From an optimization exercise on the open Yosys and OpenROAD flow, aimed at small area and a short achievable clock period; shortcuts taken in it are not production practice. RTL that was checked went through simulation tests only; none was proved equivalent to the original. The series may have gaps, and a smaller design here may also do less where the tests do not look. Only the layout flow was run in runs 2 to 4, 6, 9 and 11; the RTL was not checked for function there.

==> run_1/final_congestion.png <==
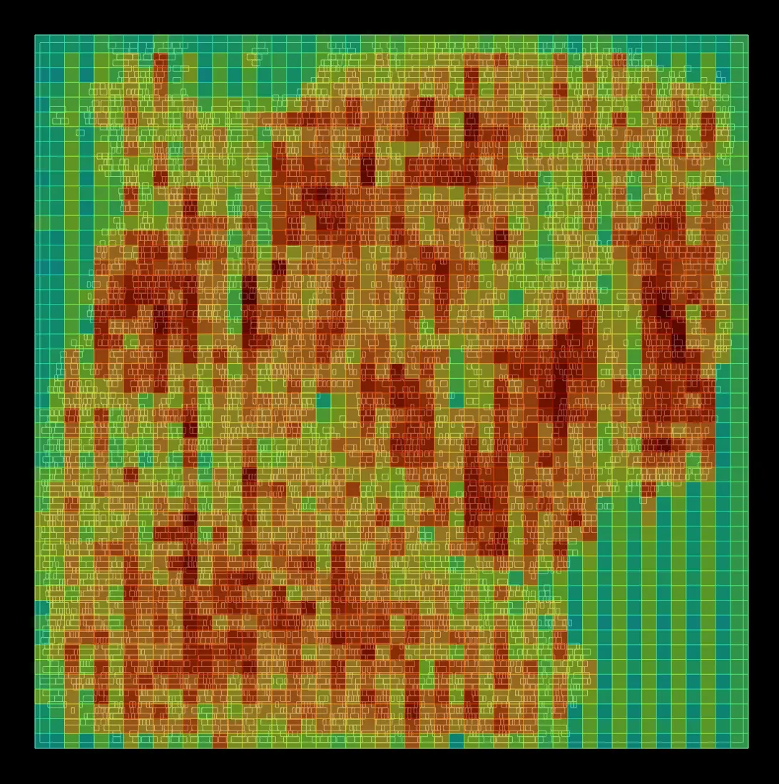
==> run_1/zoom.png <==
Region (237, 237) to (262, 262) um. Cells in gray, sequential cells in the stronger gray; small squares are vias.
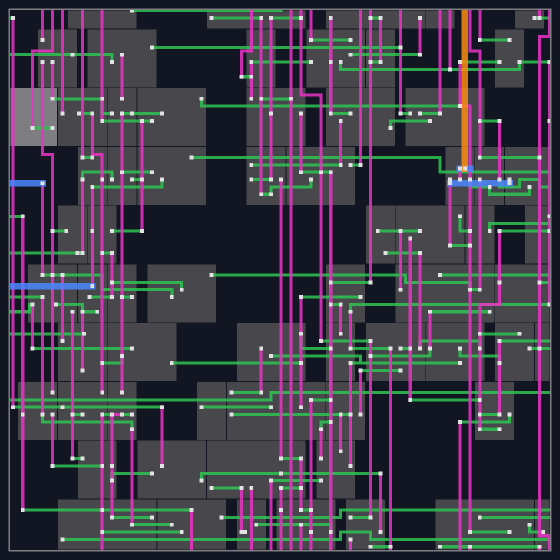
==> run_1/metal_stack.png <==
Scale: 1 px per um. Two of the layers only.
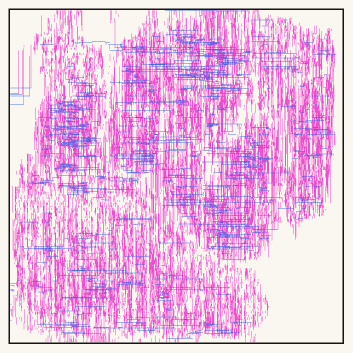
==> run_1/met4.png <==
Scale: 1.5 px per um.
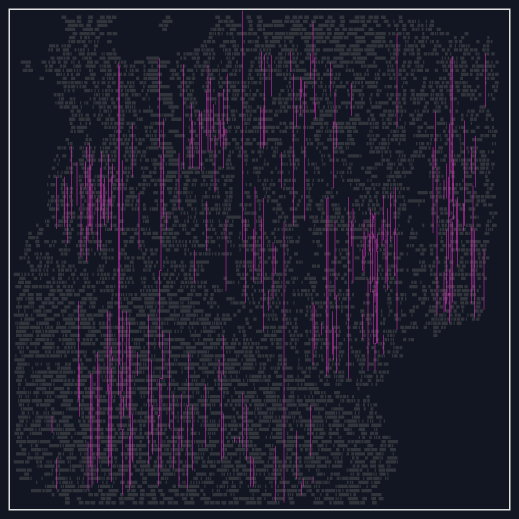
## config.mk

```make
export PLATFORM = sky130hd
export DESIGN_NAME = PE
export DESIGN_NICKNAME = PE
export VERILOG_FILES = /design/flow/design.v
export SDC_FILE = /design/flow/constraint.sdc
export NUM_CORES = 4
export LEC_CHECK = 0
export CAP_MARGIN = 20
export CORE_MARGIN = 2
export CORE_UTILIZATION = 40
export SLEW_MARGIN = 20
```

## design.v

```verilog
module mult32(input clk,
	      input rst,
	      input en,
	      input [31:0] a,
	      input [31:0] b,
	      output [31:0] z,
				output output_ready);
reg [49:0] temp_out ;
reg s_a, s_b, s_z;
reg [9:0] e_a, e_b, e_z;
reg [23:0] m_a, m_b, m_z;
reg guard, round, lonz;
reg [31:0] Z, temp2;
reg out_ready;
reg [31:0] z_q;
reg out_ready_q;
reg [5:0] diff2;
reg [15:0] val16;
reg [7:0] val8;
reg [3:0] val4;
always@(posedge clk)
begin
	if(rst == 1)
	begin
		Z = 32'd0;
		out_ready = 0;
	end
	else if(en == 0)
	begin
		out_ready = 0;
	end
	else if(en == 1)
	begin 
		s_a = a[31];
		s_b = b[31];
		e_a = a[30:23] - 127;
		e_b = b[30:23] - 127;
		m_a[22:0] = a[22:0];
		m_b[22:0] = b[22:0];
		m_a[23] = 1;
		m_b[23] = 1;
		if((e_a == 128 && m_a[22:0] != 0) || (e_b == 128 && m_b[22:0] != 0))
		begin
			Z[31] = 1;
			Z[30:23] = 8'hff;
			Z[22] = 1;
			Z[21:0] = 0;
			out_ready = 1;
		end
		else if(e_a == 128)
		begin
			if(($signed(e_b) == -127) && (m_b[22:0] == 0))
			begin
				Z[31] = 1;
				Z[30:23] = 8'hff;
				Z[22] = 1;
				Z[21:0] = 0;
				out_ready = 1;
			end
			else
			begin
				Z[31] = s_a ^ s_b;
				Z[30:23] = 8'hff;
				Z[22:0] = 0;
				out_ready = 1;
			end
		end
		else if(e_b == 128)
		begin
			if(($signed(e_a) == -127) && (m_a[22:0] == 0))
			begin
				Z[31] = 1;
				Z[30:23] = 8'hff;
				Z[22] = 1;
				Z[21:0] = 0;
				out_ready = 1;
			end
			else
			begin
				Z[31] = s_a ^ s_b;
				Z[30:23] = 8'hff;
				Z[22:0] = 0;
				out_ready = 1;
			end
		end
		else if($signed(e_a) == -127 && m_a[22:0] == 23'd0)  	
		begin	   
			Z[31] = s_a ^ s_b;
			Z[30:23] = 0;
			Z[22:0] = 0;
			out_ready = 1;
		end
		else if($signed(e_b) == -127 && m_b[22:0] == 23'd0)	
		begin	   
			Z[31] = s_a ^ s_b;
			Z[30:23] = 0;
			Z[22:0] = 0;
			out_ready = 1;
		end
		else
		begin
			s_z = s_a ^ s_b;
			e_z = e_a + e_b + 1;
			temp_out = m_a * m_b * 4;
			m_z = temp_out [49:26];
			guard = temp_out [25];
			round = temp_out [24];
			lonz = (temp_out[23:0] != 0);
			if(m_z[23] == 0)
			begin
				temp2 [23:0] = m_z[23:0];
				temp2 [31:24] = 0;
				if (temp2 == 0)
				begin 
					diff2 = 32;
				end
				else
				begin
    			diff2[5] = 1'b0;
  		  	diff2[4] = (temp2[31:16] == 16'b0);
    			val16 = diff2[4] ? temp2[15:0] : temp2[31:16];
    			diff2[3] = (val16[15:8] == 8'b0);
    			val8 = diff2[3] ? val16[7:0] : val16 [15:8];
    			diff2[2] = (val8[7:4] == 4'b0);
    			val4 = diff2[2] ? val8[3:0] : val8[7:4];
    			diff2[1] = (val4[3:2] == 2'b0);
    			diff2[0] = diff2[1] ? ~val4[1] : ~val4[3];
				end
				m_z = m_z << (diff2 - 8);
				e_z = e_z - (diff2 - 8);
			end
			if (guard && (round | lonz | m_z[0]))
			begin
				m_z = m_z + 1;
				if(m_z == 24'hffffff)
				begin
					e_z = e_z + 1;
				end
			end
			Z[22:0] = m_z [22:0];
			Z[31:23] = e_z [7:0] + 127;	
			Z[31] = s_z;
			if($signed(e_z) < -126)
			begin
				Z[31:0] = 0; 
			end
			if($signed(e_z) == -126 && m_z[23] == 0)
			begin
				Z[30:23] = 0;
			end	
			if($signed(e_z) > 127)
			begin
				Z[22:0] = 0;
				Z[30:23] = 8'hff;
				Z[31] = s_z;
			end
			out_ready = 1;		
		end
	end
	z_q <= Z;
	out_ready_q <= out_ready;
end
assign z = z_q;
assign output_ready = out_ready_q;
endmodule	
module adder32(input clk,
						 input rst,
						 input en,
						 input [31:0] a,
						 input [31:0] b,
						 output [31:0] z,
						 output output_ready);
reg s_a, s_b, s_z;
reg [9:0] e_a, e_b, e_z, e_min, diff;
reg [26:0] m_a, m_b;
reg [23:0] m_z;
reg [27:0] temp;
reg guard, round, lonz;
reg [31:0] Z, temp2;
reg out_ready;
reg [31:0] z_q;
reg out_ready_q;
reg [5:0] diff2;
reg [15:0] val16;
reg [7:0] val8;
reg [3:0] val4;
always@(posedge clk)
begin		
	if(rst == 1)
	begin
		diff = 0;
		diff2 = 0;
		Z = 32'd0;
		out_ready = 0;
		temp = 0;
	end
	else if (en == 0)
	begin
		out_ready = 0;
	end
	else if (en == 1)
	begin
		s_a = a[31];
		s_b = b[31];
		e_a = a[30:23] - 127;
		e_b = b[30:23] - 127;
		m_a[26] = 1;
		m_b[26] = 1;
		m_a [25:3]= a[22:0];
		m_b [25:3]= b[22:0];
		m_a [2:0] = 3'd0;
		m_b [2:0] = 3'd0;
		if((e_a == 128 && m_a[25:0] != 0) || (e_b == 128 && m_b[25:0] != 0))
		begin
			Z[31] = 1;
			Z[30:23] = 8'hff;
			Z[22] = 1;
			Z[21:0] = 0;
			out_ready = 1;
		end
		else if(e_a == 128)
		begin
			Z[31] = s_a;
			Z[30:23] = 8'hff;
			Z[22:0] = 0;
			out_ready = 1;
		end
		else if(e_b == 128)
		begin
			Z[31] = s_b;
			Z[30:23] = 8'hff;
			Z[22:0] = 0;
			out_ready = 1;
		end
		else if(($signed(e_a) == -127 && m_a[25:0] == 0) && ($signed(e_b) == -127 && m_b[25:0] == 0))
		begin	   
			Z[31] = s_a & s_b;
			Z[30:23] = 0;
			Z[22:0] = 0;
			out_ready = 1;
		end
		else if($signed(e_a) == -127 && m_a[25:0] == 0) 	
		begin	   
			Z[31] = s_b;
			Z[30:23] = e_b[7:0] + 127;
			Z[22:0] = m_b[25:3];
			out_ready = 1;
		end
		else if($signed(e_b) == -127 && m_b[25:0] == 0)  	
		begin	   
			Z[31] = s_a;
			Z[30:23] = e_a[7:0] + 127;
			Z[22:0] = m_a[25:3];
			out_ready = 1;
		end
		else if(($signed(e_a) == $signed(e_b)) && (m_a == m_b) && (s_a != s_b))			
		begin
			Z[31] = 0;
			Z[30:23] = 0;
			Z[22:0] = 0;
			out_ready = 1;
		end
		else
		begin
			if($signed(e_a) > $signed(e_b))
			begin
				diff = e_a - e_b;
				e_b = e_b + diff;
				m_b = m_b >> diff;
				m_b[0] = m_b[0] | m_b[1];
			end
			else if ($signed(e_a) < $signed(e_b))
			begin
				diff = e_b - e_a;
				e_a = e_a + diff;
				m_a = m_a >> diff;
				m_a[0] = m_a[0] | m_a[1];
			end
			e_z = e_a;
			if(s_a == s_b)
			begin
				temp = m_a + m_b;
				s_z = s_a;
			end
			else
			begin
				if(m_a >= m_b)
				begin
					temp = m_a - m_b;
					s_z = s_a;
				end
				else
				begin
					temp = m_b - m_a;
					s_z = s_b;
				end
			end
			if(temp[27] == 1)
			begin
				m_z = temp[27:4];
				e_z = e_z + 1;
				guard = temp[3];
				round = temp[2];
				lonz = temp[1] | temp[0];
			end
			else
			begin
				m_z = temp[26:3];
				guard = temp[2];
				round = temp[1];
				lonz = temp[0];
				m_z[0] = guard;
			end
			if(m_z [23] == 0)
			begin
				temp2 [23:0] = m_z;
				temp2 [31:24] = 0;
				if (temp2 == 0)
				begin 
					diff2 = 32;
				end
				else
				begin
    			diff2[5] = 1'b0;
  		  	diff2[4] = (temp2[31:16] == 16'b0);
    			val16 = diff2[4] ? temp2[15:0] : temp2[31:16];
    			diff2[3] = (val16[15:8] == 8'b0);
    			val8 = diff2[3] ? val16[7:0] : val16 [15:8];
    			diff2[2] = (val8[7:4] == 4'b0);
    			val4 = diff2[2] ? val8[3:0] : val8[7:4];
    			diff2[1] = (val4[3:2] == 2'b0);
    			diff2[0] = diff2[1] ? ~val4[1] : ~val4[3];
				end
				m_z = m_z << (diff2 - 8);
				e_z = e_z - (diff2 - 8);
			end
			if(guard && (round | lonz | m_z[0]))
			begin
				m_z = m_z + 1;
				if(m_z == 24'hffffff)
				begin
					e_z = e_z + 1;
				end
			end
			Z[22:0] = m_z [22:0];
			Z[30:23] = e_z[7:0] + 127;	
			Z[31] = s_z;
			if($signed(e_z) < -126)
			begin
				Z[31:0] = 0; 
			end
			if($signed(e_z) == -127 && m_z[23] == 0)
				Z[30:23] = 0;
			if ($signed(e_z) == -127 && m_z[23:0] == 24'h0)
			          Z[31] = 0;  
			if($signed(e_z) > 127)
			begin
				Z[22:0] = 0;
				Z[30:23] = 8'hff;
				Z[31] = s_z;
			end
			out_ready = 1;	
		end
	end
	z_q <= Z;
	out_ready_q <= out_ready;
end
assign z = z_q;
assign output_ready = out_ready_q;
endmodule
module PE (input [31:0] x, input [31:0] w, input [31:0] acc, output reg [31:0] res, input clk, output reg [31:0] wout);
  reg [31:0] S1;
  wire [31:0] addout,multout;
  always @(posedge clk) begin
    res <= addout;
    wout <= w;
  end
mult32 m1(.clk(clk),.en(1'b1),.rst(1'b0),.a(x),.b(w),.z(multout),.output_ready());
adder32 a1(.clk(clk),.en(1'b1),.rst(1'b0),.a(multout),.b(acc),.z(addout),.output_ready());
endmodule
```

## run.sh

```bash
#!/bin/bash
# synth_recipe.tcl (not shown) runs the flow's synth.tcl, then flattens the netlist and writes it again
# the make line also repeats each setting of config.mk as NAME=value (left out here)
make -C /OpenROAD-flow-scripts/flow DESIGN_CONFIG=/design/flow/config.mk WORK_HOME=/design/flow/orfs CLKGATE_MAP_FILE= SYNTH_SCRIPT=/design/flow/synth_recipe.tcl finish
```

## constraint.sdc

```tcl
create_clock -name core_clock -period 18.0 [get_ports {clk}]
set_input_delay 3.6000 -clock core_clock [delete_from_list [all_inputs] [get_ports {clk}]]
set_output_delay 3.6000 -clock core_clock [all_outputs]
set_load 0.01 [all_outputs]
```

==> results.yml, run 1 <==
clock_network:
  clk_latency_ns: 0.52
  cts_made_buffers: 17
  clockBufferDepth: 2
  clk_pin_slew_ns: 0.12
  clock_sinks: 128
  htree_levels: 4
  cts_tree: "done"
routing:
  drtIter0Drc: 4084
  vias: 43661
  wl_met1_mm: 70.9
  wire_per_inst_um: 23.1
  wl_met3_mm: 11.0
global_routing:
  grt_start_max_net_pins: 53
yosys:
  synth_fa_ha_area_share_pct: 32.0
  synth_top_cells_by_area: "fa_1 23%, ha_1 9.2%, nand2_1 6.2%"
  synth_xor_area_share_pct: 4.78
  synth_cell_type_count: 137
  synth_edf_count: 0
  yosysTopAreaCell: "fa_1"
  synth_top_family_by_area: "adder cells"
  synth_top_area_share_pct: 22.6
critical_path:
  cp.depth: 55
  crit_path_start_kind: "input port"
  crit_path_end: "a1.z_q[25]"
  end_kind: "register"
  r2r_end: "a1.z_q[25]"
status:
  status: "no timing/DRC/antenna violations"
sta:
  tightestPinTransition_ns: 1.08
  timing.slew.headroom_pct: 27.8
  slew_violations: 0
  period_share_pct: 96.2
  fin_skew_ns: 0.0571
cells_and_area:
  layout_commonest_cell: "nand2_1"
  final-clk-cell-share_pct: 1.20
  drive_above_1_share_pct: 11.0
  largest_class: "multi-input combinational cells"
  fill_cells: 10868
placed_design:
  postPlaceCellArea_um2: 48700
  hpwlAfterDp_mm: 140
Back to the opening pictures, final_congestion.png:
gr busiest metal: met2
gr usage total: 30.4%
met2 usage: 50.4%
GR met1 Demand/Resource: 39.6%

Back to the opening pictures, zoom.png:
[met2] magenta
[met1] green
[met3] blue
[met4] orange
sequential cells in the window: 0
cells with their middle in the window: 57
most frequent: xnor2_1 (9), a21oi_1 (7)

Back to the opening pictures, metal_stack.png:
[met3] blue | wire length: 11000 um
[met2] magenta | wire length: 79.1 mm

Back to the opening pictures, met4.png:
main direction: vertical
share of all routed wire: 5.1%
nets with wire on the layer: 186

==> run 2: too many edits to list; what changed since run 1 <==
design.v: 380 -> 1761 lines; modules unchanged: 0
  mult32: edited, 165 -> 73 lines
  mul24: new, 1545 lines
  fa_cell: new, 4 lines
  ha_cell: new, 4 lines
  add_pre: new, 14 lines
  adder32: edited, 205 -> 90 lines
  PE: edited, 10 -> 31 lines
==> module ha_cell as of run 2 <==
module ha_cell (input a, input b, output s, output co);
  assign s  = a ^ b;
  assign co = a & b;
endmodule
==> module add_pre as of run 2 <==
module add_pre (input [7:0] ec0, input [7:0] ec1, input [7:0] ec2, input [1:0] k,
                input [7:0] eb, output xa, output [7:0] d);
  wire [8:0] ab0 = {1'b0, ec0} - {1'b0, eb};
  wire [8:0] ab1 = {1'b0, ec1} - {1'b0, eb};
  wire [8:0] ab2 = {1'b0, ec2} - {1'b0, eb};
  wire [8:0] ba0 = {1'b0, eb} - {1'b0, ec0};
  wire [8:0] ba1 = {1'b0, eb} - {1'b0, ec1};
  wire [8:0] ba2 = {1'b0, eb} - {1'b0, ec2};
  wire [7:0] d0 = ab0[8] ? ba0[7:0] : ab0[7:0];
  wire [7:0] d1 = ab1[8] ? ba1[7:0] : ab1[7:0];
  wire [7:0] d2 = ab2[8] ? ba2[7:0] : ab2[7:0];
  assign xa = (k == 2'd0) ? ~ab0[8] : (k == 2'd1) ? ~ab1[8] : ~ab2[8];
  assign d  = (k == 2'd0) ? d0 : (k == 2'd1) ? d1 : d2;
endmodule
==> module adder32 as of run 2 <==
module adder32 (input as, input [7:0] ae, input [22:0] af,
                input a_zero, input a_inf, input a_nan,
                input [31:0] b, input xa, input [7:0] d,
                output reg [31:0] z);
  wire        sb = b[31];
  wire [7:0]  eb = b[30:23];
  wire [22:0] bf = b[22:0];
  wire        fb_nz = |bf;
  wire        b_max = &eb;
  wire        b_zero = ~|eb & ~fb_nz;
  wire        sub = as ^ sb;
  wire        a_eq = {ae, af} == b[30:0];
  wire [7:0]  ex = xa ? ae : eb;
  wire [22:0] fx = xa ? af : bf;
  wire [22:0] fy = xa ? bf : af;
  wire        sx = xa ? as : sb;
  wire [26:0] mx  = {1'b1, fx, 3'b000};
  wire [26:0] my  = {1'b1, fy, 3'b000};
  wire [26:0] sh0 = ((|d[7:5]) | (d[4:0] > 5'd26)) ? 27'd0 : (my >> d[4:0]);
  wire [26:0] sh  = {sh0[26:1], sh0[0] | sh0[1]};
  wire [27:0] t   = sub ? ({1'b0, mx} - {1'b0, sh}) : ({1'b0, mx} + {1'b0, sh});
  wire        c   = t[27];
  wire        n1  = ~t[27] & ~t[26];
  wire [23:0] mf  = c ? t[27:4] : (n1 ? {t[25:4], t[2], 1'b0} : {t[26:4], t[2]});
  wire        gf  = c ? t[3] : t[2];
  wire        rf  = c ? t[2] : t[1];
  wire        stf = c ? (t[1] | t[0]) : t[0];
  wire        incf = gf & (rf | stf | mf[0]);
  wire [23:0] mrf = mf + {23'd0, incf};
  wire        ecf = incf & (mf == 24'hfffffe);
  wire [8:0]  exm = {1'b0, ex} - 9'd1;
  wire [8:0]  ex1 = {1'b0, ex} + 9'd1;
  wire [8:0]  ex2 = {1'b0, ex} + 9'd2;
  wire [1:0]  kf  = {1'b0, ~n1} + {1'b0, c} + {1'b0, ecf};
  wire [7:0]  ef  = (kf == 2'd0) ? exm[7:0] : (kf == 2'd1) ? ex : (kf == 2'd2) ? ex1[7:0] : ex2[7:0];
  wire        uff = (kf == 2'd0) ? (ex < 8'd2) : (kf == 2'd1) ? (ex == 8'd0) : 1'b0;
  wire        off = (kf == 2'd2) ? (ex == 8'd254) : (kf == 2'd3) ? (ex >= 8'd253) : 1'b0;
  wire [25:0] nab0 = {2'b01, af, 1'b0} - {2'b01, bf, 1'b0};
  wire [25:0] nba0 = {2'b01, bf, 1'b0} - {2'b01, af, 1'b0};
  wire [25:0] nab1 = {2'b01, af, 1'b0} - {3'b001, bf};
  wire [25:0] nba1 = {2'b01, bf, 1'b0} - {3'b001, af};
  wire        neg = nab0[25];
  wire [24:0] tn  = d[0] ? (xa ? nab1[24:0] : nba1[24:0]) : (neg ? nba0[24:0] : nab0[24:0]);
  wire        sn  = d[0] ? sx : (neg ? sb : as);
  wire [23:0] mn  = {tn[24:2], tn[0]};
  reg  [4:0]  lz;
  integer i;
  always @* begin
    lz = 5'd24;
    for (i = 0; i < 24; i = i + 1)
      if (mn[i]) lz = 5'd23 - i[4:0];
  end
  wire [23:0] mnn  = mn << lz;
  wire        lz0  = mn[23];
  wire [23:0] mn1  = mn + {23'd0, tn[0]};
  wire        ecn  = tn[0] & (mn == 24'hfffffe);
  wire [23:0] mrn  = lz0 ? mn1 : mnn;
  wire [8:0]  exl  = {1'b0, ex} - {4'd0, lz};
  wire [7:0]  en   = lz0 ? (ecn ? ex1[7:0] : ex) : exl[7:0];
  wire        ufn  = lz0 ? (ex == 8'd0) & ~ecn : exl[8] | (exl[7:0] == 8'd0);
  wire        ofn  = lz0 & ecn & (ex == 8'd254);
  wire        near = sub & ~|d[7:1];
  wire        sr = near ? sn : sx;
  wire [23:0] mr = near ? mrn : mrf;
  wire [7:0]  er = near ? en : ef;
  wire        uf = near ? ufn : uff;
  wire        of = near ? ofn : off;
  always @* begin
    if (a_nan | (b_max & fb_nz))
      z = 32'hffc00000;
    else if (a_inf)
      z = {as, 8'hff, 23'd0};
    else if (b_max)
      z = {sb, 8'hff, 23'd0};
    else if (a_zero & b_zero)
      z = {as & sb, 31'd0};
    else if (a_zero)
      z = b;
    else if (b_zero)
      z = {as, ae, af};
    else if (a_eq & sub)
      z = 32'd0;
    else if (uf)
      z = 32'd0;
    else if (of)
      z = {sr, 8'hff, 23'd0};
    else
      z = {sr, er, mr[22:0]};
  end
endmodule
==> module fa_cell as of run 2 <==
module fa_cell (input a, input b, input ci, output s, output co);
  assign s  = a ^ b ^ ci;
  assign co = (a & b) | (a & ci) | (b & ci);
endmodule
==> module mult32 as of run 2 <==
module mult32 (input [31:0] a, input [31:0] b,
               output        zs,      
               output [7:0]  ze,      
               output [22:0] zf,      
               output        zzero,   
               output        zinf,    
               output        znan,    
               output [7:0]  ec0,     
               output [7:0]  ec1,     
               output [7:0]  ec2,     
               output [1:0]  k);
  wire       s  = a[31] ^ b[31];
  wire [7:0] ea = a[30:23];
  wire [7:0] eb = b[30:23];
  wire       fa_nz = |a[22:0];
  wire       fb_nz = |b[22:0];
  wire       a_max = &ea;
  wire       b_max = &eb;
  wire       a_nan = a_max & fa_nz;
  wire       b_nan = b_max & fb_nz;
  wire       a_zero = ~|ea & ~fa_nz;
  wire       b_zero = ~|eb & ~fb_nz;
  wire [47:0] ps, pc;
  mul24 u_mul (.a({1'b1, a[22:0]}), .b({1'b1, b[22:0]}), .s(ps), .c(pc));
  wire [47:0] p = ps + pc;
  wire        hi = p[47];
  wire        g  = p[23];
  wire        r  = p[22];
  reg  [4:0]  tza, tzb;
  integer i;
  always @* begin
    tza = 5'd23;
    tzb = 5'd23;
    for (i = 22; i >= 0; i = i - 1) begin
      if (a[i]) tza = i[4:0];
      if (b[i]) tzb = i[4:0];
    end
  end
  wire [5:0]  tz = {1'b0, tza} + {1'b0, tzb};
  wire        st = tz < 6'd22;
  wire        inc_hi = g & (r | st | p[24]);
  wire        inc_lo = g & (r | st);
  wire [22:0] f_hi = p[46:24] + {22'd0, inc_hi};
  wire [22:0] f_lo = {p[45:24], inc_lo};
  wire        ec_hi = inc_hi & (p[46:24] == 23'h7ffffe);
  wire        ec_lo = inc_lo & (p[46:24] == 23'h7fffff);
  wire        ec = hi ? ec_hi : ec_lo;
  wire [8:0]  e2 = {1'b0, ea} + {1'b0, eb};
  wire [9:0]  tm = {1'b0, e2} - 10'd1;
  wire [9:0]  t0 = {1'b0, e2};
  wire [9:0]  tp = {1'b0, e2} + 10'd1;
  wire        uf_m = tm[9] | (tm < 10'd127);
  wire        uf_0 = t0 < 10'd127;
  wire        uf_p = tp < 10'd127;
  wire        of_m = ~tm[9] & (tm > 10'd380);
  wire        of_0 = t0 > 10'd380;
  wire        of_p = tp > 10'd380;
  assign k   = {1'b0, hi} + {1'b0, ec};
  wire        uf = (k == 2'd0) ? uf_m : (k == 2'd1) ? uf_0 : uf_p;
  wire        of = (k == 2'd0) ? of_m : (k == 2'd1) ? of_0 : of_p;
  assign ec0 = tm[7:0] + 8'd130;
  assign ec1 = t0[7:0] + 8'd130;
  assign ec2 = tp[7:0] + 8'd130;
  wire        in_nan = a_nan | b_nan | (a_max & b_zero) | (b_max & a_zero);
  wire        in_inf = a_max | b_max;
  wire        in_zero = a_zero | b_zero;
  assign znan  = in_nan;
  assign zinf  = ~in_nan & (in_inf | (~in_zero & ~uf & of));
  assign zzero = ~in_nan & ~in_inf & (in_zero | uf);
  assign zs = in_nan | (s & ~(~in_inf & ~in_zero & uf));
  assign ze = (k == 2'd0) ? ec0 : (k == 2'd1) ? ec1 : ec2;
  assign zf = hi ? f_hi : f_lo;
endmodule
==> module PE as of run 2 <==
module PE (input [31:0] x, input [31:0] w, input [31:0] acc, output reg [31:0] res, input clk, output reg [31:0] wout);
  reg  [31:0] x_q;
  reg  [31:0] acc_q;
  reg         ps_q, pzero_q, pinf_q, pnan_q, xa_q;
  reg  [7:0]  pe_q, d_q;
  reg  [22:0] pf_q;
  wire        ps, pzero, pinf, pnan, xa;
  wire [7:0]  pe, d, ec0, ec1, ec2;
  wire [22:0] pf;
  wire [1:0]  k;
  wire [31:0] sum;
  mult32 m1 (.a(x_q), .b(wout), .zs(ps), .ze(pe), .zf(pf), .zzero(pzero), .zinf(pinf),
             .znan(pnan), .ec0(ec0), .ec1(ec1), .ec2(ec2), .k(k));
  add_pre p1 (.ec0(ec0), .ec1(ec1), .ec2(ec2), .k(k), .eb(acc[30:23]), .xa(xa), .d(d));
  adder32 a1 (.as(ps_q), .ae(pe_q), .af(pf_q), .a_zero(pzero_q), .a_inf(pinf_q), .a_nan(pnan_q),
              .b(acc_q), .xa(xa_q), .d(d_q), .z(sum));
  always @(posedge clk) begin
    x_q     <= x;
    wout    <= w;
    acc_q   <= acc;
    ps_q    <= ps;
    pe_q    <= pe;
    pf_q    <= pf;
    pzero_q <= pzero;
    pinf_q  <= pinf;
    pnan_q  <= pnan;
    xa_q    <= xa;
    d_q     <= d;
    res     <= sum;
  end
endmodule
==> run_2/metal_stack.png <==
Scale: 1 px per um. Two of the layers only.
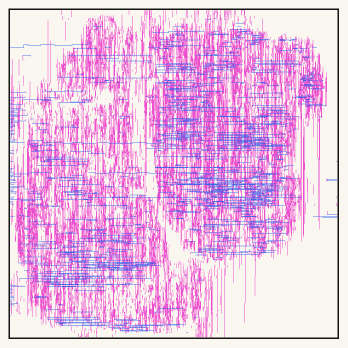
[met2] magenta | wire length: 73.2 mm
[met3] blue | wire length: 14300 um

==> run 2 against run 1 <==
  * Still clean on timing, DRC and antenna
  * Design area decreased by 8.3%
  * Final cell count fell by 8.9%
  * First-iteration DRC count increased by 11%
  * Worst setup slack gained 6.0 ns
  * Die area down 3.0%
  * Non-clock buffer count fell by 357
==> results.yml, run 2 <==
critical_path:
  crit_path_end: "res[16]"
  end_kind: "register"
  crit_path_start_kind: "register"
cells_and_area:
  fill_cells: 10562
  drive_above_1_share_pct: 4.64
  largest_class: "multi-input combinational cells"
  layout_commonest_cell: "inv_1"
sta:
  slew_violations: 0
  fin_skew_ns: 0.0378
  tightestPinTransition_ns: 1.16
clock_network:
  clock_sinks: 172
  clk_latency_ns: 0.55
  cts_made_buffers: 17
global_routing:
  grt_start_max_net_pins: 77
  track_usage_pct: 30.0
  use_met2_pct: 48.3
  use_met1_pct: 39.4
status:
  status: "no timing/DRC/antenna violations"
placed_design:
  hpwlAfterDp_mm: 124
routing:
  vias: 40377
  drtIter0Drc: 4536
  wire_per_inst_um: 24.3
yosys:
  synth_fa_ha_area_share_pct: 33.0
  synth_edf_count: 0
  synth_top_cells_by_area: "fa_1 24%, ha_1 9.3%, dfxtp_1 8.2%"
  synth_top_area_share_pct: 23.7
==> run_2/met4.png <==
Scale: 1.5 px per um.
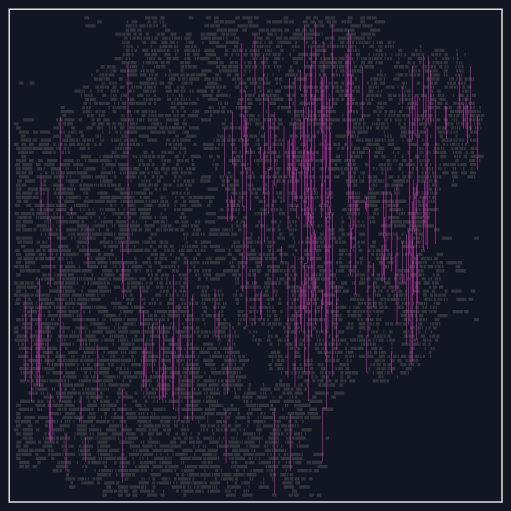
share of all routed wire: 5.3%
main direction: vertical
wire length on this layer: 8560 um
nets with wire on the layer: 163
longest straight run: 190 um

==> run 3: changes to the inputs <==
--- a/config.mk
+++ b/config.mk
@@ -5,7 +5,8 @@
 export SDC_FILE = /design/flow/constraint.sdc
 export NUM_CORES = 4
 export LEC_CHECK = 0
-export CAP_MARGIN = 20
+export CAP_MARGIN = 50
 export CORE_MARGIN = 2
 export CORE_UTILIZATION = 40
-export SLEW_MARGIN = 20
+export SETUP_SLACK_MARGIN = 5
+export SLEW_MARGIN = 80
==> run_3/final_placement.png <==
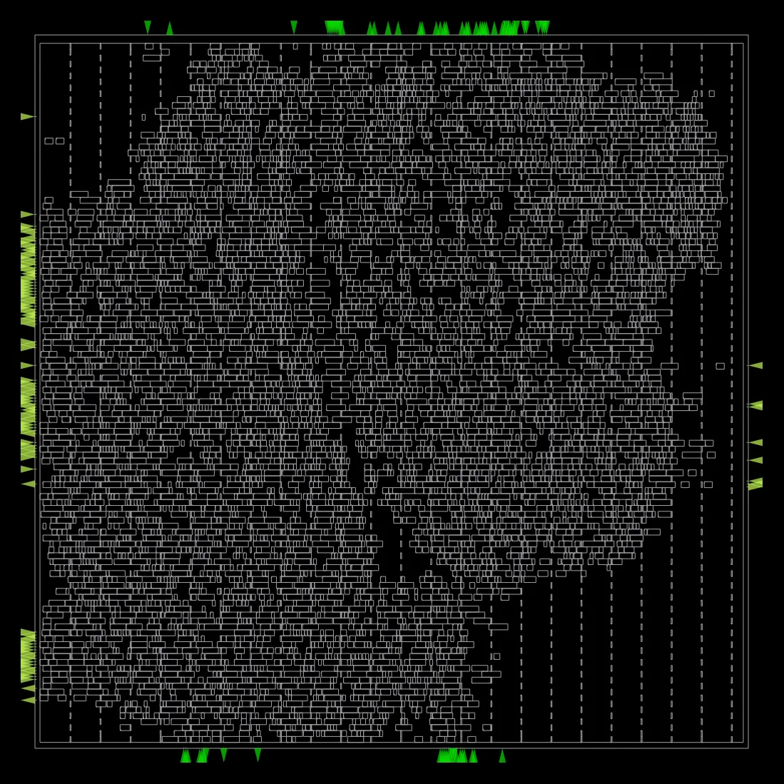
tap cells: 1380
FP Rows: 118
fraction of area in registers: 6.94%
Layout Utilization: 50.6%
Core Area: 104000 um2

==> run 3 against run 2 <==
  * Count of clock-buffer cells in the layout did not move
  * Die area is the same
  * Sequential share of layout area fell by 0.71 points
  * Global-route usage rose by 0.94 points
  * Critical path depth up 11
  * Critical endpoint is now res[29]
  * Largest cell class unchanged
==> results.yml, run 3 <==
critical_path:
  critical_path.top_delay_family: "buffers and inverters"
  end_kind: "register"
  crit_path_start_kind: "register"
  crit_path_end: "res[29]"
  cp.depth: 44
  r2r_end: "res[29]"
  crit_buf_inv: 16
yosys:
  synth_cell_type_count: 98
  synth_xor_area_share_pct: 3.70
  synth_top_cells_by_area: "fa_1 24%, ha_1 9.3%, dfxtp_1 8.2%"
  synth_top_area_share_pct: 23.7
  yosysTopAreaCell: "fa_1"
  synth_fa_ha_area_share_pct: 33.0
  synth_seq_cells: 172
cells_and_area:
  fill_cells: 9794
  layout_commonest_cell: "inv_1"
  regArea_um2: 3640
  drive_above_1_share_pct: 19.8
  largest_class: "multi-input combinational cells"
  final_cell_mix: "711 x inv_1, 541 x nand2_1, 493 x fa_1"
  final-clk-cell-share_pct: 1.20
placed_design:
  port_buffers: 160
  hpwlAfterDp_mm: 129
  gp_congestion: 1.05
  postPlaceCellArea_um2: 50400
routing:
  drtIter0Drc: 4323
  vias: 41759
  wl_met3_mm: 14.4
  wl_met1_mm: 68.1
  wire_per_inst_um: 24.2
die:
  die_width_um: 328
sta:
  timing.slew.headroom_pct: 77.6
  whs_ns: 0.574
  period_share_pct: 68.9
  tightestPinTransition_ns: 0.334
  fin_skew_ns: 0.0291
  setup_violations: 0
  slew_violations: 0
clock_network:
  cts_made_buffers: 17
  htree_levels: 4
  cts-resized-gates: 0
  clockBufferDepth: 2
  clock_sinks: 172
  cts_tree: "done"
  clk_latency_ns: 0.55
  clk_pin_slew_ns: 0.09
global_routing:
  track_usage_pct: 31.0
  use_met1_pct: 40.4
  use_met2_pct: 49.4
  grt_busiest_layer: "met2"
status:
  status: "no timing/DRC/antenna violations"
==> run_3/wire_density.png <==
Scale: 1 px per um. 33 x 33 tiles, from dark blue (low) to red (high), scaled to the fullest tile. Values are wire area over tile area, all layers added.
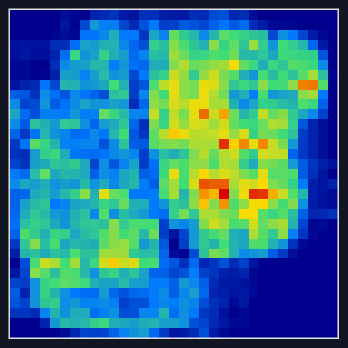
nearly empty tiles: 15%
tiles over half the peak: 24%
mean over tiles: 0.26
emptiest ninth of the die: lower right
fullest tile: 0.83

==> run 4: changes to the inputs <==
==> flow/run.sh (new file) <==
#!/bin/bash
# The standard layout, with repair_timing asked to keep a setup margin, so that
# the timing repair also works on paths that already meet the 18 ns clock.
set -euo pipefail
MARGIN=$(cat flow/margin.txt)
bash standard.sh SETUP_SLACK_MARGIN=$MARGIN finish > flow_make.log 2>&1
==> flow/margin.txt (new file) <==
9
==> standard.sh (new file) <==
#!/bin/bash
# synth_recipe.tcl (not shown) runs the flow's synth.tcl, then flattens the netlist and writes it again
# the make line also repeats each setting of config.mk as NAME=value (left out here)
make -C /OpenROAD-flow-scripts/flow DESIGN_CONFIG=/design/flow/config.mk WORK_HOME=/design/flow/orfs CLKGATE_MAP_FILE= SYNTH_SCRIPT=/design/flow/synth_recipe.tcl "${@:-finish}"
==> config.mk (replaced) <==
export PLATFORM = sky130hd
export DESIGN_NAME = PE
export DESIGN_NICKNAME = PE
export VERILOG_FILES = /design/flow/design.v
export SDC_FILE = /design/flow/constraint.sdc
export NUM_CORES = 4
export LEC_CHECK = 0
export CAP_MARGIN = 20
export CORE_MARGIN = 2
export CORE_UTILIZATION = 40
export SLEW_MARGIN = 20
removed: run.sh
==> run_4/final_congestion.png <==
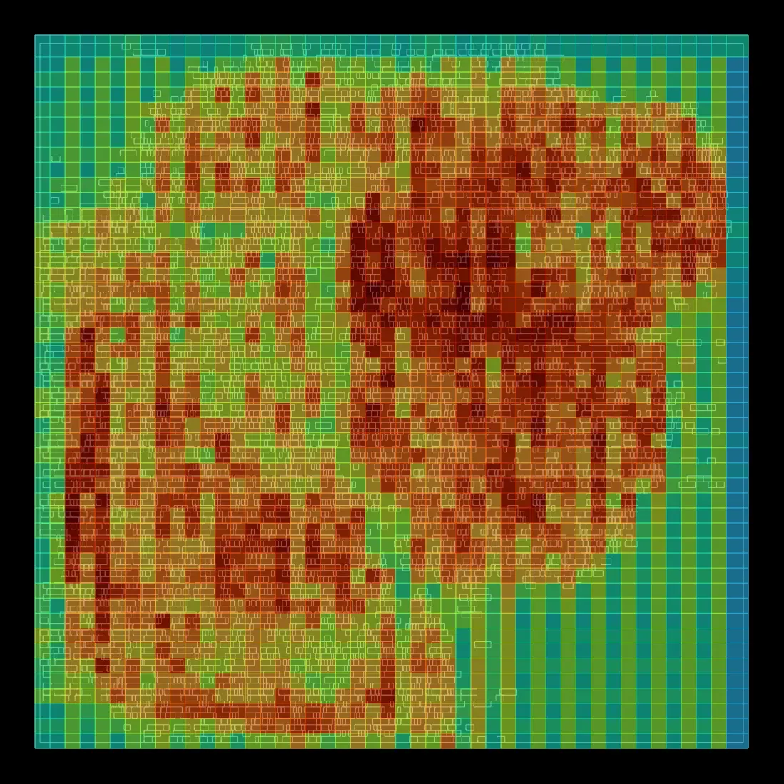
GR met1 Demand/Resource: 39.9%
Routed WL per cell: 24.7 um
met3 usage: 5.73%

==> run 4 against run 3 <==
  * Maximum frequency up 40%
  * Worst setup slack better by 3.6 ns
  * Count of clock-buffer cells in the layout unchanged
  * Non-clock buffer count down 212
  * Synthesized area unchanged
  * Sequential cell count unchanged
  * Via count down 2.6%
  * Register-to-register slack better by 3.6 ns
  * Synthesized cell count unchanged
==> results.yml, run 4 <==
status:
  status: "no timing/DRC/antenna violations"
placed_design:
  gp_congestion: 1.04
  port_buffers: 160
  postPlaceCellArea_um2: 44700
  hpwlAfterDp_mm: 126
routing:
  wl_met3_mm: 16.6
  wl_met1_mm: 66.1
critical_path:
  end_kind: "register"
  cp.depth: 28
  crit_buf_inv: 1
  critical_path.top_delay_family: "compound AO/OA/AOI/OAI gates"
  r2r_end: "res[27]"
clock_network:
  cts_tree: "done"
  clk_latency_ns: 0.54
  clockBufferDepth: 2
  htree_levels: 4
  cts-resized-gates: 52
  clock_sinks: 172
sta:
  fin_skew_ns: 0.0297
  timing.slew.headroom_pct: 26.4
  period_share_pct: 49.2
  slew_violations: 0
yosys:
  synth_edf_count: 0
  yosysTopAreaCell: "fa_1"
  synth_top_area_share_pct: 23.7
  synth_cell_type_count: 98
  synth_fa_ha_area_share_pct: 33.0
  synth_top_cells_by_area: "fa_1 24%, ha_1 9.3%, dfxtp_1 8.2%"
  synth_top_family_by_area: "adder cells"
die:
  core_area_um2: 104000
  rows: 118
  tap_cells: 1380
cells_and_area:
  largest_class: "multi-input combinational cells"
  regArea_um2: 3500
  drive_above_1_share_pct: 7.31
  final_cell_mix: "740 x inv_1, 547 x nand2_1, 495 x fa_1"
  fill_cells: 10503
global_routing:
  grt_busiest_layer: "met2"
==> run_4/wire_density.png <==
Scale: 1 px per um. 33 x 33 tiles, from dark blue (low) to red (high), scaled to the fullest tile. Values are wire area over tile area, all layers added.
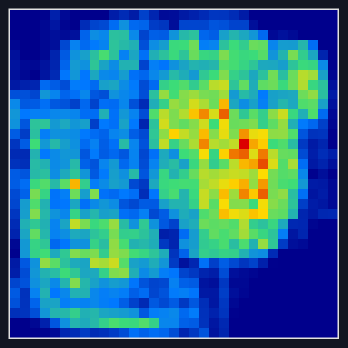
tiles over half the peak: 19%
nearly empty tiles: 16%
fullest tile: 0.90
emptiest ninth of the die: lower right
mean over tiles: 0.27

==> run 5: changes to the inputs <==
--- a/design.v
+++ b/design.v
@@ -1,14 +1,4 @@
-module mult32 (input [31:0] a, input [31:0] b,
-               output        zs,      
-               output [7:0]  ze,      
-               output [22:0] zf,      
-               output        zzero,   
-               output        zinf,    
-               output        znan,    
-               output [7:0]  ec0,     
-               output [7:0]  ec1,     
-               output [7:0]  ec2,     
-               output [1:0]  k);
+module mult32 (input [31:0] a, input [31:0] b, output reg [31:0] z);
   wire       s  = a[31] ^ b[31];
   wire [7:0] ea = a[30:23];
   wire [7:0] eb = b[30:23];
@@ -44,32 +34,26 @@
   wire [22:0] f_lo = {p[45:24], inc_lo};
   wire        ec_hi = inc_hi & (p[46:24] == 23'h7ffffe);
   wire        ec_lo = inc_lo & (p[46:24] == 23'h7fffff);
+  wire [22:0] f  = hi ? f_hi : f_lo;
   wire        ec = hi ? ec_hi : ec_lo;
-  wire [8:0]  e2 = {1'b0, ea} + {1'b0, eb};
-  wire [9:0]  tm = {1'b0, e2} - 10'd1;
-  wire [9:0]  t0 = {1'b0, e2};
-  wire [9:0]  tp = {1'b0, e2} + 10'd1;
-  wire        uf_m = tm[9] | (tm < 10'd127);
-  wire        uf_0 = t0 < 10'd127;
-  wire        uf_p = tp < 10'd127;
-  wire        of_m = ~tm[9] & (tm > 10'd380);
-  wire        of_0 = t0 > 10'd380;
-  wire        of_p = tp > 10'd380;
-  assign k   = {1'b0, hi} + {1'b0, ec};
-  wire        uf = (k == 2'd0) ? uf_m : (k == 2'd1) ? uf_0 : uf_p;
-  wire        of = (k == 2'd0) ? of_m : (k == 2'd1) ? of_0 : of_p;
-  assign ec0 = tm[7:0] + 8'd130;
-  assign ec1 = t0[7:0] + 8'd130;
-  assign ec2 = tp[7:0] + 8'd130;
-  wire        in_nan = a_nan | b_nan | (a_max & b_zero) | (b_max & a_zero);
-  wire        in_inf = a_max | b_max;
-  wire        in_zero = a_zero | b_zero;
-  assign znan  = in_nan;
-  assign zinf  = ~in_nan & (in_inf | (~in_zero & ~uf & of));
-  assign zzero = ~in_nan & ~in_inf & (in_zero | uf);
-  assign zs = in_nan | (s & ~(~in_inf & ~in_zero & uf));
-  assign ze = (k == 2'd0) ? ec0 : (k == 2'd1) ? ec1 : ec2;
-  assign zf = hi ? f_hi : f_lo;
+  wire [9:0]  t = {2'b0, ea} + {2'b0, eb} + {9'b0, ec} - {9'b0, ~hi};
+  wire        uf = t[9] | (t < 10'd127);
+  wire        of = ~t[9] & (t > 10'd380);
+  wire [7:0]  fe = t[7:0] + 8'd130;
+  always @* begin
+    if (a_nan | b_nan | (a_max & b_zero) | (b_max & a_zero))
+      z = 32'hffc00000;
+    else if (a_max | b_max)
+      z = {s, 8'hff, 23'd0};
+    else if (a_zero | b_zero)
+      z = {s, 31'd0};
+    else if (uf)
+      z = 32'd0;
+    else if (of)
+      z = {s, 8'hff, 23'd0};
+    else
+      z = {s, fe, f};
+  end
 endmodule
 module mul24 (input [23:0] a, input [23:0] b, output [47:0] s, output [47:0] c);
   wire pp1 = a[0] & b[0];
@@ -1624,36 +1608,28 @@
   assign s  = a ^ b;
   assign co = a & b;
 endmodule
-module add_pre (input [7:0] ec0, input [7:0] ec1, input [7:0] ec2, input [1:0] k,
-                input [7:0] eb, output xa, output [7:0] d);
-  wire [8:0] ab0 = {1'b0, ec0} - {1'b0, eb};
-  wire [8:0] ab1 = {1'b0, ec1} - {1'b0, eb};
-  wire [8:0] ab2 = {1'b0, ec2} - {1'b0, eb};
-  wire [8:0] ba0 = {1'b0, eb} - {1'b0, ec0};
-  wire [8:0] ba1 = {1'b0, eb} - {1'b0, ec1};
-  wire [8:0] ba2 = {1'b0, eb} - {1'b0, ec2};
-  wire [7:0] d0 = ab0[8] ? ba0[7:0] : ab0[7:0];
-  wire [7:0] d1 = ab1[8] ? ba1[7:0] : ab1[7:0];
-  wire [7:0] d2 = ab2[8] ? ba2[7:0] : ab2[7:0];
-  assign xa = (k == 2'd0) ? ~ab0[8] : (k == 2'd1) ? ~ab1[8] : ~ab2[8];
-  assign d  = (k == 2'd0) ? d0 : (k == 2'd1) ? d1 : d2;
-endmodule
-module adder32 (input as, input [7:0] ae, input [22:0] af,
-                input a_zero, input a_inf, input a_nan,
-                input [31:0] b, input xa, input [7:0] d,
-                output reg [31:0] z);
-  wire        sb = b[31];
-  wire [7:0]  eb = b[30:23];
-  wire [22:0] bf = b[22:0];
-  wire        fb_nz = |bf;
-  wire        b_max = &eb;
-  wire        b_zero = ~|eb & ~fb_nz;
-  wire        sub = as ^ sb;
-  wire        a_eq = {ae, af} == b[30:0];
-  wire [7:0]  ex = xa ? ae : eb;
-  wire [22:0] fx = xa ? af : bf;
-  wire [22:0] fy = xa ? bf : af;
-  wire        sx = xa ? as : sb;
+module adder32 (input [31:0] a, input [31:0] b, output reg [31:0] z);
+  wire       sa = a[31];
+  wire       sb = b[31];
+  wire [7:0] ea = a[30:23];
+  wire [7:0] eb = b[30:23];
+  wire       fa_nz = |a[22:0];
+  wire       fb_nz = |b[22:0];
+  wire       a_max = &ea;
+  wire       b_max = &eb;
+  wire       a_zero = ~|ea & ~fa_nz;
+  wire       b_zero = ~|eb & ~fb_nz;
+  wire       sub = sa ^ sb;
+  wire       a_eq = a[30:0] == b[30:0];
+  wire [8:0]  dab = {1'b0, ea} - {1'b0, eb};
+  wire [8:0]  dba = {1'b0, eb} - {1'b0, ea};
+  wire        xa = ~dab[8];
+  wire [7:0]  d  = xa ? dab[7:0] : dba[7:0];
+  wire [7:0]  ex = xa ? ea : eb;
+  wire [22:0] fx = xa ? a[22:0] : b[22:0];
+  wire [22:0] fy = xa ? b[22:0] : a[22:0];
+  wire        sx = xa ? sa : sb;
+  wire        sy = xa ? sb : sa;
   wire [26:0] mx  = {1'b1, fx, 3'b000};
   wire [26:0] my  = {1'b1, fy, 3'b000};
   wire [26:0] sh0 = ((|d[7:5]) | (d[4:0] > 5'd26)) ? 27'd0 : (my >> d[4:0]);
@@ -1668,20 +1644,14 @@
   wire        incf = gf & (rf | stf | mf[0]);
   wire [23:0] mrf = mf + {23'd0, incf};
   wire        ecf = incf & (mf == 24'hfffffe);
-  wire [8:0]  exm = {1'b0, ex} - 9'd1;
-  wire [8:0]  ex1 = {1'b0, ex} + 9'd1;
-  wire [8:0]  ex2 = {1'b0, ex} + 9'd2;
-  wire [1:0]  kf  = {1'b0, ~n1} + {1'b0, c} + {1'b0, ecf};
-  wire [7:0]  ef  = (kf == 2'd0) ? exm[7:0] : (kf == 2'd1) ? ex : (kf == 2'd2) ? ex1[7:0] : ex2[7:0];
-  wire        uff = (kf == 2'd0) ? (ex < 8'd2) : (kf == 2'd1) ? (ex == 8'd0) : 1'b0;
-  wire        off = (kf == 2'd2) ? (ex == 8'd254) : (kf == 2'd3) ? (ex >= 8'd253) : 1'b0;
-  wire [25:0] nab0 = {2'b01, af, 1'b0} - {2'b01, bf, 1'b0};
-  wire [25:0] nba0 = {2'b01, bf, 1'b0} - {2'b01, af, 1'b0};
-  wire [25:0] nab1 = {2'b01, af, 1'b0} - {3'b001, bf};
-  wire [25:0] nba1 = {2'b01, bf, 1'b0} - {3'b001, af};
-  wire        neg = nab0[25];
-  wire [24:0] tn  = d[0] ? (xa ? nab1[24:0] : nba1[24:0]) : (neg ? nba0[24:0] : nab0[24:0]);
-  wire        sn  = d[0] ? sx : (neg ? sb : as);
+  wire [9:0]  ef  = {2'b0, ex} + {9'd0, c} + {9'd0, ecf} - {9'd0, n1};
+  wire [24:0] xn  = {1'b1, fx, 1'b0};
+  wire [24:0] yn  = d[0] ? {2'b01, fy} : {1'b1, fy, 1'b0};
+  wire [25:0] t1  = {1'b0, xn} - {1'b0, yn};
+  wire [25:0] t2  = {1'b0, yn} - {1'b0, xn};
+  wire        neg = t1[25];
+  wire [24:0] tn  = neg ? t2[24:0] : t1[24:0];
+  wire        sn  = neg ? sy : sx;
   wire [23:0] mn  = {tn[24:2], tn[0]};
   reg  [4:0]  lz;
   integer i;
@@ -1691,33 +1661,29 @@
       if (mn[i]) lz = 5'd23 - i[4:0];
   end
   wire [23:0] mnn  = mn << lz;
-  wire        lz0  = mn[23];
-  wire [23:0] mn1  = mn + {23'd0, tn[0]};
-  wire        ecn  = tn[0] & (mn == 24'hfffffe);
-  wire [23:0] mrn  = lz0 ? mn1 : mnn;
-  wire [8:0]  exl  = {1'b0, ex} - {4'd0, lz};
-  wire [7:0]  en   = lz0 ? (ecn ? ex1[7:0] : ex) : exl[7:0];
-  wire        ufn  = lz0 ? (ex == 8'd0) & ~ecn : exl[8] | (exl[7:0] == 8'd0);
-  wire        ofn  = lz0 & ecn & (ex == 8'd254);
+  wire        incn = (lz == 5'd0) & tn[0];
+  wire [23:0] mrn  = mnn + {23'd0, incn};
+  wire        ecn  = incn & (mnn == 24'hfffffe);
+  wire [9:0]  en   = {2'b0, ex} + {9'd0, ecn} - {5'd0, lz};
   wire        near = sub & ~|d[7:1];
   wire        sr = near ? sn : sx;
   wire [23:0] mr = near ? mrn : mrf;
-  wire [7:0]  er = near ? en : ef;
-  wire        uf = near ? ufn : uff;
-  wire        of = near ? ofn : off;
+  wire [9:0]  er = near ? en : ef;
+  wire        uf = $signed(er) < 10'sd1;
+  wire        of = $signed(er) > 10'sd254;
   always @* begin
-    if (a_nan | (b_max & fb_nz))
+    if ((a_max & fa_nz) | (b_max & fb_nz))
       z = 32'hffc00000;
-    else if (a_inf)
-      z = {as, 8'hff, 23'd0};
+    else if (a_max)
+      z = {sa, 8'hff, 23'd0};
     else if (b_max)
       z = {sb, 8'hff, 23'd0};
     else if (a_zero & b_zero)
-      z = {as & sb, 31'd0};
+      z = {sa & sb, 31'd0};
     else if (a_zero)
       z = b;
     else if (b_zero)
-      z = {as, ae, af};
+      z = a;
     else if (a_eq & sub)
       z = 32'd0;
     else if (uf)
@@ -1725,37 +1691,22 @@
     else if (of)
       z = {sr, 8'hff, 23'd0};
     else
-      z = {sr, er, mr[22:0]};
+      z = {sr, er[7:0], mr[22:0]};
   end
 endmodule
 module PE (input [31:0] x, input [31:0] w, input [31:0] acc, output reg [31:0] res, input clk, output reg [31:0] wout);
   reg  [31:0] x_q;
   reg  [31:0] acc_q;
-  reg         ps_q, pzero_q, pinf_q, pnan_q, xa_q;
-  reg  [7:0]  pe_q, d_q;
-  reg  [22:0] pf_q;
-  wire        ps, pzero, pinf, pnan, xa;
-  wire [7:0]  pe, d, ec0, ec1, ec2;
-  wire [22:0] pf;
-  wire [1:0]  k;
+  reg  [31:0] prod_q;
+  wire [31:0] prod;
   wire [31:0] sum;
-  mult32 m1 (.a(x_q), .b(wout), .zs(ps), .ze(pe), .zf(pf), .zzero(pzero), .zinf(pinf),
-             .znan(pnan), .ec0(ec0), .ec1(ec1), .ec2(ec2), .k(k));
-  add_pre p1 (.ec0(ec0), .ec1(ec1), .ec2(ec2), .k(k), .eb(acc[30:23]), .xa(xa), .d(d));
-  adder32 a1 (.as(ps_q), .ae(pe_q), .af(pf_q), .a_zero(pzero_q), .a_inf(pinf_q), .a_nan(pnan_q),
-              .b(acc_q), .xa(xa_q), .d(d_q), .z(sum));
+  mult32 m1 (.a(x_q), .b(wout), .z(prod));
+  adder32 a1 (.a(prod_q), .b(acc_q), .z(sum));
   always @(posedge clk) begin
-    x_q     <= x;
-    wout    <= w;
-    acc_q   <= acc;
-    ps_q    <= ps;
-    pe_q    <= pe;
-    pf_q    <= pf;
-    pzero_q <= pzero;
-    pinf_q  <= pinf;
-    pnan_q  <= pnan;
-    xa_q    <= xa;
-    d_q     <= d;
-    res     <= sum;
+    x_q    <= x;
+    wout   <= w;
+    prod_q <= prod;
+    acc_q  <= acc;
+    res    <= sum;
   end
 endmodule
==> run.sh (new file) <==
#!/bin/bash
# synth_recipe.tcl (not shown) runs the flow's synth.tcl, then flattens the netlist and writes it again
# the make line also repeats each setting of config.mk as NAME=value (left out here)
make -C /OpenROAD-flow-scripts/flow DESIGN_CONFIG=/design/flow/config.mk WORK_HOME=/design/flow/orfs CLKGATE_MAP_FILE= SYNTH_SCRIPT=/design/flow/synth_recipe.tcl finish
removed: flow/run.sh
removed: flow/margin.txt
removed: standard.sh
==> run_5/final_placement.png <==
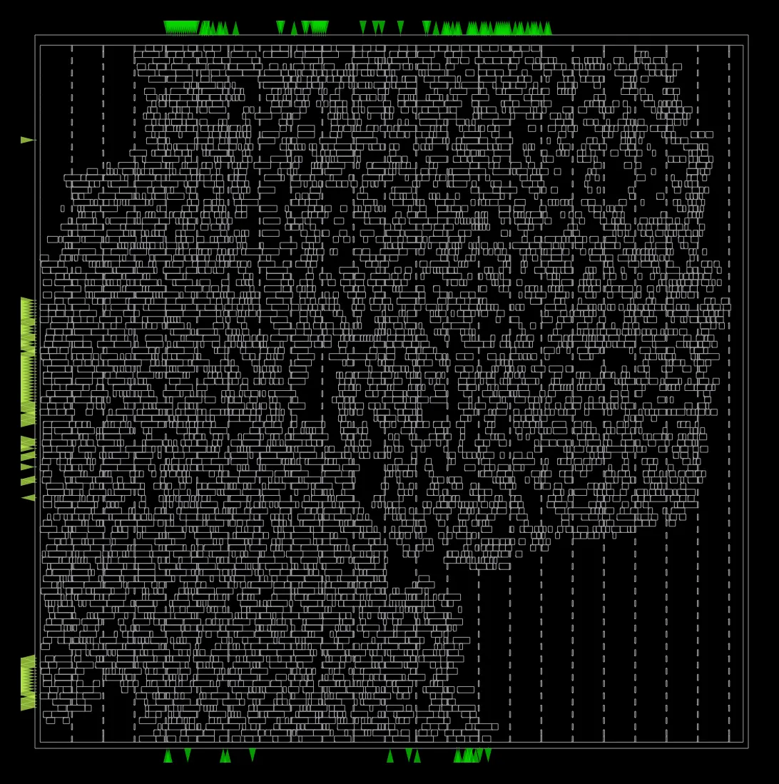
tap cells: 1265
Core Area: 95300 um2
fill count: 9745

==> run 5 against run 4 <==
  * Register-to-register slack got worse by 6.0 ns
  * First-iteration DRC count shrank 25%
  * Critical path depth is 27 higher
  * Hold slack worse by 0.014 ns
  * Sequential share of layout area is 0.14 points higher
  * Still clean on timing, DRC and antenna
  * Design area down 9.9%
  * Synthesized cell count shrank 8.6%
  * Maximum frequency is 40% lower
  * Critical endpoint is now res[11]
==> results.yml, run 5 <==
status:
  status: "no timing/DRC/antenna violations"
clock_network:
  clk_latency_ns: 0.52
  clock_sinks: 160
  htree_levels: 4
  cts_made_buffers: 17
  cts_tree: "done"
  cts-resized-gates: 0
  clockBufferDepth: 2
sta:
  tightestPinTransition_ns: 1.25
  whs_ns: 0.552
  setup_violations: 0
  period_share_pct: 82.4
  slew_violations: 0
  fin_skew_ns: 0.0358
job:
  drv_cap: 0
global_routing:
  grt_start_max_net_pins: 56
  grt_busiest_layer: "met2"
  use_met1_pct: 40.9
  grtUsageMet3_pct: 5.20
  use_met2_pct: 48.5
cells_and_area:
  post-route-util_pct: 43.7
  regArea_um2: 3210
  bufAreaShareNonClock_pct: 5.23
  layout_commonest_cell: "inv_1"
  final_cell_mix: "710 x inv_1, 492 x fa_1, 482 x nand2_1"
  final-clk-cell-share_pct: 1.43
placed_design:
  gp_congestion: 1.01
  port_buffers: 160
  hpwlAfterDp_mm: 117
yosys:
  muxShareOfSynthArea_pct: 3.71
  synth_fa_ha_area_share_pct: 33.5
  yosysTopAreaCell: "fa_1"
  synth_top_area_share_pct: 25.5
  synth_xor_area_share_pct: 4.36
  synth_top_cells_by_area: "fa_1 26%, dfxtp_1 8.3%, ha_1 8.0%"
  synth_cell_type_count: 129
  synth_top_family_by_area: "adder cells"
critical_path:
  crit_buf_inv: 7
  end_kind: "register"
  critical_path.top_delay_family: "compound AO/OA/AOI/OAI gates"
  r2r_end: "res[11]"
  cp.depth: 55
routing:
  vias: 36177
  wire_per_inst_um: 24.8
  wl_met3_mm: 13.1
  drtIter0Drc: 3698
  wl_met1_mm: 63.2
  final_antenna_net_count: 0
die:
  rows: 113
  die_width_um: 315
==> run_5/met4.png <==
Scale: 2 px per um.
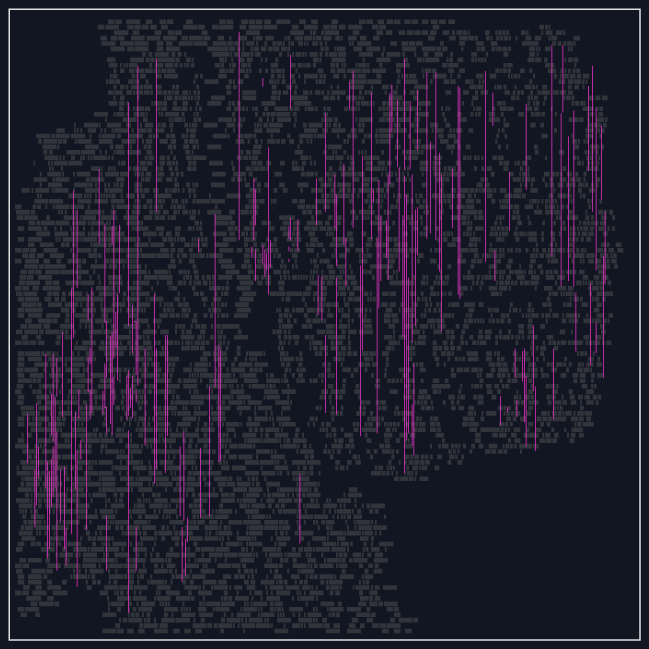
wire length on this layer: 7100 um
nets with wire on the layer: 132

--- run 6: outline of the changes from run 5 ---
design.v: 1712 -> 1763 lines; modules unchanged: 1
  mult32: edited, 57 -> 73 lines
  mul24: edited, 1545 -> 1547 lines
  han_cell: new, 4 lines
  add_pre: new, 14 lines
  adder32: edited, 86 -> 90 lines
  PE: edited, 16 -> 31 lines
  removed: ha_cell
==> module add_pre as of run 6 <==
module add_pre (input [7:0] ec0, input [7:0] ec1, input [7:0] ec2, input [1:0] k,
                input [7:0] eb, output xa, output [7:0] d);
  wire [8:0] ab0 = {1'b0, ec0} - {1'b0, eb};
  wire [8:0] ab1 = {1'b0, ec1} - {1'b0, eb};
  wire [8:0] ab2 = {1'b0, ec2} - {1'b0, eb};
  wire [8:0] ba0 = {1'b0, eb} - {1'b0, ec0};
  wire [8:0] ba1 = {1'b0, eb} - {1'b0, ec1};
  wire [8:0] ba2 = {1'b0, eb} - {1'b0, ec2};
  wire [7:0] d0 = ab0[8] ? ba0[7:0] : ab0[7:0];
  wire [7:0] d1 = ab1[8] ? ba1[7:0] : ab1[7:0];
  wire [7:0] d2 = ab2[8] ? ba2[7:0] : ab2[7:0];
  assign xa = (k == 2'd0) ? ~ab0[8] : (k == 2'd1) ? ~ab1[8] : ~ab2[8];
  assign d  = (k == 2'd0) ? d0 : (k == 2'd1) ? d1 : d2;
endmodule
==> module adder32 as of run 6 <==
module adder32 (input as, input [7:0] ae, input [22:0] af,
                input a_zero, input a_inf, input a_nan,
                input [31:0] b, input xa, input [7:0] d,
                output reg [31:0] z);
  wire        sb = b[31];
  wire [7:0]  eb = b[30:23];
  wire [22:0] bf = b[22:0];
  wire        fb_nz = |bf;
  wire        b_max = &eb;
  wire        b_zero = ~|eb & ~fb_nz;
  wire        sub = as ^ sb;
  wire        a_eq = {ae, af} == b[30:0];
  wire [7:0]  ex = xa ? ae : eb;
  wire [22:0] fx = xa ? af : bf;
  wire [22:0] fy = xa ? bf : af;
  wire        sx = xa ? as : sb;
  wire [26:0] mx  = {1'b1, fx, 3'b000};
  wire [26:0] my  = {1'b1, fy, 3'b000};
  wire [26:0] sh0 = ((|d[7:5]) | (d[4:0] > 5'd26)) ? 27'd0 : (my >> d[4:0]);
  wire [26:0] sh  = {sh0[26:1], sh0[0] | sh0[1]};
  wire [27:0] t   = sub ? ({1'b0, mx} - {1'b0, sh}) : ({1'b0, mx} + {1'b0, sh});
  wire        c   = t[27];
  wire        n1  = ~t[27] & ~t[26];
  wire [23:0] mf  = c ? t[27:4] : (n1 ? {t[25:4], t[2], 1'b0} : {t[26:4], t[2]});
  wire        gf  = c ? t[3] : t[2];
  wire        rf  = c ? t[2] : t[1];
  wire        stf = c ? (t[1] | t[0]) : t[0];
  wire        incf = gf & (rf | stf | mf[0]);
  wire [23:0] mrf = mf + {23'd0, incf};
  wire        ecf = incf & (mf == 24'hfffffe);
  wire [8:0]  exm = {1'b0, ex} - 9'd1;
  wire [8:0]  ex1 = {1'b0, ex} + 9'd1;
  wire [8:0]  ex2 = {1'b0, ex} + 9'd2;
  wire [1:0]  kf  = {1'b0, ~n1} + {1'b0, c} + {1'b0, ecf};
  wire [7:0]  ef  = (kf == 2'd0) ? exm[7:0] : (kf == 2'd1) ? ex : (kf == 2'd2) ? ex1[7:0] : ex2[7:0];
  wire        uff = (kf == 2'd0) ? (ex < 8'd2) : (kf == 2'd1) ? (ex == 8'd0) : 1'b0;
  wire        off = (kf == 2'd2) ? (ex == 8'd254) : (kf == 2'd3) ? (ex >= 8'd253) : 1'b0;
  wire [24:0] xn  = {1'b1, fx, 1'b0};
  wire [24:0] yn  = d[0] ? {2'b01, fy} : {1'b1, fy, 1'b0};
  wire [25:0] t1  = {1'b0, xn} - {1'b0, yn};
  wire [25:0] t2  = {1'b0, yn} - {1'b0, xn};
  wire        neg = t1[25];
  wire [24:0] tn  = neg ? t2[24:0] : t1[24:0];
  wire        sn  = neg ? (xa ? sb : as) : sx;
  wire [23:0] mn  = {tn[24:2], tn[0]};
  reg  [4:0]  lz;
  integer i;
  always @* begin
    lz = 5'd24;
    for (i = 0; i < 24; i = i + 1)
      if (mn[i]) lz = 5'd23 - i[4:0];
  end
  wire [23:0] mnn  = mn << lz;
  wire        lz0  = mn[23];
  wire [23:0] mn1  = mn + {23'd0, tn[0]};
  wire        ecn  = tn[0] & (mn == 24'hfffffe);
  wire [23:0] mrn  = lz0 ? mn1 : mnn;
  wire [8:0]  exl  = {1'b0, ex} - {4'd0, lz};
  wire [7:0]  en   = lz0 ? (ecn ? ex1[7:0] : ex) : exl[7:0];
  wire        ufn  = lz0 ? (ex == 8'd0) & ~ecn : exl[8] | (exl[7:0] == 8'd0);
  wire        ofn  = lz0 & ecn & (ex == 8'd254);
  wire        near = sub & ~|d[7:1];
  wire        sr = near ? sn : sx;
  wire [23:0] mr = near ? mrn : mrf;
  wire [7:0]  er = near ? en : ef;
  wire        uf = near ? ufn : uff;
  wire        of = near ? ofn : off;
  always @* begin
    if (a_nan | (b_max & fb_nz))
      z = 32'hffc00000;
    else if (a_inf)
      z = {as, 8'hff, 23'd0};
    else if (b_max)
      z = {sb, 8'hff, 23'd0};
    else if (a_zero & b_zero)
      z = {as & sb, 31'd0};
    else if (a_zero)
      z = b;
    else if (b_zero)
      z = {as, ae, af};
    else if (a_eq & sub)
      z = 32'd0;
    else if (uf)
      z = 32'd0;
    else if (of)
      z = {sr, 8'hff, 23'd0};
    else
      z = {sr, er, mr[22:0]};
  end
endmodule
==> module han_cell as of run 6 <==
module han_cell (input a, input b, output s, output co);
  assign s  = ~(a ^ b);
  assign co = a | b;
endmodule
==> module mult32 as of run 6 <==
module mult32 (input [31:0] a, input [31:0] b,
               output        zs,      
               output [7:0]  ze,      
               output [22:0] zf,      
               output        zzero,   
               output        zinf,    
               output        znan,    
               output [7:0]  ec0,     
               output [7:0]  ec1,     
               output [7:0]  ec2,     
               output [1:0]  k);
  wire       s  = a[31] ^ b[31];
  wire [7:0] ea = a[30:23];
  wire [7:0] eb = b[30:23];
  wire       fa_nz = |a[22:0];
  wire       fb_nz = |b[22:0];
  wire       a_max = &ea;
  wire       b_max = &eb;
  wire       a_nan = a_max & fa_nz;
  wire       b_nan = b_max & fb_nz;
  wire       a_zero = ~|ea & ~fa_nz;
  wire       b_zero = ~|eb & ~fb_nz;
  wire [47:0] ps, pc;
  mul24 u_mul (.a({1'b1, a[22:0]}), .b({1'b1, b[22:0]}), .s(ps), .c(pc));
  wire [47:0] p = ps + pc;
  wire        hi = p[47];
  wire        g  = p[23];
  wire        r  = p[22];
  reg  [4:0]  tza, tzb;
  integer i;
  always @* begin
    tza = 5'd23;
    tzb = 5'd23;
    for (i = 22; i >= 0; i = i - 1) begin
      if (a[i]) tza = i[4:0];
      if (b[i]) tzb = i[4:0];
    end
  end
  wire [5:0]  tz = {1'b0, tza} + {1'b0, tzb};
  wire        st = tz < 6'd22;
  wire        inc_hi = g & (r | st | p[24]);
  wire        inc_lo = g & (r | st);
  wire [22:0] f_hi = p[46:24] + {22'd0, inc_hi};
  wire [22:0] f_lo = {p[45:24], inc_lo};
  wire        ec_hi = inc_hi & (p[46:24] == 23'h7ffffe);
  wire        ec_lo = inc_lo & (p[46:24] == 23'h7fffff);
  wire        ec = hi ? ec_hi : ec_lo;
  wire [8:0]  e2 = {1'b0, ea} + {1'b0, eb};
  wire [9:0]  tm = {1'b0, e2} - 10'd1;
  wire [9:0]  t0 = {1'b0, e2};
  wire [9:0]  tp = {1'b0, e2} + 10'd1;
  wire        uf_m = tm[9] | (tm < 10'd127);
  wire        uf_0 = t0 < 10'd127;
  wire        uf_p = tp < 10'd127;
  wire        of_m = ~tm[9] & (tm > 10'd380);
  wire        of_0 = t0 > 10'd380;
  wire        of_p = tp > 10'd380;
  assign k   = {1'b0, hi} + {1'b0, ec};
  wire        uf = (k == 2'd0) ? uf_m : (k == 2'd1) ? uf_0 : uf_p;
  wire        of = (k == 2'd0) ? of_m : (k == 2'd1) ? of_0 : of_p;
  assign ec0 = tm[7:0] + 8'd130;
  assign ec1 = t0[7:0] + 8'd130;
  assign ec2 = tp[7:0] + 8'd130;
  wire        in_nan = a_nan | b_nan | (a_max & b_zero) | (b_max & a_zero);
  wire        in_inf = a_max | b_max;
  wire        in_zero = a_zero | b_zero;
  assign znan  = in_nan;
  assign zinf  = ~in_nan & (in_inf | (~in_zero & ~uf & of));
  assign zzero = ~in_nan & ~in_inf & (in_zero | uf);
  assign zs = in_nan | (s & ~(~in_inf & ~in_zero & uf));
  assign ze = (k == 2'd0) ? ec0 : (k == 2'd1) ? ec1 : ec2;
  assign zf = hi ? f_hi : f_lo;
endmodule
==> module PE as of run 6 <==
module PE (input [31:0] x, input [31:0] w, input [31:0] acc, output reg [31:0] res, input clk, output reg [31:0] wout);
  reg  [31:0] x_q;
  reg  [31:0] acc_q;
  reg         ps_q, pzero_q, pinf_q, pnan_q, xa_q;
  reg  [7:0]  pe_q, d_q;
  reg  [22:0] pf_q;
  wire        ps, pzero, pinf, pnan, xa;
  wire [7:0]  pe, d, ec0, ec1, ec2;
  wire [22:0] pf;
  wire [1:0]  k;
  wire [31:0] sum;
  mult32 m1 (.a(x_q), .b(wout), .zs(ps), .ze(pe), .zf(pf), .zzero(pzero), .zinf(pinf),
             .znan(pnan), .ec0(ec0), .ec1(ec1), .ec2(ec2), .k(k));
  add_pre p1 (.ec0(ec0), .ec1(ec1), .ec2(ec2), .k(k), .eb(acc[30:23]), .xa(xa), .d(d));
  adder32 a1 (.as(ps_q), .ae(pe_q), .af(pf_q), .a_zero(pzero_q), .a_inf(pinf_q), .a_nan(pnan_q),
              .b(acc_q), .xa(xa_q), .d(d_q), .z(sum));
  always @(posedge clk) begin
    x_q     <= x;
    wout    <= w;
    acc_q   <= acc;
    ps_q    <= ps;
    pe_q    <= pe;
    pf_q    <= pf;
    pzero_q <= pzero;
    pinf_q  <= pinf;
    pnan_q  <= pnan;
    xa_q    <= xa;
    d_q     <= d;
    res     <= sum;
  end
endmodule
--- a/config.mk
+++ b/config.mk
@@ -10,2 +10,4 @@
 export CORE_UTILIZATION = 40
 export SLEW_MARGIN = 20
+export SYNTH_HIERARCHICAL = 1
+export SYNTH_MINIMUM_KEEP_SIZE = 0
==> run_6/final_congestion.png <==
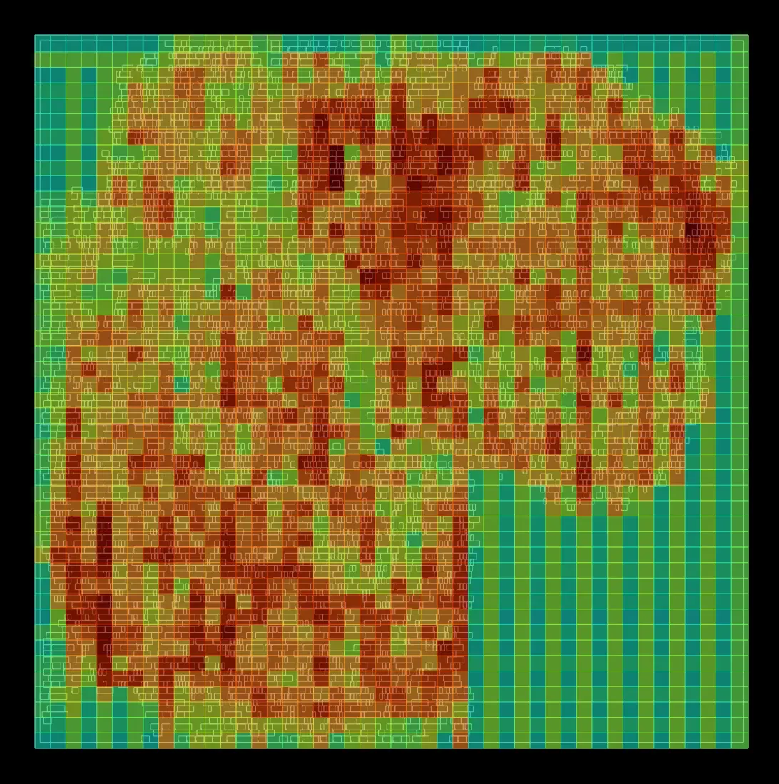
Layout Utilization: 42.7%
met3 usage: 3.43%
Routed WL per cell: 23.7 um

==> run 6 against run 5 <==
  * Still clean
  * Largest cell class unchanged
  * Utilization shrank 0.99 points
  * Sequential share of layout area grew 0.54 points
  * Synthesized cell count shrank 1.5%
==> results.yml, run 6 <==
clock_network:
  htree_levels: 4
  cts_tree: "done"
  clock_sinks: 172
  cts-resized-gates: 0
  clk_pin_slew_ns: 0.08
  clockBufferDepth: 2
die:
  core_area_um2: 98100
  tap_cells: 1287
  die_width_um: 318
  rows: 115
critical_path:
  crit_path_start_kind: "register"
  end_kind: "register"
  cp.depth: 39
  r2r_end: "res[17]"
  crit_start: "xa_q"
  crit_path_end: "res[17]"
  crit_buf_inv: 5
placed_design:
  postPlaceCellArea_um2: 41400
  gp_congestion: 0.988
  port_buffers: 160
cells_and_area:
  bufAreaShareNonClock_pct: 5.16
  final-clk-cell-share_pct: 1.40
  layout_commonest_cell: "nand2_1"
  regArea_um2: 3460
  fill_cells: 9896
  sh_seq_area_pct: 8.24
  final_cell_mix: "833 x nand2_1, 495 x fa_1, 421 x inv_1"
  largest_class: "multi-input combinational cells"
sta:
  whs_ns: 0.578
  tightestPinTransition_ns: 1.12
  fin_skew_ns: 0.0247
  timing.slew.headroom_pct: 24.8
  slew_violations: 0
routing:
  wl_met1_mm: 61.8
  vias: 36983
  final_antenna_net_count: 0
  wl_met3_mm: 11.4
global_routing:
  grt_busiest_layer: "met2"
  use_met2_pct: 45.1
  track_usage_pct: 28.3
status:
  status: "no timing/DRC/antenna violations"
==> run_6/wire_density.png <==
Scale: 1 px per um. 32 x 32 tiles, from dark blue (low) to red (high), scaled to the fullest tile. Values are wire area over tile area, all layers added.
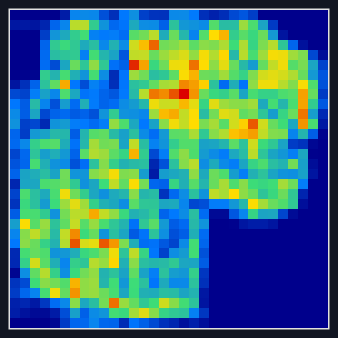
tiles over half the peak: 31%
mean over tiles: 0.24
fullest tile: 0.68
densest ninth of the die: top center
emptiest ninth of the die: lower right
nearly empty tiles: 18%

==> run 7: changes to the inputs <==
--- a/design.v
+++ b/design.v
@@ -5,9 +5,7 @@
                output        zzero,   
                output        zinf,    
                output        znan,    
-               output [7:0]  ec0,     
-               output [7:0]  ec1,     
-               output [7:0]  ec2,     
+               output [9:0]  f0,      
                output [1:0]  k);
   wire       s  = a[31] ^ b[31];
   wire [7:0] ea = a[30:23];
@@ -58,9 +56,10 @@
   assign k   = {1'b0, hi} + {1'b0, ec};
   wire        uf = (k == 2'd0) ? uf_m : (k == 2'd1) ? uf_0 : uf_p;
   wire        of = (k == 2'd0) ? of_m : (k == 2'd1) ? of_0 : of_p;
-  assign ec0 = tm[7:0] + 8'd130;
-  assign ec1 = t0[7:0] + 8'd130;
-  assign ec2 = tp[7:0] + 8'd130;
+  wire [7:0]  ec0 = tm[7:0] + 8'd130;
+  wire [7:0]  ec1 = t0[7:0] + 8'd130;
+  wire [7:0]  ec2 = tp[7:0] + 8'd130;
+  assign f0  = tm - 10'd126;
   wire        in_nan = a_nan | b_nan | (a_max & b_zero) | (b_max & a_zero);
   wire        in_inf = a_max | b_max;
   wire        in_zero = a_zero | b_zero;
@@ -1626,18 +1625,18 @@
   assign s  = ~(a ^ b);
   assign co = a | b;
 endmodule
-module add_pre (input [7:0] ec0, input [7:0] ec1, input [7:0] ec2, input [1:0] k,
-                input [7:0] eb, output xa, output [7:0] d);
-  wire [8:0] ab0 = {1'b0, ec0} - {1'b0, eb};
-  wire [8:0] ab1 = {1'b0, ec1} - {1'b0, eb};
-  wire [8:0] ab2 = {1'b0, ec2} - {1'b0, eb};
-  wire [8:0] ba0 = {1'b0, eb} - {1'b0, ec0};
-  wire [8:0] ba1 = {1'b0, eb} - {1'b0, ec1};
-  wire [8:0] ba2 = {1'b0, eb} - {1'b0, ec2};
-  wire [7:0] d0 = ab0[8] ? ba0[7:0] : ab0[7:0];
-  wire [7:0] d1 = ab1[8] ? ba1[7:0] : ab1[7:0];
-  wire [7:0] d2 = ab2[8] ? ba2[7:0] : ab2[7:0];
-  assign xa = (k == 2'd0) ? ~ab0[8] : (k == 2'd1) ? ~ab1[8] : ~ab2[8];
+module add_pre (input [9:0] f0, input [1:0] k, input [7:0] eb,
+                output xa, output [7:0] d);
+  wire [9:0] p0 = f0 - {2'b0, eb};
+  wire [9:0] n0 = {2'b0, eb} - f0;
+  wire [9:0] p1 = p0 + 10'd1;
+  wire [9:0] p2 = p0 + 10'd2;
+  wire [9:0] n1 = n0 - 10'd1;
+  wire [9:0] n2 = n0 - 10'd2;
+  wire [7:0] d0 = p0[9] ? n0[7:0] : p0[7:0];
+  wire [7:0] d1 = p1[9] ? n1[7:0] : p1[7:0];
+  wire [7:0] d2 = p2[9] ? n2[7:0] : p2[7:0];
+  assign xa = (k == 2'd0) ? ~p0[9] : (k == 2'd1) ? ~p1[9] : ~p2[9];
   assign d  = (k == 2'd0) ? d0 : (k == 2'd1) ? d1 : d2;
 endmodule
 module adder32 (input as, input [7:0] ae, input [22:0] af,
@@ -1737,13 +1736,14 @@
   reg  [7:0]  pe_q, d_q;
   reg  [22:0] pf_q;
   wire        ps, pzero, pinf, pnan, xa;
-  wire [7:0]  pe, d, ec0, ec1, ec2;
+  wire [7:0]  pe, d;
+  wire [9:0]  f0;
   wire [22:0] pf;
   wire [1:0]  k;
   wire [31:0] sum;
   mult32 m1 (.a(x_q), .b(wout), .zs(ps), .ze(pe), .zf(pf), .zzero(pzero), .zinf(pinf),
-             .znan(pnan), .ec0(ec0), .ec1(ec1), .ec2(ec2), .k(k));
-  add_pre p1 (.ec0(ec0), .ec1(ec1), .ec2(ec2), .k(k), .eb(acc[30:23]), .xa(xa), .d(d));
+             .znan(pnan), .f0(f0), .k(k));
+  add_pre p1 (.f0(f0), .k(k), .eb(acc[30:23]), .xa(xa), .d(d));
   adder32 a1 (.as(ps_q), .ae(pe_q), .af(pf_q), .a_zero(pzero_q), .a_inf(pinf_q), .a_nan(pnan_q),
               .b(acc_q), .xa(xa_q), .d(d_q), .z(sum));
   always @(posedge clk) begin
==> flow/run.sh (new file) <==
#!/bin/bash
# The standard layout, with repair_timing asked to keep a setup margin, so that
# the timing repair also works on paths that already meet the 18 ns clock.
set -euo pipefail
MARGIN=$(cat flow/margin.txt)
bash standard.sh SETUP_SLACK_MARGIN=$MARGIN finish > flow_make.log 2>&1
==> flow/margin.txt (new file) <==
13
==> standard.sh (new file) <==
#!/bin/bash
# synth_recipe.tcl (not shown) runs the flow's synth.tcl, then flattens the netlist and writes it again
# the make line also repeats each setting of config.mk as NAME=value (left out here)
make -C /OpenROAD-flow-scripts/flow DESIGN_CONFIG=/design/flow/config.mk WORK_HOME=/design/flow/orfs CLKGATE_MAP_FILE= SYNTH_SCRIPT=/design/flow/synth_recipe.tcl "${@:-finish}"
removed: run.sh
==> run_7/metal_stack.png <==
Scale: 1 px per um. Two of the layers only.
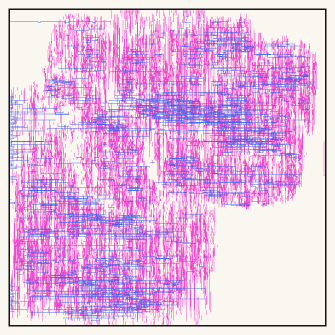
[met2] magenta | wire length: 72.3 mm
[met3] blue | wire length: 18000 um

==> run 7 against run 6 <==
  * Still clean
  * Clock skew grew 0.011 ns
  * Register-to-register slack gained 2.9 ns
  * Critical path depth shrank 14
  * Sequential cell count is the same
  * Critical endpoint is now d_q[1]
  * Die area shrank 1.8%
==> results.yml, run 7 <==
cells_and_area:
  fill_cells: 8736
  largest_class: "multi-input combinational cells"
  final_cell_mix: "801 x nand2_1, 453 x fa_1, 397 x buf_4"
  regArea_um2: 3640
  drive_above_1_share_pct: 26.1
sta:
  setup_violations: 0
  period_share_pct: 44.8
  slew_violations: 0
die:
  tap_cells: 1276
  die_width_um: 315
  rows: 114
critical_path:
  cp.depth: 25
  r2r_end: "d_q[1]"
  crit_start: "wout[7]"
  crit_path_end: "d_q[1]"
  end_kind: "register"
  critical_path.top_delay_family: "adder cells"
  crit_buf_inv: 4
placed_design:
  hpwlAfterDp_mm: 108
  port_buffers: 160
  postPlaceCellArea_um2: 40900
  gp_congestion: 1.01
clock_network:
  htree_levels: 4
global_routing:
  grt_busiest_layer: "met2"
  use_met1_pct: 41.5
routing:
  drtIter0Drc: 4281
  wire_per_inst_um: 25.1
status:
  status: "no timing/DRC/antenna violations"
==> run_7/zoom.png <==
Region (224, 224) to (249, 249) um. Cells in gray, sequential cells in the stronger gray; small squares are vias.
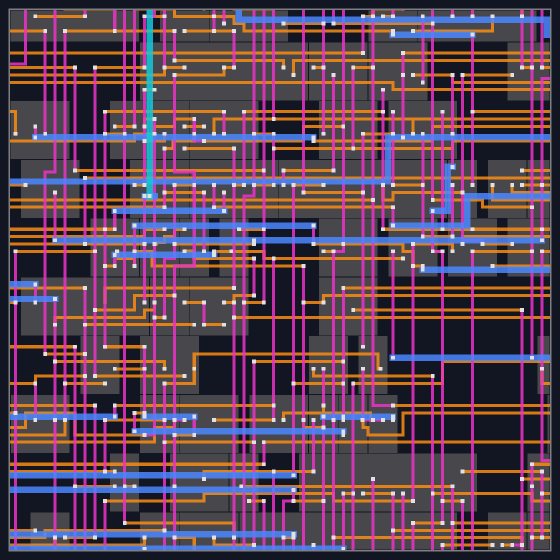
[met4] cyan
[met2] magenta
[met1] orange
[met3] blue
cells with their middle in the window: 54
most frequent: buf_4 (8), nor2_1 (6)
sequential cells in the window: 0

==> run 8: changes to the inputs <==
==> flow/margin.txt (replaced) <==
11
==> run_8/zoom.png <==
Region (224, 224) to (249, 249) um. Cells in gray, sequential cells in the stronger gray; small squares are vias.
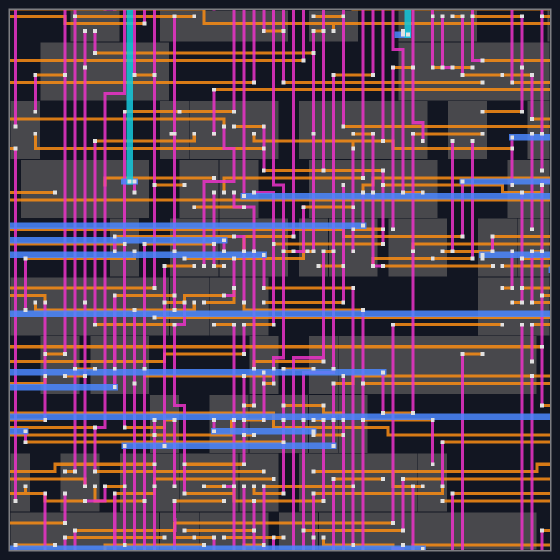
[met2] magenta
[met1] orange
[met3] blue
[met4] cyan
sequential cells in the window: 0
most frequent: a21oi_1 (6), nor2_1 (6), xnor2_2 (4)
cells with their middle in the window: 50

==> run 8 against run 7 <==
  * Still clean on timing, DRC and antenna
  * Non-clock buffer count shrank 127
  * Hold slack is essentially flat
  * First-iteration DRC count increased by 0.58%
  * Via count shrank 2.4%
  * Maximum frequency rose by 0.46%
  * Highest routed layer unchanged
==> results.yml, run 8 <==
clock_network:
  clk_pin_slew_ns: 0.09
  clk_latency_ns: 0.50
  clockBufferDepth: 2
  cts_tree: "done"
sta:
  period_share_pct: 44.6
  tightestPinTransition_ns: 1.04
  slew_violations: 0
cells_and_area:
  fill_cells: 9057
  final_cell_mix: "800 x nand2_1, 458 x fa_1, 378 x inv_1"
  layout_commonest_cell: "nand2_1"
  drive_above_1_share_pct: 22.6
  final-clk-cell-share_pct: 1.29
status:
  status: "no timing/DRC/antenna violations"
die:
  tap_cells: 1276
  rows: 114
global_routing:
  use_met2_pct: 48.3
  grtUsageMet3_pct: 8.00
routing:
  drtIter0Drc: 4306
placed_design:
  gp_congestion: 1.00
  hpwlAfterDp_mm: 107
critical_path:
  crit_path_start_kind: "register"
  crit_buf_inv: 5
  r2r_end: "pe_q[7]"
  cp.depth: 28
==> run_8/metal_stack.png <==
Scale: 1 px per um. Two of the layers only.
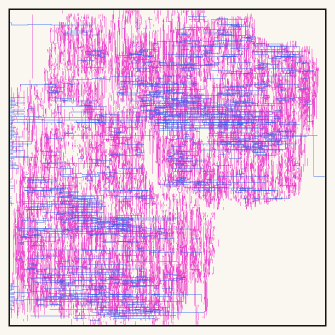
[met3] blue | wire length: 16900 um
[met2] magenta | wire length: 70.2 mm

==> run 9: changes to the inputs <==
--- a/design.v
+++ b/design.v
@@ -36,12 +36,24 @@
   end
   wire [5:0]  tz = {1'b0, tza} + {1'b0, tzb};
   wire        st = tz < 6'd22;
+  wire [47:0] h = ps ^ pc;
+  wire [47:0] gg = ps & pc;
+  wire [47:0] q = h ^ {gg[46:0], 1'b0};
+  reg  [22:0] q_run;    
+  integer j;
+  always @* begin
+    q_run[0] = 1'b1;
+    for (j = 1; j < 23; j = j + 1)
+      q_run[j] = &(q[46:25] | ~({22{1'b1}} >> (22 - j)));
+  end
   wire        inc_hi = g & (r | st | p[24]);
   wire        inc_lo = g & (r | st);
-  wire [22:0] f_hi = p[46:24] + {22'd0, inc_hi};
+  wire [22:0] carry_hi = {23{inc_hi}} & ({q_run[21:0], 1'b1} & {{22{p[24]}}, 1'b1});
+  wire [22:0] f_hi = p[46:24] ^ carry_hi;
   wire [22:0] f_lo = {p[45:24], inc_lo};
-  wire        ec_hi = inc_hi & (p[46:24] == 23'h7ffffe);
-  wire        ec_lo = inc_lo & (p[46:24] == 23'h7fffff);
+  wire        ones_46_26 = &q[46:26];
+  wire        ec_hi = 1'b0;
+  wire        ec_lo = inc_lo & p[24] & q[25] & ones_46_26;
   wire        ec = hi ? ec_hi : ec_lo;
   wire [8:0]  e2 = {1'b0, ea} + {1'b0, eb};
   wire [9:0]  tm = {1'b0, e2} - 10'd1;
@@ -1667,8 +1679,7 @@
   wire        rf  = c ? t[2] : t[1];
   wire        stf = c ? (t[1] | t[0]) : t[0];
   wire        incf = gf & (rf | stf | mf[0]);
-  wire [23:0] mrf = mf + {23'd0, incf};
-  wire        ecf = incf & (mf == 24'hfffffe);
+  wire        ecf;
   wire [8:0]  exm = {1'b0, ex} - 9'd1;
   wire [8:0]  ex1 = {1'b0, ex} + 9'd1;
   wire [8:0]  ex2 = {1'b0, ex} + 9'd2;
@@ -1693,16 +1704,18 @@
   end
   wire [23:0] mnn  = mn << lz;
   wire        lz0  = mn[23];
-  wire [23:0] mn1  = mn + {23'd0, tn[0]};
-  wire        ecn  = tn[0] & (mn == 24'hfffffe);
-  wire [23:0] mrn  = lz0 ? mn1 : mnn;
   wire [8:0]  exl  = {1'b0, ex} - {4'd0, lz};
-  wire [7:0]  en   = lz0 ? (ecn ? ex1[7:0] : ex) : exl[7:0];
-  wire        ufn  = lz0 ? (ex == 8'd0) & ~ecn : exl[8] | (exl[7:0] == 8'd0);
-  wire        ofn  = lz0 & ecn & (ex == 8'd254);
+  wire [7:0]  en   = lz0 ? ex : exl[7:0];
+  wire        ufn  = lz0 ? (ex == 8'd0) : exl[8] | (exl[7:0] == 8'd0);
+  wire        ofn  = 1'b0;
   wire        near = sub & ~|d[7:1];
+  wire [23:0] mi  = near ? mn : mf;
+  wire        ii  = near ? tn[0] : incf;
+  wire [23:0] mi1 = mi + {23'd0, ii};
+  wire        eci = ii & (mi == 24'hfffffe);
+  assign ecf = eci;
   wire        sr = near ? sn : sx;
-  wire [23:0] mr = near ? mrn : mrf;
+  wire [23:0] mr = (near & ~lz0) ? mnn : mi1;
   wire [7:0]  er = near ? en : ef;
   wire        uf = near ? ufn : uff;
   wire        of = near ? ofn : off;
==> flow/margin.txt (replaced) <==
10
==> run_9/zoom.png <==
Region (222, 222) to (247, 247) um. Cells in gray, sequential cells in the stronger gray; small squares are vias.
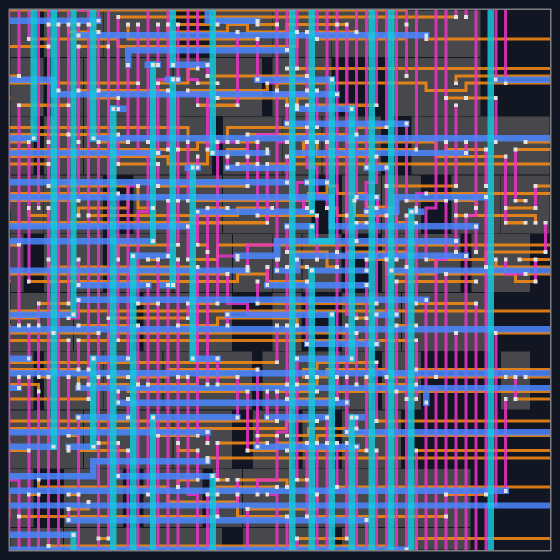
[met2] magenta
[met3] blue
[met4] cyan
[met1] orange
most frequent: buf_4 (14), buf_6 (9), nor2_1 (6)
sequential cells in the window: 0
cells with their middle in the window: 60

==> run 9 against run 8 <==
  * Still clean on timing, DRC and antenna
  * Register-to-register slack worse by 0.14 ns
  * Die area down 1.9%
  * Synthesized area is 1.9% lower
  * Highest routed layer unchanged
==> results.yml, run 9 <==
cells_and_area:
  layout_commonest_cell: "nand2_1"
  regArea_um2: 3570
  final-clk-cell-share_pct: 1.26
  final_cell_mix: "813 x nand2_1, 487 x fa_1, 405 x inv_1"
  bufAreaShareNonClock_pct: 11.8
placed_design:
  hpwlAfterDp_mm: 107
  gp_congestion: 1.05
routing:
  drtIter0Drc: 4476
  vias: 38039
  wire_per_inst_um: 25.2
die:
  rows: 113
  die_width_um: 312
  core_area_um2: 94600
clock_network:
  clk_latency_ns: 0.51
  clock_sinks: 172
  cts_tree: "done"
  cts-resized-gates: 326
  cts_made_buffers: 17
  clk_pin_slew_ns: 0.09
critical_path:
  cp.depth: 35
  r2r_end: "res[7]"
  end_kind: "register"
global_routing:
  grt_start_max_net_pins: 51
  grtUsageMet3_pct: 7.96
  use_met2_pct: 46.5
sta:
  timing.slew.headroom_pct: 11.3
  fin_skew_ns: 0.0289
status:
  status: "no timing/DRC/antenna violations"
==> run_9/final_placement.png <==
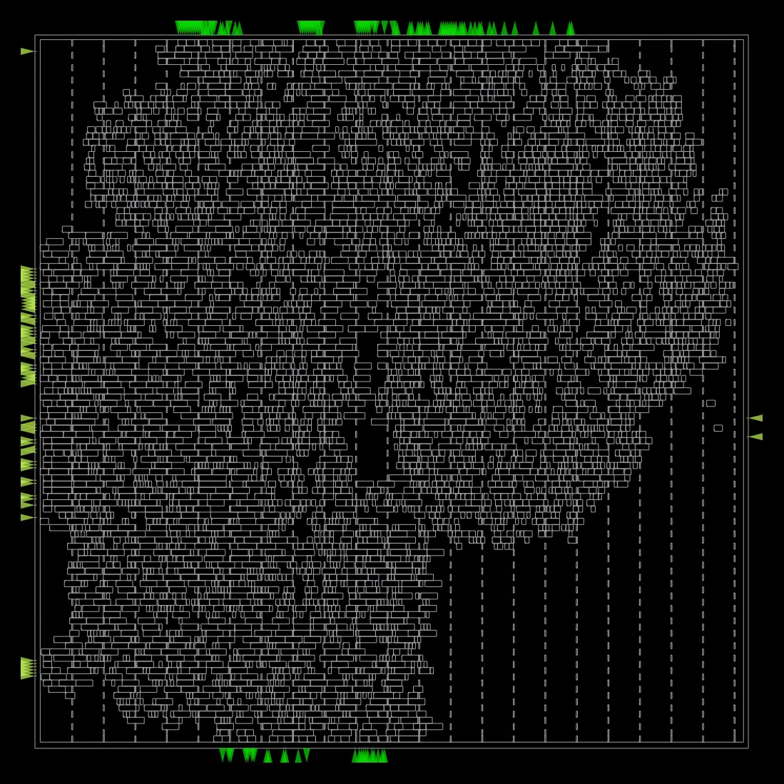
fraction of area in registers: 7.80%
FFs & Latches: 172

==> run 10: changes to the inputs <==
--- a/design.v
+++ b/design.v
@@ -1637,8 +1637,18 @@
   assign s  = ~(a ^ b);
   assign co = a | b;
 endmodule
-module add_pre (input [9:0] f0, input [1:0] k, input [7:0] eb,
-                output xa, output [7:0] d);
+module add_pre (input as, input [7:0] ae, input [22:0] af,
+                input a_zero, input a_inf, input a_nan,
+                input [9:0] f0, input [1:0] k, input [31:0] b,
+                output sx, output sy, output [7:0] ex, output [22:0] fx,
+                output [22:0] fy, output [7:0] d,
+                output r_nan, output r_inf, output r_zz, output r_pass);
+  wire        sb = b[31];
+  wire [7:0]  eb = b[30:23];
+  wire [22:0] bf = b[22:0];
+  wire        fb_nz = |bf;
+  wire        b_max = &eb;
+  wire        b_zero = ~|eb & ~fb_nz;
   wire [9:0] p0 = f0 - {2'b0, eb};
   wire [9:0] n0 = {2'b0, eb} - f0;
   wire [9:0] p1 = p0 + 10'd1;
@@ -1648,25 +1658,25 @@
   wire [7:0] d0 = p0[9] ? n0[7:0] : p0[7:0];
   wire [7:0] d1 = p1[9] ? n1[7:0] : p1[7:0];
   wire [7:0] d2 = p2[9] ? n2[7:0] : p2[7:0];
-  assign xa = (k == 2'd0) ? ~p0[9] : (k == 2'd1) ? ~p1[9] : ~p2[9];
+  wire       xa = (k == 2'd0) ? ~p0[9] : (k == 2'd1) ? ~p1[9] : ~p2[9];
   assign d  = (k == 2'd0) ? d0 : (k == 2'd1) ? d1 : d2;
+  assign r_nan  = a_nan | (b_max & fb_nz);
+  assign r_inf  = ~r_nan & (a_inf | b_max);
+  assign r_zz   = ~r_nan & ~r_inf & a_zero & b_zero;
+  assign r_pass = ~r_nan & ~r_inf & (a_zero ^ b_zero);
+  wire       xs = a_inf | (~b_max & (b_zero | (~a_zero & xa)));
+  assign sx = xs ? as : sb;
+  assign sy = xs ? sb : as;
+  assign ex = xs ? ae : eb;
+  assign fx = xs ? af : bf;
+  assign fy = xs ? bf : af;
 endmodule
-module adder32 (input as, input [7:0] ae, input [22:0] af,
-                input a_zero, input a_inf, input a_nan,
-                input [31:0] b, input xa, input [7:0] d,
+module adder32 (input sx, input sy, input [7:0] ex, input [22:0] fx,
+                input [22:0] fy, input [7:0] d,
+                input r_nan, input r_inf, input r_zz, input r_pass,
                 output reg [31:0] z);
-  wire        sb = b[31];
-  wire [7:0]  eb = b[30:23];
-  wire [22:0] bf = b[22:0];
-  wire        fb_nz = |bf;
-  wire        b_max = &eb;
-  wire        b_zero = ~|eb & ~fb_nz;
-  wire        sub = as ^ sb;
-  wire        a_eq = {ae, af} == b[30:0];
-  wire [7:0]  ex = xa ? ae : eb;
-  wire [22:0] fx = xa ? af : bf;
-  wire [22:0] fy = xa ? bf : af;
-  wire        sx = xa ? as : sb;
+  wire        sub = sx ^ sy;
+  wire        a_eq = ~|d & (fx == fy);
   wire [26:0] mx  = {1'b1, fx, 3'b000};
   wire [26:0] my  = {1'b1, fy, 3'b000};
   wire [26:0] sh0 = ((|d[7:5]) | (d[4:0] > 5'd26)) ? 27'd0 : (my >> d[4:0]);
@@ -1683,55 +1693,67 @@
   wire [8:0]  exm = {1'b0, ex} - 9'd1;
   wire [8:0]  ex1 = {1'b0, ex} + 9'd1;
   wire [8:0]  ex2 = {1'b0, ex} + 9'd2;
-  wire [1:0]  kf  = {1'b0, ~n1} + {1'b0, c} + {1'b0, ecf};
-  wire [7:0]  ef  = (kf == 2'd0) ? exm[7:0] : (kf == 2'd1) ? ex : (kf == 2'd2) ? ex1[7:0] : ex2[7:0];
-  wire        uff = (kf == 2'd0) ? (ex < 8'd2) : (kf == 2'd1) ? (ex == 8'd0) : 1'b0;
-  wire        off = (kf == 2'd2) ? (ex == 8'd254) : (kf == 2'd3) ? (ex >= 8'd253) : 1'b0;
+  wire [7:0]  ef0 = c ? ex1[7:0] : (n1 ? exm[7:0] : ex);
+  wire [7:0]  ef1 = c ? ex2[7:0] : (n1 ? ex : ex1[7:0]);
+  wire        uf0 = ~c & (n1 ? (ex < 8'd2) : (ex == 8'd0));
+  wire        uf1 = ~c & n1 & (ex == 8'd0);
+  wire        of0 = c & (ex == 8'd254);
+  wire        of1 = c ? (ex >= 8'd253) : (~n1 & (ex == 8'd254));
+  wire [7:0]  ef  = ecf ? ef1 : ef0;
+  wire        uff = ecf ? uf1 : uf0;
+  wire        off = ecf ? of1 : of0;
   wire [24:0] xn  = {1'b1, fx, 1'b0};
   wire [24:0] yn  = d[0] ? {2'b01, fy} : {1'b1, fy, 1'b0};
   wire [25:0] t1  = {1'b0, xn} - {1'b0, yn};
   wire [25:0] t2  = {1'b0, yn} - {1'b0, xn};
   wire        neg = t1[25];
   wire [24:0] tn  = neg ? t2[24:0] : t1[24:0];
-  wire        sn  = neg ? (xa ? sb : as) : sx;
+  wire        sn  = neg ? sy : sx;
   wire [23:0] mn  = {tn[24:2], tn[0]};
-  reg  [4:0]  lz;
+  wire [23:0] m1  = {t1[24:2], t1[0]};
+  wire [23:0] m2  = {t2[24:2], t2[0]};
+  reg  [4:0]  lz1, lz2;
   integer i;
   always @* begin
-    lz = 5'd24;
-    for (i = 0; i < 24; i = i + 1)
-      if (mn[i]) lz = 5'd23 - i[4:0];
+    lz1 = 5'd24;
+    lz2 = 5'd24;
+    for (i = 0; i < 24; i = i + 1) begin
+      if (m1[i]) lz1 = 5'd23 - i[4:0];
+      if (m2[i]) lz2 = 5'd23 - i[4:0];
+    end
   end
+  wire [4:0]  lz   = neg ? lz2 : lz1;
   wire [23:0] mnn  = mn << lz;
   wire        lz0  = mn[23];
   wire [8:0]  exl  = {1'b0, ex} - {4'd0, lz};
   wire [7:0]  en   = lz0 ? ex : exl[7:0];
-  wire        ufn  = lz0 ? (ex == 8'd0) : exl[8] | (exl[7:0] == 8'd0);
+  reg  [23:0] topmask;
+  integer n;
+  always @* begin
+    for (n = 0; n < 24; n = n + 1)
+      topmask[n] = ({1'b0, ex} > (9'd23 - n));
+  end
+  wire        ufn  = ~|(mn & topmask) & ((|mn) | (ex < 8'd25));
   wire        ofn  = 1'b0;
   wire        near = sub & ~|d[7:1];
   wire [23:0] mi  = near ? mn : mf;
   wire        ii  = near ? tn[0] : incf;
   wire [23:0] mi1 = mi + {23'd0, ii};
-  wire        eci = ii & (mi == 24'hfffffe);
-  assign ecf = eci;
+  assign ecf = incf & (mf == 24'hfffffe);
   wire        sr = near ? sn : sx;
   wire [23:0] mr = (near & ~lz0) ? mnn : mi1;
   wire [7:0]  er = near ? en : ef;
   wire        uf = near ? ufn : uff;
   wire        of = near ? ofn : off;
   always @* begin
-    if (a_nan | (b_max & fb_nz))
+    if (r_nan)
       z = 32'hffc00000;
-    else if (a_inf)
-      z = {as, 8'hff, 23'd0};
-    else if (b_max)
-      z = {sb, 8'hff, 23'd0};
-    else if (a_zero & b_zero)
-      z = {as & sb, 31'd0};
-    else if (a_zero)
-      z = b;
-    else if (b_zero)
-      z = {as, ae, af};
+    else if (r_inf)
+      z = {sx, 8'hff, 23'd0};
+    else if (r_zz)
+      z = {sx & sy, 31'd0};
+    else if (r_pass)
+      z = {sx, ex, fx};
     else if (a_eq & sub)
       z = 32'd0;
     else if (uf)
@@ -1744,33 +1766,38 @@
 endmodule
 module PE (input [31:0] x, input [31:0] w, input [31:0] acc, output reg [31:0] res, input clk, output reg [31:0] wout);
   reg  [31:0] x_q;
-  reg  [31:0] acc_q;
-  reg         ps_q, pzero_q, pinf_q, pnan_q, xa_q;
-  reg  [7:0]  pe_q, d_q;
-  reg  [22:0] pf_q;
-  wire        ps, pzero, pinf, pnan, xa;
-  wire [7:0]  pe, d;
-  wire [9:0]  f0;
+  reg         sx_q, sy_q, rnan_q, rinf_q, rzz_q, rpass_q;
+  reg  [7:0]  ex_q, d_q;
+  reg  [22:0] fx_q, fy_q;
+  wire        ps, pzero, pinf, pnan;
+  wire [7:0]  pe;
   wire [22:0] pf;
+  wire [9:0]  f0;
   wire [1:0]  k;
+  wire        sx, sy, rnan, rinf, rzz, rpass;
+  wire [7:0]  ex, d;
+  wire [22:0] fx, fy;
   wire [31:0] sum;
   mult32 m1 (.a(x_q), .b(wout), .zs(ps), .ze(pe), .zf(pf), .zzero(pzero), .zinf(pinf),
              .znan(pnan), .f0(f0), .k(k));
-  add_pre p1 (.f0(f0), .k(k), .eb(acc[30:23]), .xa(xa), .d(d));
-  adder32 a1 (.as(ps_q), .ae(pe_q), .af(pf_q), .a_zero(pzero_q), .a_inf(pinf_q), .a_nan(pnan_q),
-              .b(acc_q), .xa(xa_q), .d(d_q), .z(sum));
+  add_pre p1 (.as(ps), .ae(pe), .af(pf), .a_zero(pzero), .a_inf(pinf), .a_nan(pnan),
+              .f0(f0), .k(k), .b(acc), .sx(sx), .sy(sy), .ex(ex), .fx(fx), .fy(fy), .d(d),
+              .r_nan(rnan), .r_inf(rinf), .r_zz(rzz), .r_pass(rpass));
+  adder32 a1 (.sx(sx_q), .sy(sy_q), .ex(ex_q), .fx(fx_q), .fy(fy_q), .d(d_q),
+              .r_nan(rnan_q), .r_inf(rinf_q), .r_zz(rzz_q), .r_pass(rpass_q), .z(sum));
   always @(posedge clk) begin
     x_q     <= x;
     wout    <= w;
-    acc_q   <= acc;
-    ps_q    <= ps;
-    pe_q    <= pe;
-    pf_q    <= pf;
-    pzero_q <= pzero;
-    pinf_q  <= pinf;
-    pnan_q  <= pnan;
-    xa_q    <= xa;
+    sx_q    <= sx;
+    sy_q    <= sy;
+    ex_q    <= ex;
+    fx_q    <= fx;
+    fy_q    <= fy;
     d_q     <= d;
+    rnan_q  <= rnan;
+    rinf_q  <= rinf;
+    rzz_q   <= rzz;
+    rpass_q <= rpass;
     res     <= sum;
   end
 endmodule
==> flow/margin.txt (replaced) <==
11
--- a/config.mk
+++ b/config.mk
@@ -7,7 +7,7 @@
 export LEC_CHECK = 0
 export CAP_MARGIN = 20
 export CORE_MARGIN = 2
-export CORE_UTILIZATION = 40
+export CORE_UTILIZATION = 60
 export SLEW_MARGIN = 20
 export SYNTH_HIERARCHICAL = 1
 export SYNTH_MINIMUM_KEEP_SIZE = 0
==> run_10/final_congestion.png <==
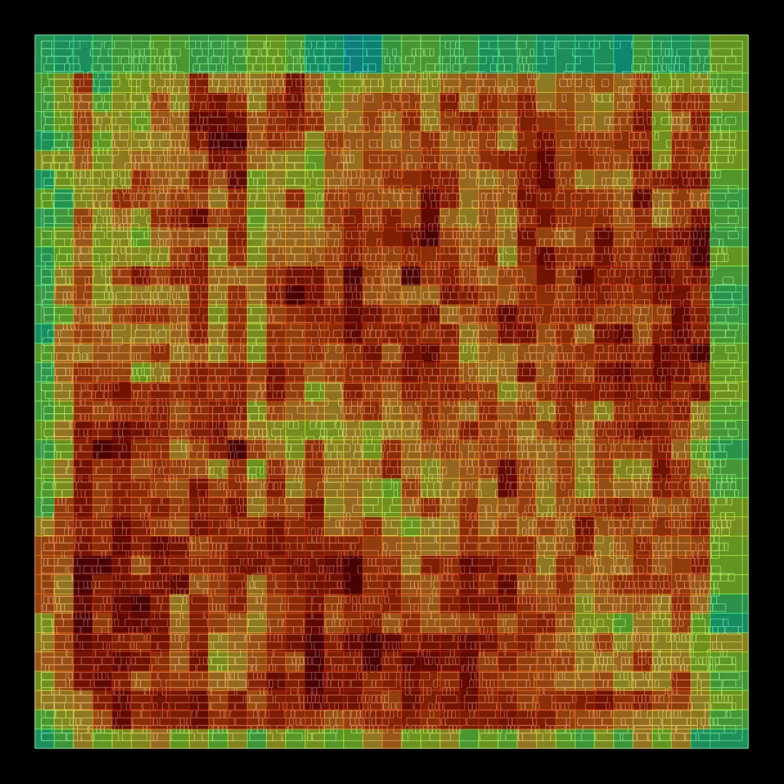
Layout Utilization: 70.5%
Routed WL per cell: 26.4 um

==> run 10 against run 9 <==
  * Worst setup slack improved by 0.11 ns
  * Routed wire length fell by 3.1%
  * Hold slack improved by 0.11 ns
  * Sequential cell count fell by 8
  * Final cell count fell by 7.6%
  * Non-clock buffer count fell by 73
  * Still clean
  * Synthesized cell count rose by 0.20%
  * Highest routed layer unchanged
==> results.yml, run 10 <==
global_routing:
  use_met1_pct: 56.0
  track_usage_pct: 44.5
  use_met2_pct: 67.0
  grt_start_max_net_pins: 47
  grtUsageMet3_pct: 13.5
  grt_busiest_layer: "met2"
job:
  drv_cap: 0
placed_design:
  hpwlAfterDp_mm: 102
  gp_congestion: 1.06
  postPlaceCellArea_um2: 39700
sta:
  whs_ns: 0.657
  tightestPinTransition_ns: 1.03
  setup_violations: 0
  fin_skew_ns: 0.0243
  timing.slew.headroom_pct: 30.8
  slew_violations: 0
  period_share_pct: 44.7
critical_path:
  crit_path_start_kind: "register"
  crit_path_end: "fx_q[8]"
  crit_buf_inv: 5
  end_kind: "register"
  critical_path.top_delay_family: "adder cells"
  cp.depth: 28
  crit_start: "wout[11]"
  r2r_end: "fx_q[8]"
clock_network:
  clk_pin_slew_ns: 0.09
  clockBufferDepth: 2
  cts_tree: "done"
  clock_sinks: 164
  cts_made_buffers: 17
  htree_levels: 4
status:
  status: "no timing/DRC/antenna violations"
cells_and_area:
  drive_above_1_share_pct: 15.3
  largest_class: "multi-input combinational cells"
  bufAreaShareNonClock_pct: 11.6
  final-clk-cell-share_pct: 1.42
  sh_seq_area_pct: 7.76
die:
  rows: 92
routing:
  wl_met3_mm: 20.2
  drtIter0Drc: 4800
  final_antenna_net_count: 0
==> run_10/final_placement.png <==
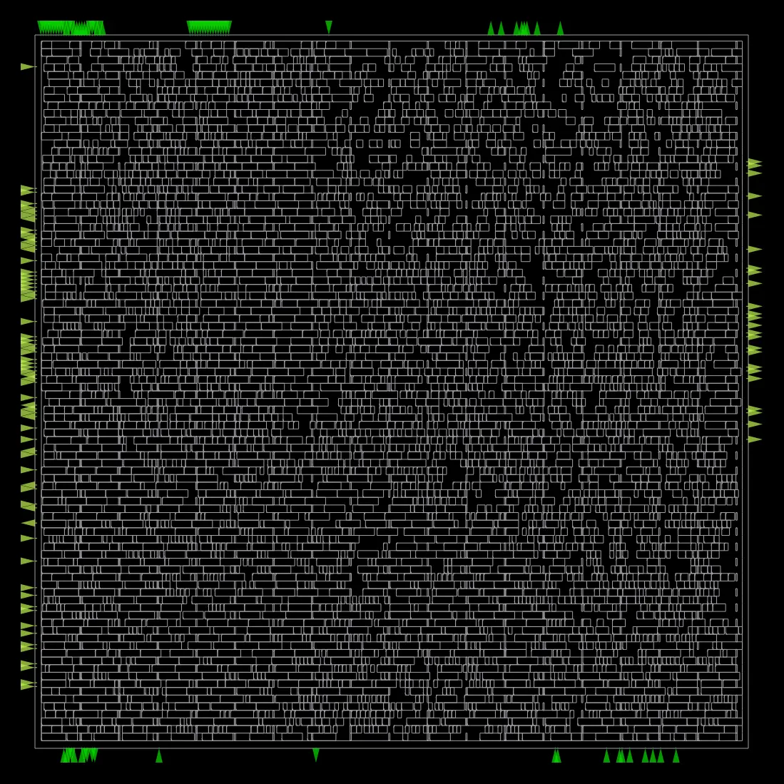
tap cells: 846
fill count: 4895

==> run 11: changes to the inputs <==
--- a/design.v
+++ b/design.v
@@ -1,29 +1,26 @@
-module mult32 (input [31:0] a, input [31:0] b,
-               output        zs,      
-               output [7:0]  ze,      
-               output [22:0] zf,      
-               output        zzero,   
-               output        zinf,    
-               output        znan,    
-               output [9:0]  f0,      
-               output [1:0]  k);
-  wire       s  = a[31] ^ b[31];
+module mul_a (input [31:0] a, input [31:0] b,
+              output [47:0] sn,      
+              output [47:0] cn,
+              output [8:0]  e2,      
+              output        s,       
+              output        in_nan,  
+              output        in_inf,  
+              output        in_zero, 
+              output        st);     
   wire [7:0] ea = a[30:23];
   wire [7:0] eb = b[30:23];
   wire       fa_nz = |a[22:0];
   wire       fb_nz = |b[22:0];
   wire       a_max = &ea;
   wire       b_max = &eb;
-  wire       a_nan = a_max & fa_nz;
-  wire       b_nan = b_max & fb_nz;
   wire       a_zero = ~|ea & ~fa_nz;
   wire       b_zero = ~|eb & ~fb_nz;
-  wire [47:0] ps, pc;
-  mul24 u_mul (.a({1'b1, a[22:0]}), .b({1'b1, b[22:0]}), .s(ps), .c(pc));
-  wire [47:0] p = ps + pc;
-  wire        hi = p[47];
-  wire        g  = p[23];
-  wire        r  = p[22];
+  mul24 u_mul (.a({1'b1, a[22:0]}), .b({1'b1, b[22:0]}), .sn(sn), .cn(cn));
+  assign s       = a[31] ^ b[31];
+  assign e2      = {1'b0, ea} + {1'b0, eb};
+  assign in_nan  = (a_max & fa_nz) | (b_max & fb_nz) | (a_max & b_zero) | (b_max & a_zero);
+  assign in_inf  = a_max | b_max;
+  assign in_zero = a_zero | b_zero;
   reg  [4:0]  tza, tzb;
   integer i;
   always @* begin
@@ -35,7 +32,24 @@
     end
   end
   wire [5:0]  tz = {1'b0, tza} + {1'b0, tzb};
-  wire        st = tz < 6'd22;
+  assign st = tz < 6'd22;
+endmodule
+module mul_b (input [47:0] sn, input [47:0] cn, input [8:0] e2, input s,
+              input in_nan, input in_inf, input in_zero, input st,
+              output        zs,      
+              output [7:0]  ze,      
+              output [22:0] zf,      
+              output        zzero,   
+              output        zinf,    
+              output        znan,    
+              output [9:0]  f0,      
+              output [1:0]  k);
+  wire [47:0] ps = ~sn;
+  wire [47:0] pc = ~cn;
+  wire [47:0] p = ps + pc;
+  wire        hi = p[47];
+  wire        g  = p[23];
+  wire        r  = p[22];
   wire [47:0] h = ps ^ pc;
   wire [47:0] gg = ps & pc;
   wire [47:0] q = h ^ {gg[46:0], 1'b0};
@@ -52,10 +66,8 @@
   wire [22:0] f_hi = p[46:24] ^ carry_hi;
   wire [22:0] f_lo = {p[45:24], inc_lo};
   wire        ones_46_26 = &q[46:26];
-  wire        ec_hi = 1'b0;
   wire        ec_lo = inc_lo & p[24] & q[25] & ones_46_26;
-  wire        ec = hi ? ec_hi : ec_lo;
-  wire [8:0]  e2 = {1'b0, ea} + {1'b0, eb};
+  wire        ec = ~hi & ec_lo;
   wire [9:0]  tm = {1'b0, e2} - 10'd1;
   wire [9:0]  t0 = {1'b0, e2};
   wire [9:0]  tp = {1'b0, e2} + 10'd1;
@@ -72,9 +84,6 @@
   wire [7:0]  ec1 = t0[7:0] + 8'd130;
   wire [7:0]  ec2 = tp[7:0] + 8'd130;
   assign f0  = tm - 10'd126;
-  wire        in_nan = a_nan | b_nan | (a_max & b_zero) | (b_max & a_zero);
-  wire        in_inf = a_max | b_max;
-  wire        in_zero = a_zero | b_zero;
   assign znan  = in_nan;
   assign zinf  = ~in_nan & (in_inf | (~in_zero & ~uf & of));
   assign zzero = ~in_nan & ~in_inf & (in_zero | uf);
@@ -82,7 +91,7 @@
   assign ze = (k == 2'd0) ? ec0 : (k == 2'd1) ? ec1 : ec2;
   assign zf = hi ? f_hi : f_lo;
 endmodule
-module mul24 (input [23:0] a, input [23:0] b, output [47:0] s, output [47:0] c);
+module mul24 (input [23:0] a, input [23:0] b, output [47:0] sn, output [47:0] cn);
   wire [23:0] an = ~a;
   wire [23:0] bn = ~b;
   wire pp1 = ~(a[0] & b[0]);
@@ -1626,8 +1635,8 @@
   fa_cell us1538 (.a(s1452), .b(c1369), .ci(c1451), .s(s1538), .co(c1539));
   wire s1540, c1541;
   fa_cell us1540 (.a(bn[22]), .b(an[22]), .ci(c1453), .s(s1540), .co(c1541));
-  assign s = ~{1'b1, c1541, c1539, c1537, c1535, c1533, c1531, c1529, c1527, c1525, c1523, c1521, c1519, c1517, c1515, c1513, c1511, c1509, c1507, c1505, c1503, c1501, c1499, c1497, c1495, c1493, c1491, c1489, c1487, c1485, c1483, c1481, c1479, c1477, c1475, c1473, c1471, c1469, c1467, c1465, c1463, c1461, c1459, c1457, c1455, s1454, pp2, pp1};
-  assign c = ~{1'b1, 1'b0, s1540, s1538, s1536, s1534, s1532, s1530, s1528, s1526, s1524, s1522, s1520, s1518, s1516, s1514, s1512, s1510, s1508, s1506, s1504, s1502, s1500, s1498, s1496, s1494, s1492, s1490, s1488, s1486, s1484, s1482, s1480, s1478, s1476, s1474, s1472, s1470, s1468, s1466, s1464, s1462, s1460, s1458, s1456, pp47, pp24, 1'b1};
+  assign sn = {1'b1, c1541, c1539, c1537, c1535, c1533, c1531, c1529, c1527, c1525, c1523, c1521, c1519, c1517, c1515, c1513, c1511, c1509, c1507, c1505, c1503, c1501, c1499, c1497, c1495, c1493, c1491, c1489, c1487, c1485, c1483, c1481, c1479, c1477, c1475, c1473, c1471, c1469, c1467, c1465, c1463, c1461, c1459, c1457, c1455, s1454, pp2, pp1};
+  assign cn = {1'b1, 1'b0, s1540, s1538, s1536, s1534, s1532, s1530, s1528, s1526, s1524, s1522, s1520, s1518, s1516, s1514, s1512, s1510, s1508, s1506, s1504, s1502, s1500, s1498, s1496, s1494, s1492, s1490, s1488, s1486, s1484, s1482, s1480, s1478, s1476, s1474, s1472, s1470, s1468, s1466, s1464, s1462, s1460, s1458, s1456, pp47, pp24, 1'b1};
 endmodule
 module fa_cell (input a, input b, input ci, output s, output co);
   assign s  = a ^ b ^ ci;
@@ -1641,7 +1650,7 @@
                 input a_zero, input a_inf, input a_nan,
                 input [9:0] f0, input [1:0] k, input [31:0] b,
                 output sx, output sy, output [7:0] ex, output [22:0] fx,
-                output [22:0] fy, output [7:0] d,
+                output [26:0] sh, output [7:0] d,
                 output r_nan, output r_inf, output r_zz, output r_pass);
   wire        sb = b[31];
   wire [7:0]  eb = b[30:23];
@@ -1669,19 +1678,20 @@
   assign sy = xs ? sb : as;
   assign ex = xs ? ae : eb;
   assign fx = xs ? af : bf;
-  assign fy = xs ? bf : af;
+  wire [22:0] fy = xs ? bf : af;
+  wire [26:0] my  = {1'b1, fy, 3'b000};
+  assign sh = (|d[7:5]) ? 27'd0 : (my >> {d[4:3], 3'b000});
 endmodule
 module adder32 (input sx, input sy, input [7:0] ex, input [22:0] fx,
-                input [22:0] fy, input [7:0] d,
+                input [26:0] sh, input [7:0] d,
                 input r_nan, input r_inf, input r_zz, input r_pass,
                 output reg [31:0] z);
   wire        sub = sx ^ sy;
-  wire        a_eq = ~|d & (fx == fy);
+  wire        a_eq = ~|d & (fx == sh[25:3]);
+  wire [26:0] sh1 = sh >> d[2:0];
+  wire [26:0] sha = {sh1[26:1], sh1[0] | sh1[1]};
   wire [26:0] mx  = {1'b1, fx, 3'b000};
-  wire [26:0] my  = {1'b1, fy, 3'b000};
-  wire [26:0] sh0 = ((|d[7:5]) | (d[4:0] > 5'd26)) ? 27'd0 : (my >> d[4:0]);
-  wire [26:0] sh  = {sh0[26:1], sh0[0] | sh0[1]};
-  wire [27:0] t   = sub ? ({1'b0, mx} - {1'b0, sh}) : ({1'b0, mx} + {1'b0, sh});
+  wire [27:0] t   = sub ? ({1'b0, mx} - {1'b0, sha}) : ({1'b0, mx} + {1'b0, sha});
   wire        c   = t[27];
   wire        n1  = ~t[27] & ~t[26];
   wire [23:0] mf  = c ? t[27:4] : (n1 ? {t[25:4], t[2], 1'b0} : {t[26:4], t[2]});
@@ -1703,7 +1713,7 @@
   wire        uff = ecf ? uf1 : uf0;
   wire        off = ecf ? of1 : of0;
   wire [24:0] xn  = {1'b1, fx, 1'b0};
-  wire [24:0] yn  = d[0] ? {2'b01, fy} : {1'b1, fy, 1'b0};
+  wire [24:0] yn  = d[0] ? {1'b0, sh[26:3]} : sh[26:2];
   wire [25:0] t1  = {1'b0, xn} - {1'b0, yn};
   wire [25:0] t2  = {1'b0, yn} - {1'b0, xn};
   wire        neg = t1[25];
@@ -1765,10 +1775,14 @@
   end
 endmodule
 module PE (input [31:0] x, input [31:0] w, input [31:0] acc, output reg [31:0] res, input clk, output reg [31:0] wout);
-  reg  [31:0] x_q;
-  reg         sx_q, sy_q, rnan_q, rinf_q, rzz_q, rpass_q;
-  reg  [7:0]  ex_q, d_q;
-  reg  [22:0] fx_q, fy_q;
+  wire [47:0] sn, cn;
+  wire [8:0]  e2;
+  wire        ms, mnan, minf, mzero, mst;
+  reg  [47:0] sn_q, cn_q;
+  reg  [8:0]  e2_q;
+  reg         ms_q, mnan_q, minf_q, mzero_q, mst_q;
+  mul_a ma (.a(x), .b(w), .sn(sn), .cn(cn), .e2(e2), .s(ms), .in_nan(mnan), .in_inf(minf),
+            .in_zero(mzero), .st(mst));
   wire        ps, pzero, pinf, pnan;
   wire [7:0]  pe;
   wire [22:0] pf;
@@ -1776,23 +1790,36 @@
   wire [1:0]  k;
   wire        sx, sy, rnan, rinf, rzz, rpass;
   wire [7:0]  ex, d;
-  wire [22:0] fx, fy;
-  wire [31:0] sum;
-  mult32 m1 (.a(x_q), .b(wout), .zs(ps), .ze(pe), .zf(pf), .zzero(pzero), .zinf(pinf),
-             .znan(pnan), .f0(f0), .k(k));
+  wire [22:0] fx;
+  wire [26:0] sh;
+  reg         sx_q, sy_q, rnan_q, rinf_q, rzz_q, rpass_q;
+  reg  [7:0]  ex_q, d_q;
+  reg  [22:0] fx_q;
+  reg  [26:0] sh_q;
+  mul_b mb (.sn(sn_q), .cn(cn_q), .e2(e2_q), .s(ms_q), .in_nan(mnan_q), .in_inf(minf_q),
+            .in_zero(mzero_q), .st(mst_q), .zs(ps), .ze(pe), .zf(pf), .zzero(pzero), .zinf(pinf),
+            .znan(pnan), .f0(f0), .k(k));
   add_pre p1 (.as(ps), .ae(pe), .af(pf), .a_zero(pzero), .a_inf(pinf), .a_nan(pnan),
-              .f0(f0), .k(k), .b(acc), .sx(sx), .sy(sy), .ex(ex), .fx(fx), .fy(fy), .d(d),
+              .f0(f0), .k(k), .b(acc), .sx(sx), .sy(sy), .ex(ex), .fx(fx), .sh(sh), .d(d),
               .r_nan(rnan), .r_inf(rinf), .r_zz(rzz), .r_pass(rpass));
-  adder32 a1 (.sx(sx_q), .sy(sy_q), .ex(ex_q), .fx(fx_q), .fy(fy_q), .d(d_q),
+  wire [31:0] sum;
+  adder32 a1 (.sx(sx_q), .sy(sy_q), .ex(ex_q), .fx(fx_q), .sh(sh_q), .d(d_q),
               .r_nan(rnan_q), .r_inf(rinf_q), .r_zz(rzz_q), .r_pass(rpass_q), .z(sum));
   always @(posedge clk) begin
-    x_q     <= x;
     wout    <= w;
+    sn_q    <= sn;
+    cn_q    <= cn;
+    e2_q    <= e2;
+    ms_q    <= ms;
+    mnan_q  <= mnan;
+    minf_q  <= minf;
+    mzero_q <= mzero;
+    mst_q   <= mst;
     sx_q    <= sx;
     sy_q    <= sy;
     ex_q    <= ex;
     fx_q    <= fx;
-    fy_q    <= fy;
+    sh_q    <= sh;
     d_q     <= d;
     rnan_q  <= rnan;
     rinf_q  <= rinf;
==> run_11/metal_stack.png <==
Scale: 1.5 px per um. Two of the layers only.
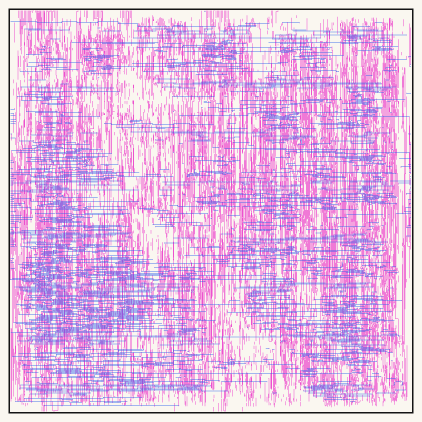
[met3] blue | wire length: 22.6 mm
[met2] magenta | wire length: 71.3 mm

==> run 11 against run 10 <==
  * Sequential share of layout area up 2.7 points
  * Synthesized area grew 10%
  * Register-to-register slack improved by 1.2 ns
  * Die area rose by 10%
==> results.yml, run 11 <==
status:
  status: "no timing/DRC/antenna violations"
placed_design:
  postPlaceCellArea_um2: 42700
  gp_congestion: 1.09
  hpwlAfterDp_mm: 114
  port_buffers: 160
sta:
  setup_violations: 0
  period_share_pct: 38.8
  timing.slew.headroom_pct: 25.3
  tightestPinTransition_ns: 1.12
  postLayoutSetupSlackWorst_ns: 11.02
  fin_skew_ns: 0.0287
die:
  rows: 96
  core_area_um2: 68800
  tap_cells: 931
  die_width_um: 268
global_routing:
  grt_start_max_net_pins: 52
  grt_busiest_layer: "met2"
  use_met1_pct: 52.6
  grtUsageMet3_pct: 18.1
routing:
  wl_met1_mm: 56.5
  post_drt_via_cell_ratio: 6.79
  vias: 40189
  final_antenna_net_count: 0
  wl_met3_mm: 22.6
  wire_per_inst_um: 28.2
  drtIter0Drc: 5082
clock_network:
  clockBufferDepth: 3
  clk_pin_slew_ns: 0.06
  clock_sinks: 246
  cts_tree: "done"
  cts_made_buffers: 37
  clk_latency_ns: 0.61
  htree_levels: 2
critical_path:
  r2r_end: "res[4]"
  crit_path_start_kind: "input port"
  critical_path.top_delay_family: "adder cells"
  max_stage_delay_ns: 0.55
  crit_path_end: "cn_q[27]"
  crit_buf_inv: 3
  crit_start: "x[2]"
  end_kind: "register"
  cp.depth: 10
cells_and_area:
  layout_commonest_cell: "nand2_1"
  regArea_um2: 4930
  final-clk-cell-share_pct: 2.66
  multi_input_area_share_pct: 71.6
  fill_cells: 5611
  seq_cells: 246
  drive_above_1_share_pct: 12.6
  sh_seq_area_pct: 10.5
  final_cell_mix: "808 x nand2_1, 473 x fa_1, 408 x inv_1"
  final_nets: 5780
yosys:
  syn-cell-area_um2: 41800
job:
  drv_cap: 0
==> run_11/final_congestion.png <==
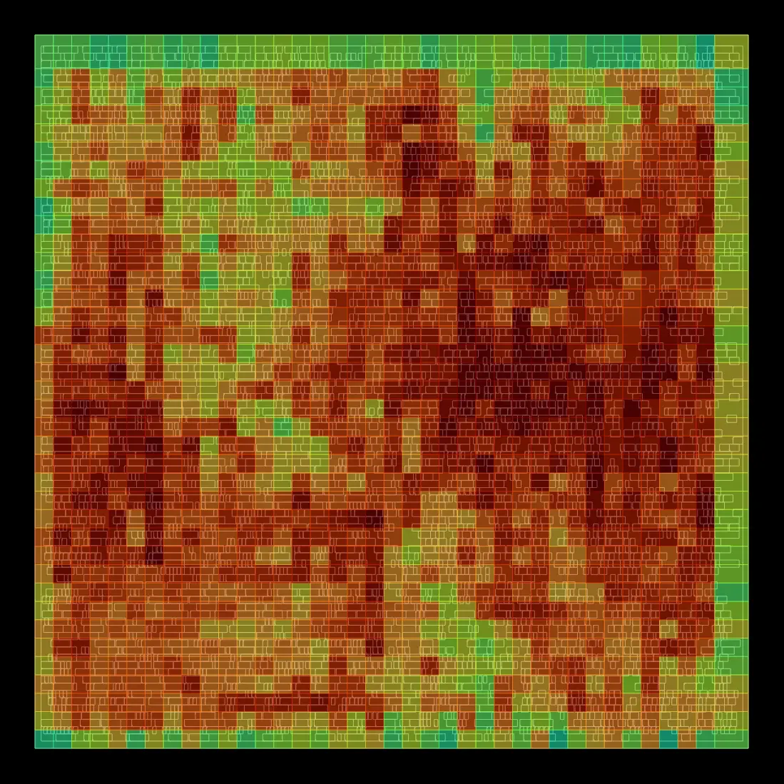
Layout Utilization: 68.2%
gr usage total: 45.7%
met2 usage: 68.7%

==> run 12: changes to the inputs <==
--- a/design.v
+++ b/design.v
@@ -1680,7 +1680,8 @@
   assign fx = xs ? af : bf;
   wire [22:0] fy = xs ? bf : af;
   wire [26:0] my  = {1'b1, fy, 3'b000};
-  assign sh = (|d[7:5]) ? 27'd0 : (my >> {d[4:3], 3'b000});
+  wire [26:0] sh0 = ((|d[7:5]) | (d[4:0] > 5'd26)) ? 27'd0 : (my >> d[4:0]);
+  assign sh = {sh0[26:1], sh0[0] | sh0[1]};
 endmodule
 module adder32 (input sx, input sy, input [7:0] ex, input [22:0] fx,
                 input [26:0] sh, input [7:0] d,
@@ -1688,10 +1689,8 @@
                 output reg [31:0] z);
   wire        sub = sx ^ sy;
   wire        a_eq = ~|d & (fx == sh[25:3]);
-  wire [26:0] sh1 = sh >> d[2:0];
-  wire [26:0] sha = {sh1[26:1], sh1[0] | sh1[1]};
   wire [26:0] mx  = {1'b1, fx, 3'b000};
-  wire [27:0] t   = sub ? ({1'b0, mx} - {1'b0, sha}) : ({1'b0, mx} + {1'b0, sha});
+  wire [27:0] t   = sub ? ({1'b0, mx} - {1'b0, sh}) : ({1'b0, mx} + {1'b0, sh});
   wire        c   = t[27];
   wire        n1  = ~t[27] & ~t[26];
   wire [23:0] mf  = c ? t[27:4] : (n1 ? {t[25:4], t[2], 1'b0} : {t[26:4], t[2]});
@@ -1713,7 +1712,7 @@
   wire        uff = ecf ? uf1 : uf0;
   wire        off = ecf ? of1 : of0;
   wire [24:0] xn  = {1'b1, fx, 1'b0};
-  wire [24:0] yn  = d[0] ? {1'b0, sh[26:3]} : sh[26:2];
+  wire [24:0] yn  = sh[26:2];
   wire [25:0] t1  = {1'b0, xn} - {1'b0, yn};
   wire [25:0] t2  = {1'b0, yn} - {1'b0, xn};
   wire        neg = t1[25];
==> run_12/met4.png <==
Scale: 2 px per um.
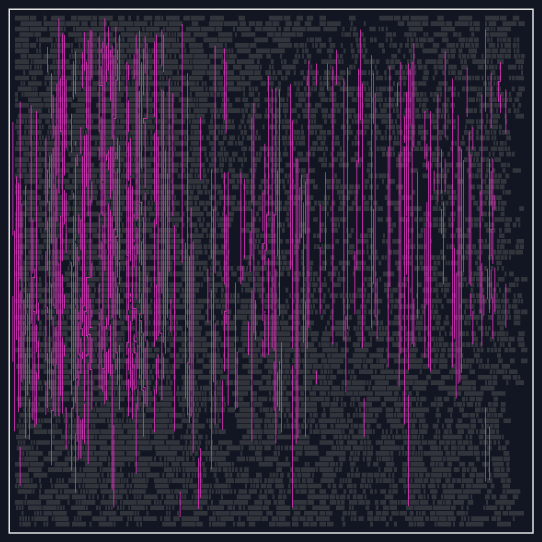
share of all routed wire: 11%
nets with wire on the layer: 271
longest straight run: 153 um

==> run 12 against run 11 <==
  * Largest cell class unchanged
  * Die area down 5.0%
  * Clock skew down 0.0059 ns
  * Worst setup slack worse by 0.16 ns
  * Critical path depth down 1
  * Critical endpoint is now cn_q[28]
  * Still clean on timing, DRC and antenna
  * Critical path type unchanged
  * Hold slack better by 0.029 ns
==> results.yml, run 12 <==
placed_design:
  hpwlAfterDp_mm: 106
  gp_congestion: 1.07
  postPlaceCellArea_um2: 40500
critical_path:
  crit_start: "x[6]"
  end_kind: "register"
  crit_path_end: "cn_q[28]"
  r2r_end: "res[30]"
  crit_buf_inv: 2
  crit_path_start_kind: "input port"
  max_stage_delay_ns: 0.64
  critical_path.top_delay_family: "adder cells"
sta:
  timing.slew.headroom_pct: 17.5
  tightestPinTransition_ns: 1.22
  period_share_pct: 39.6
  setup_violations: 0
  postLayoutSetupSlackWorst_ns: 10.87
cells_and_area:
  bufAreaShareNonClock_pct: 10.4
  regArea_um2: 4920
  drive_above_1_share_pct: 13.0
  final_nets: 5447
  final-clk-cell-share_pct: 2.38
  fill_cells: 5287
  layout_commonest_cell: "nand2_1"
  post-route-util_pct: 68.0
clock_network:
  clk_latency_ns: 0.60
  htree_levels: 1
  clock_sinks: 246
  clk_pin_slew_ns: 0.06
  clockBufferDepth: 3
  cts-resized-gates: 259
  cts_made_buffers: 30
routing:
  final_antenna_net_count: 0
  wire_per_inst_um: 29.0
  drtIter0Drc: 5030
  wl_met3_mm: 20.8
  wl_met1_mm: 55.5
  vias: 37551
  post_drt_via_cell_ratio: 6.79
status:
  status: "no timing/DRC/antenna violations"
yosys:
  syn-cell-area_um2: 39700
global_routing:
  grt_start_max_net_pins: 57
  track_usage_pct: 44.5
  grt_busiest_layer: "met2"
die:
  die_width_um: 261
  core_area_um2: 65600
==> run_12/metal_stack.png <==
Scale: 1.5 px per um. Two of the layers only.
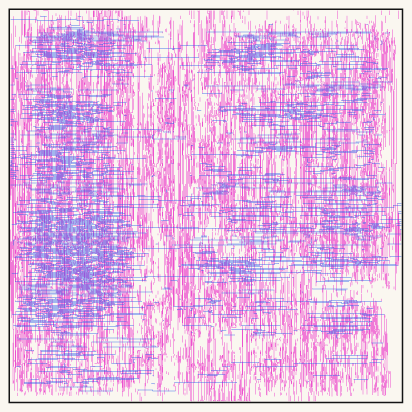
[met2] magenta | wire length: 66.9 mm
[met3] blue | wire length: 20.8 mm

re-timing with driven ports:
The flow's constraints put no driver on any port. The routed layouts listed below were extracted and timed again, unchanged, in two steps.
Step 1: set_driving_cell puts a clkbuf_16 on clk and a buf_2 on each other input, an assumption about the parent block.
Step 2 also shifts input and output timing later by t, the mid clock arrival at the registers, as if the neighbouring blocks saw the same clock.
Slacks: no drivers / after step 1 / after step 2; pairs: no drivers / after step 1.
| run | shift t [ns] | slack for setup (ns) | hold slack, ns | pins driven straight from the clock port |
|---|---|---|---|---|
| run 1 | 0.560 | 0.689 / 0.728 / 0.168 | 0.290 / 0.290 / 0.290 | 1 |
| run 2 | 0.602 | 6.707 / 6.707 / 6.707 | 0.571 / 0.571 / 0.571 | 1 |
| run 3 | 0.607 | 5.592 / 5.592 / 5.592 | 0.574 / 0.574 / 0.574 | 1 |
| run 4 | 0.591 | 9.150 / 9.150 / 9.150 | 0.566 / 0.566 / 0.566 | 1 |
| run 5 | 0.561 | 3.162 / 3.162 / 3.162 | 0.552 / 0.552 / 0.552 | 1 |
| run 6 | 0.554 | 7.065 / 7.065 / 7.065 | 0.578 / 0.578 / 0.578 | 1 |
| run 7 | 0.560 | 9.938 / 9.938 / 9.938 | 0.584 / 0.584 / 0.584 | 1 |
| run 8 | 0.548 | 9.976 / 9.976 / 9.976 | 0.584 / 0.584 / 0.584 | 1 |
| run 9 | 0.555 | 9.839 / 9.839 / 9.839 | 0.545 / 0.545 / 0.545 | 1 |
| run 10 | 0.583 | 9.948 / 9.948 / 9.948 | 0.657 / 0.657 / 0.657 | 1 |
| run 11 | 0.661 | 11.023 / 11.058 / 10.397 | 0.617 / 0.617 / 0.617 | 1 |
| run 12 | 0.661 | 10.867 / 10.912 / 10.251 | 0.646 / 0.646 / 0.646 | 1 |
After both steps every run listed still meets setup and hold. The setup slack of run 11, which loses most, moves by +0.035 ns with the drivers and by -0.626 ns with both steps.
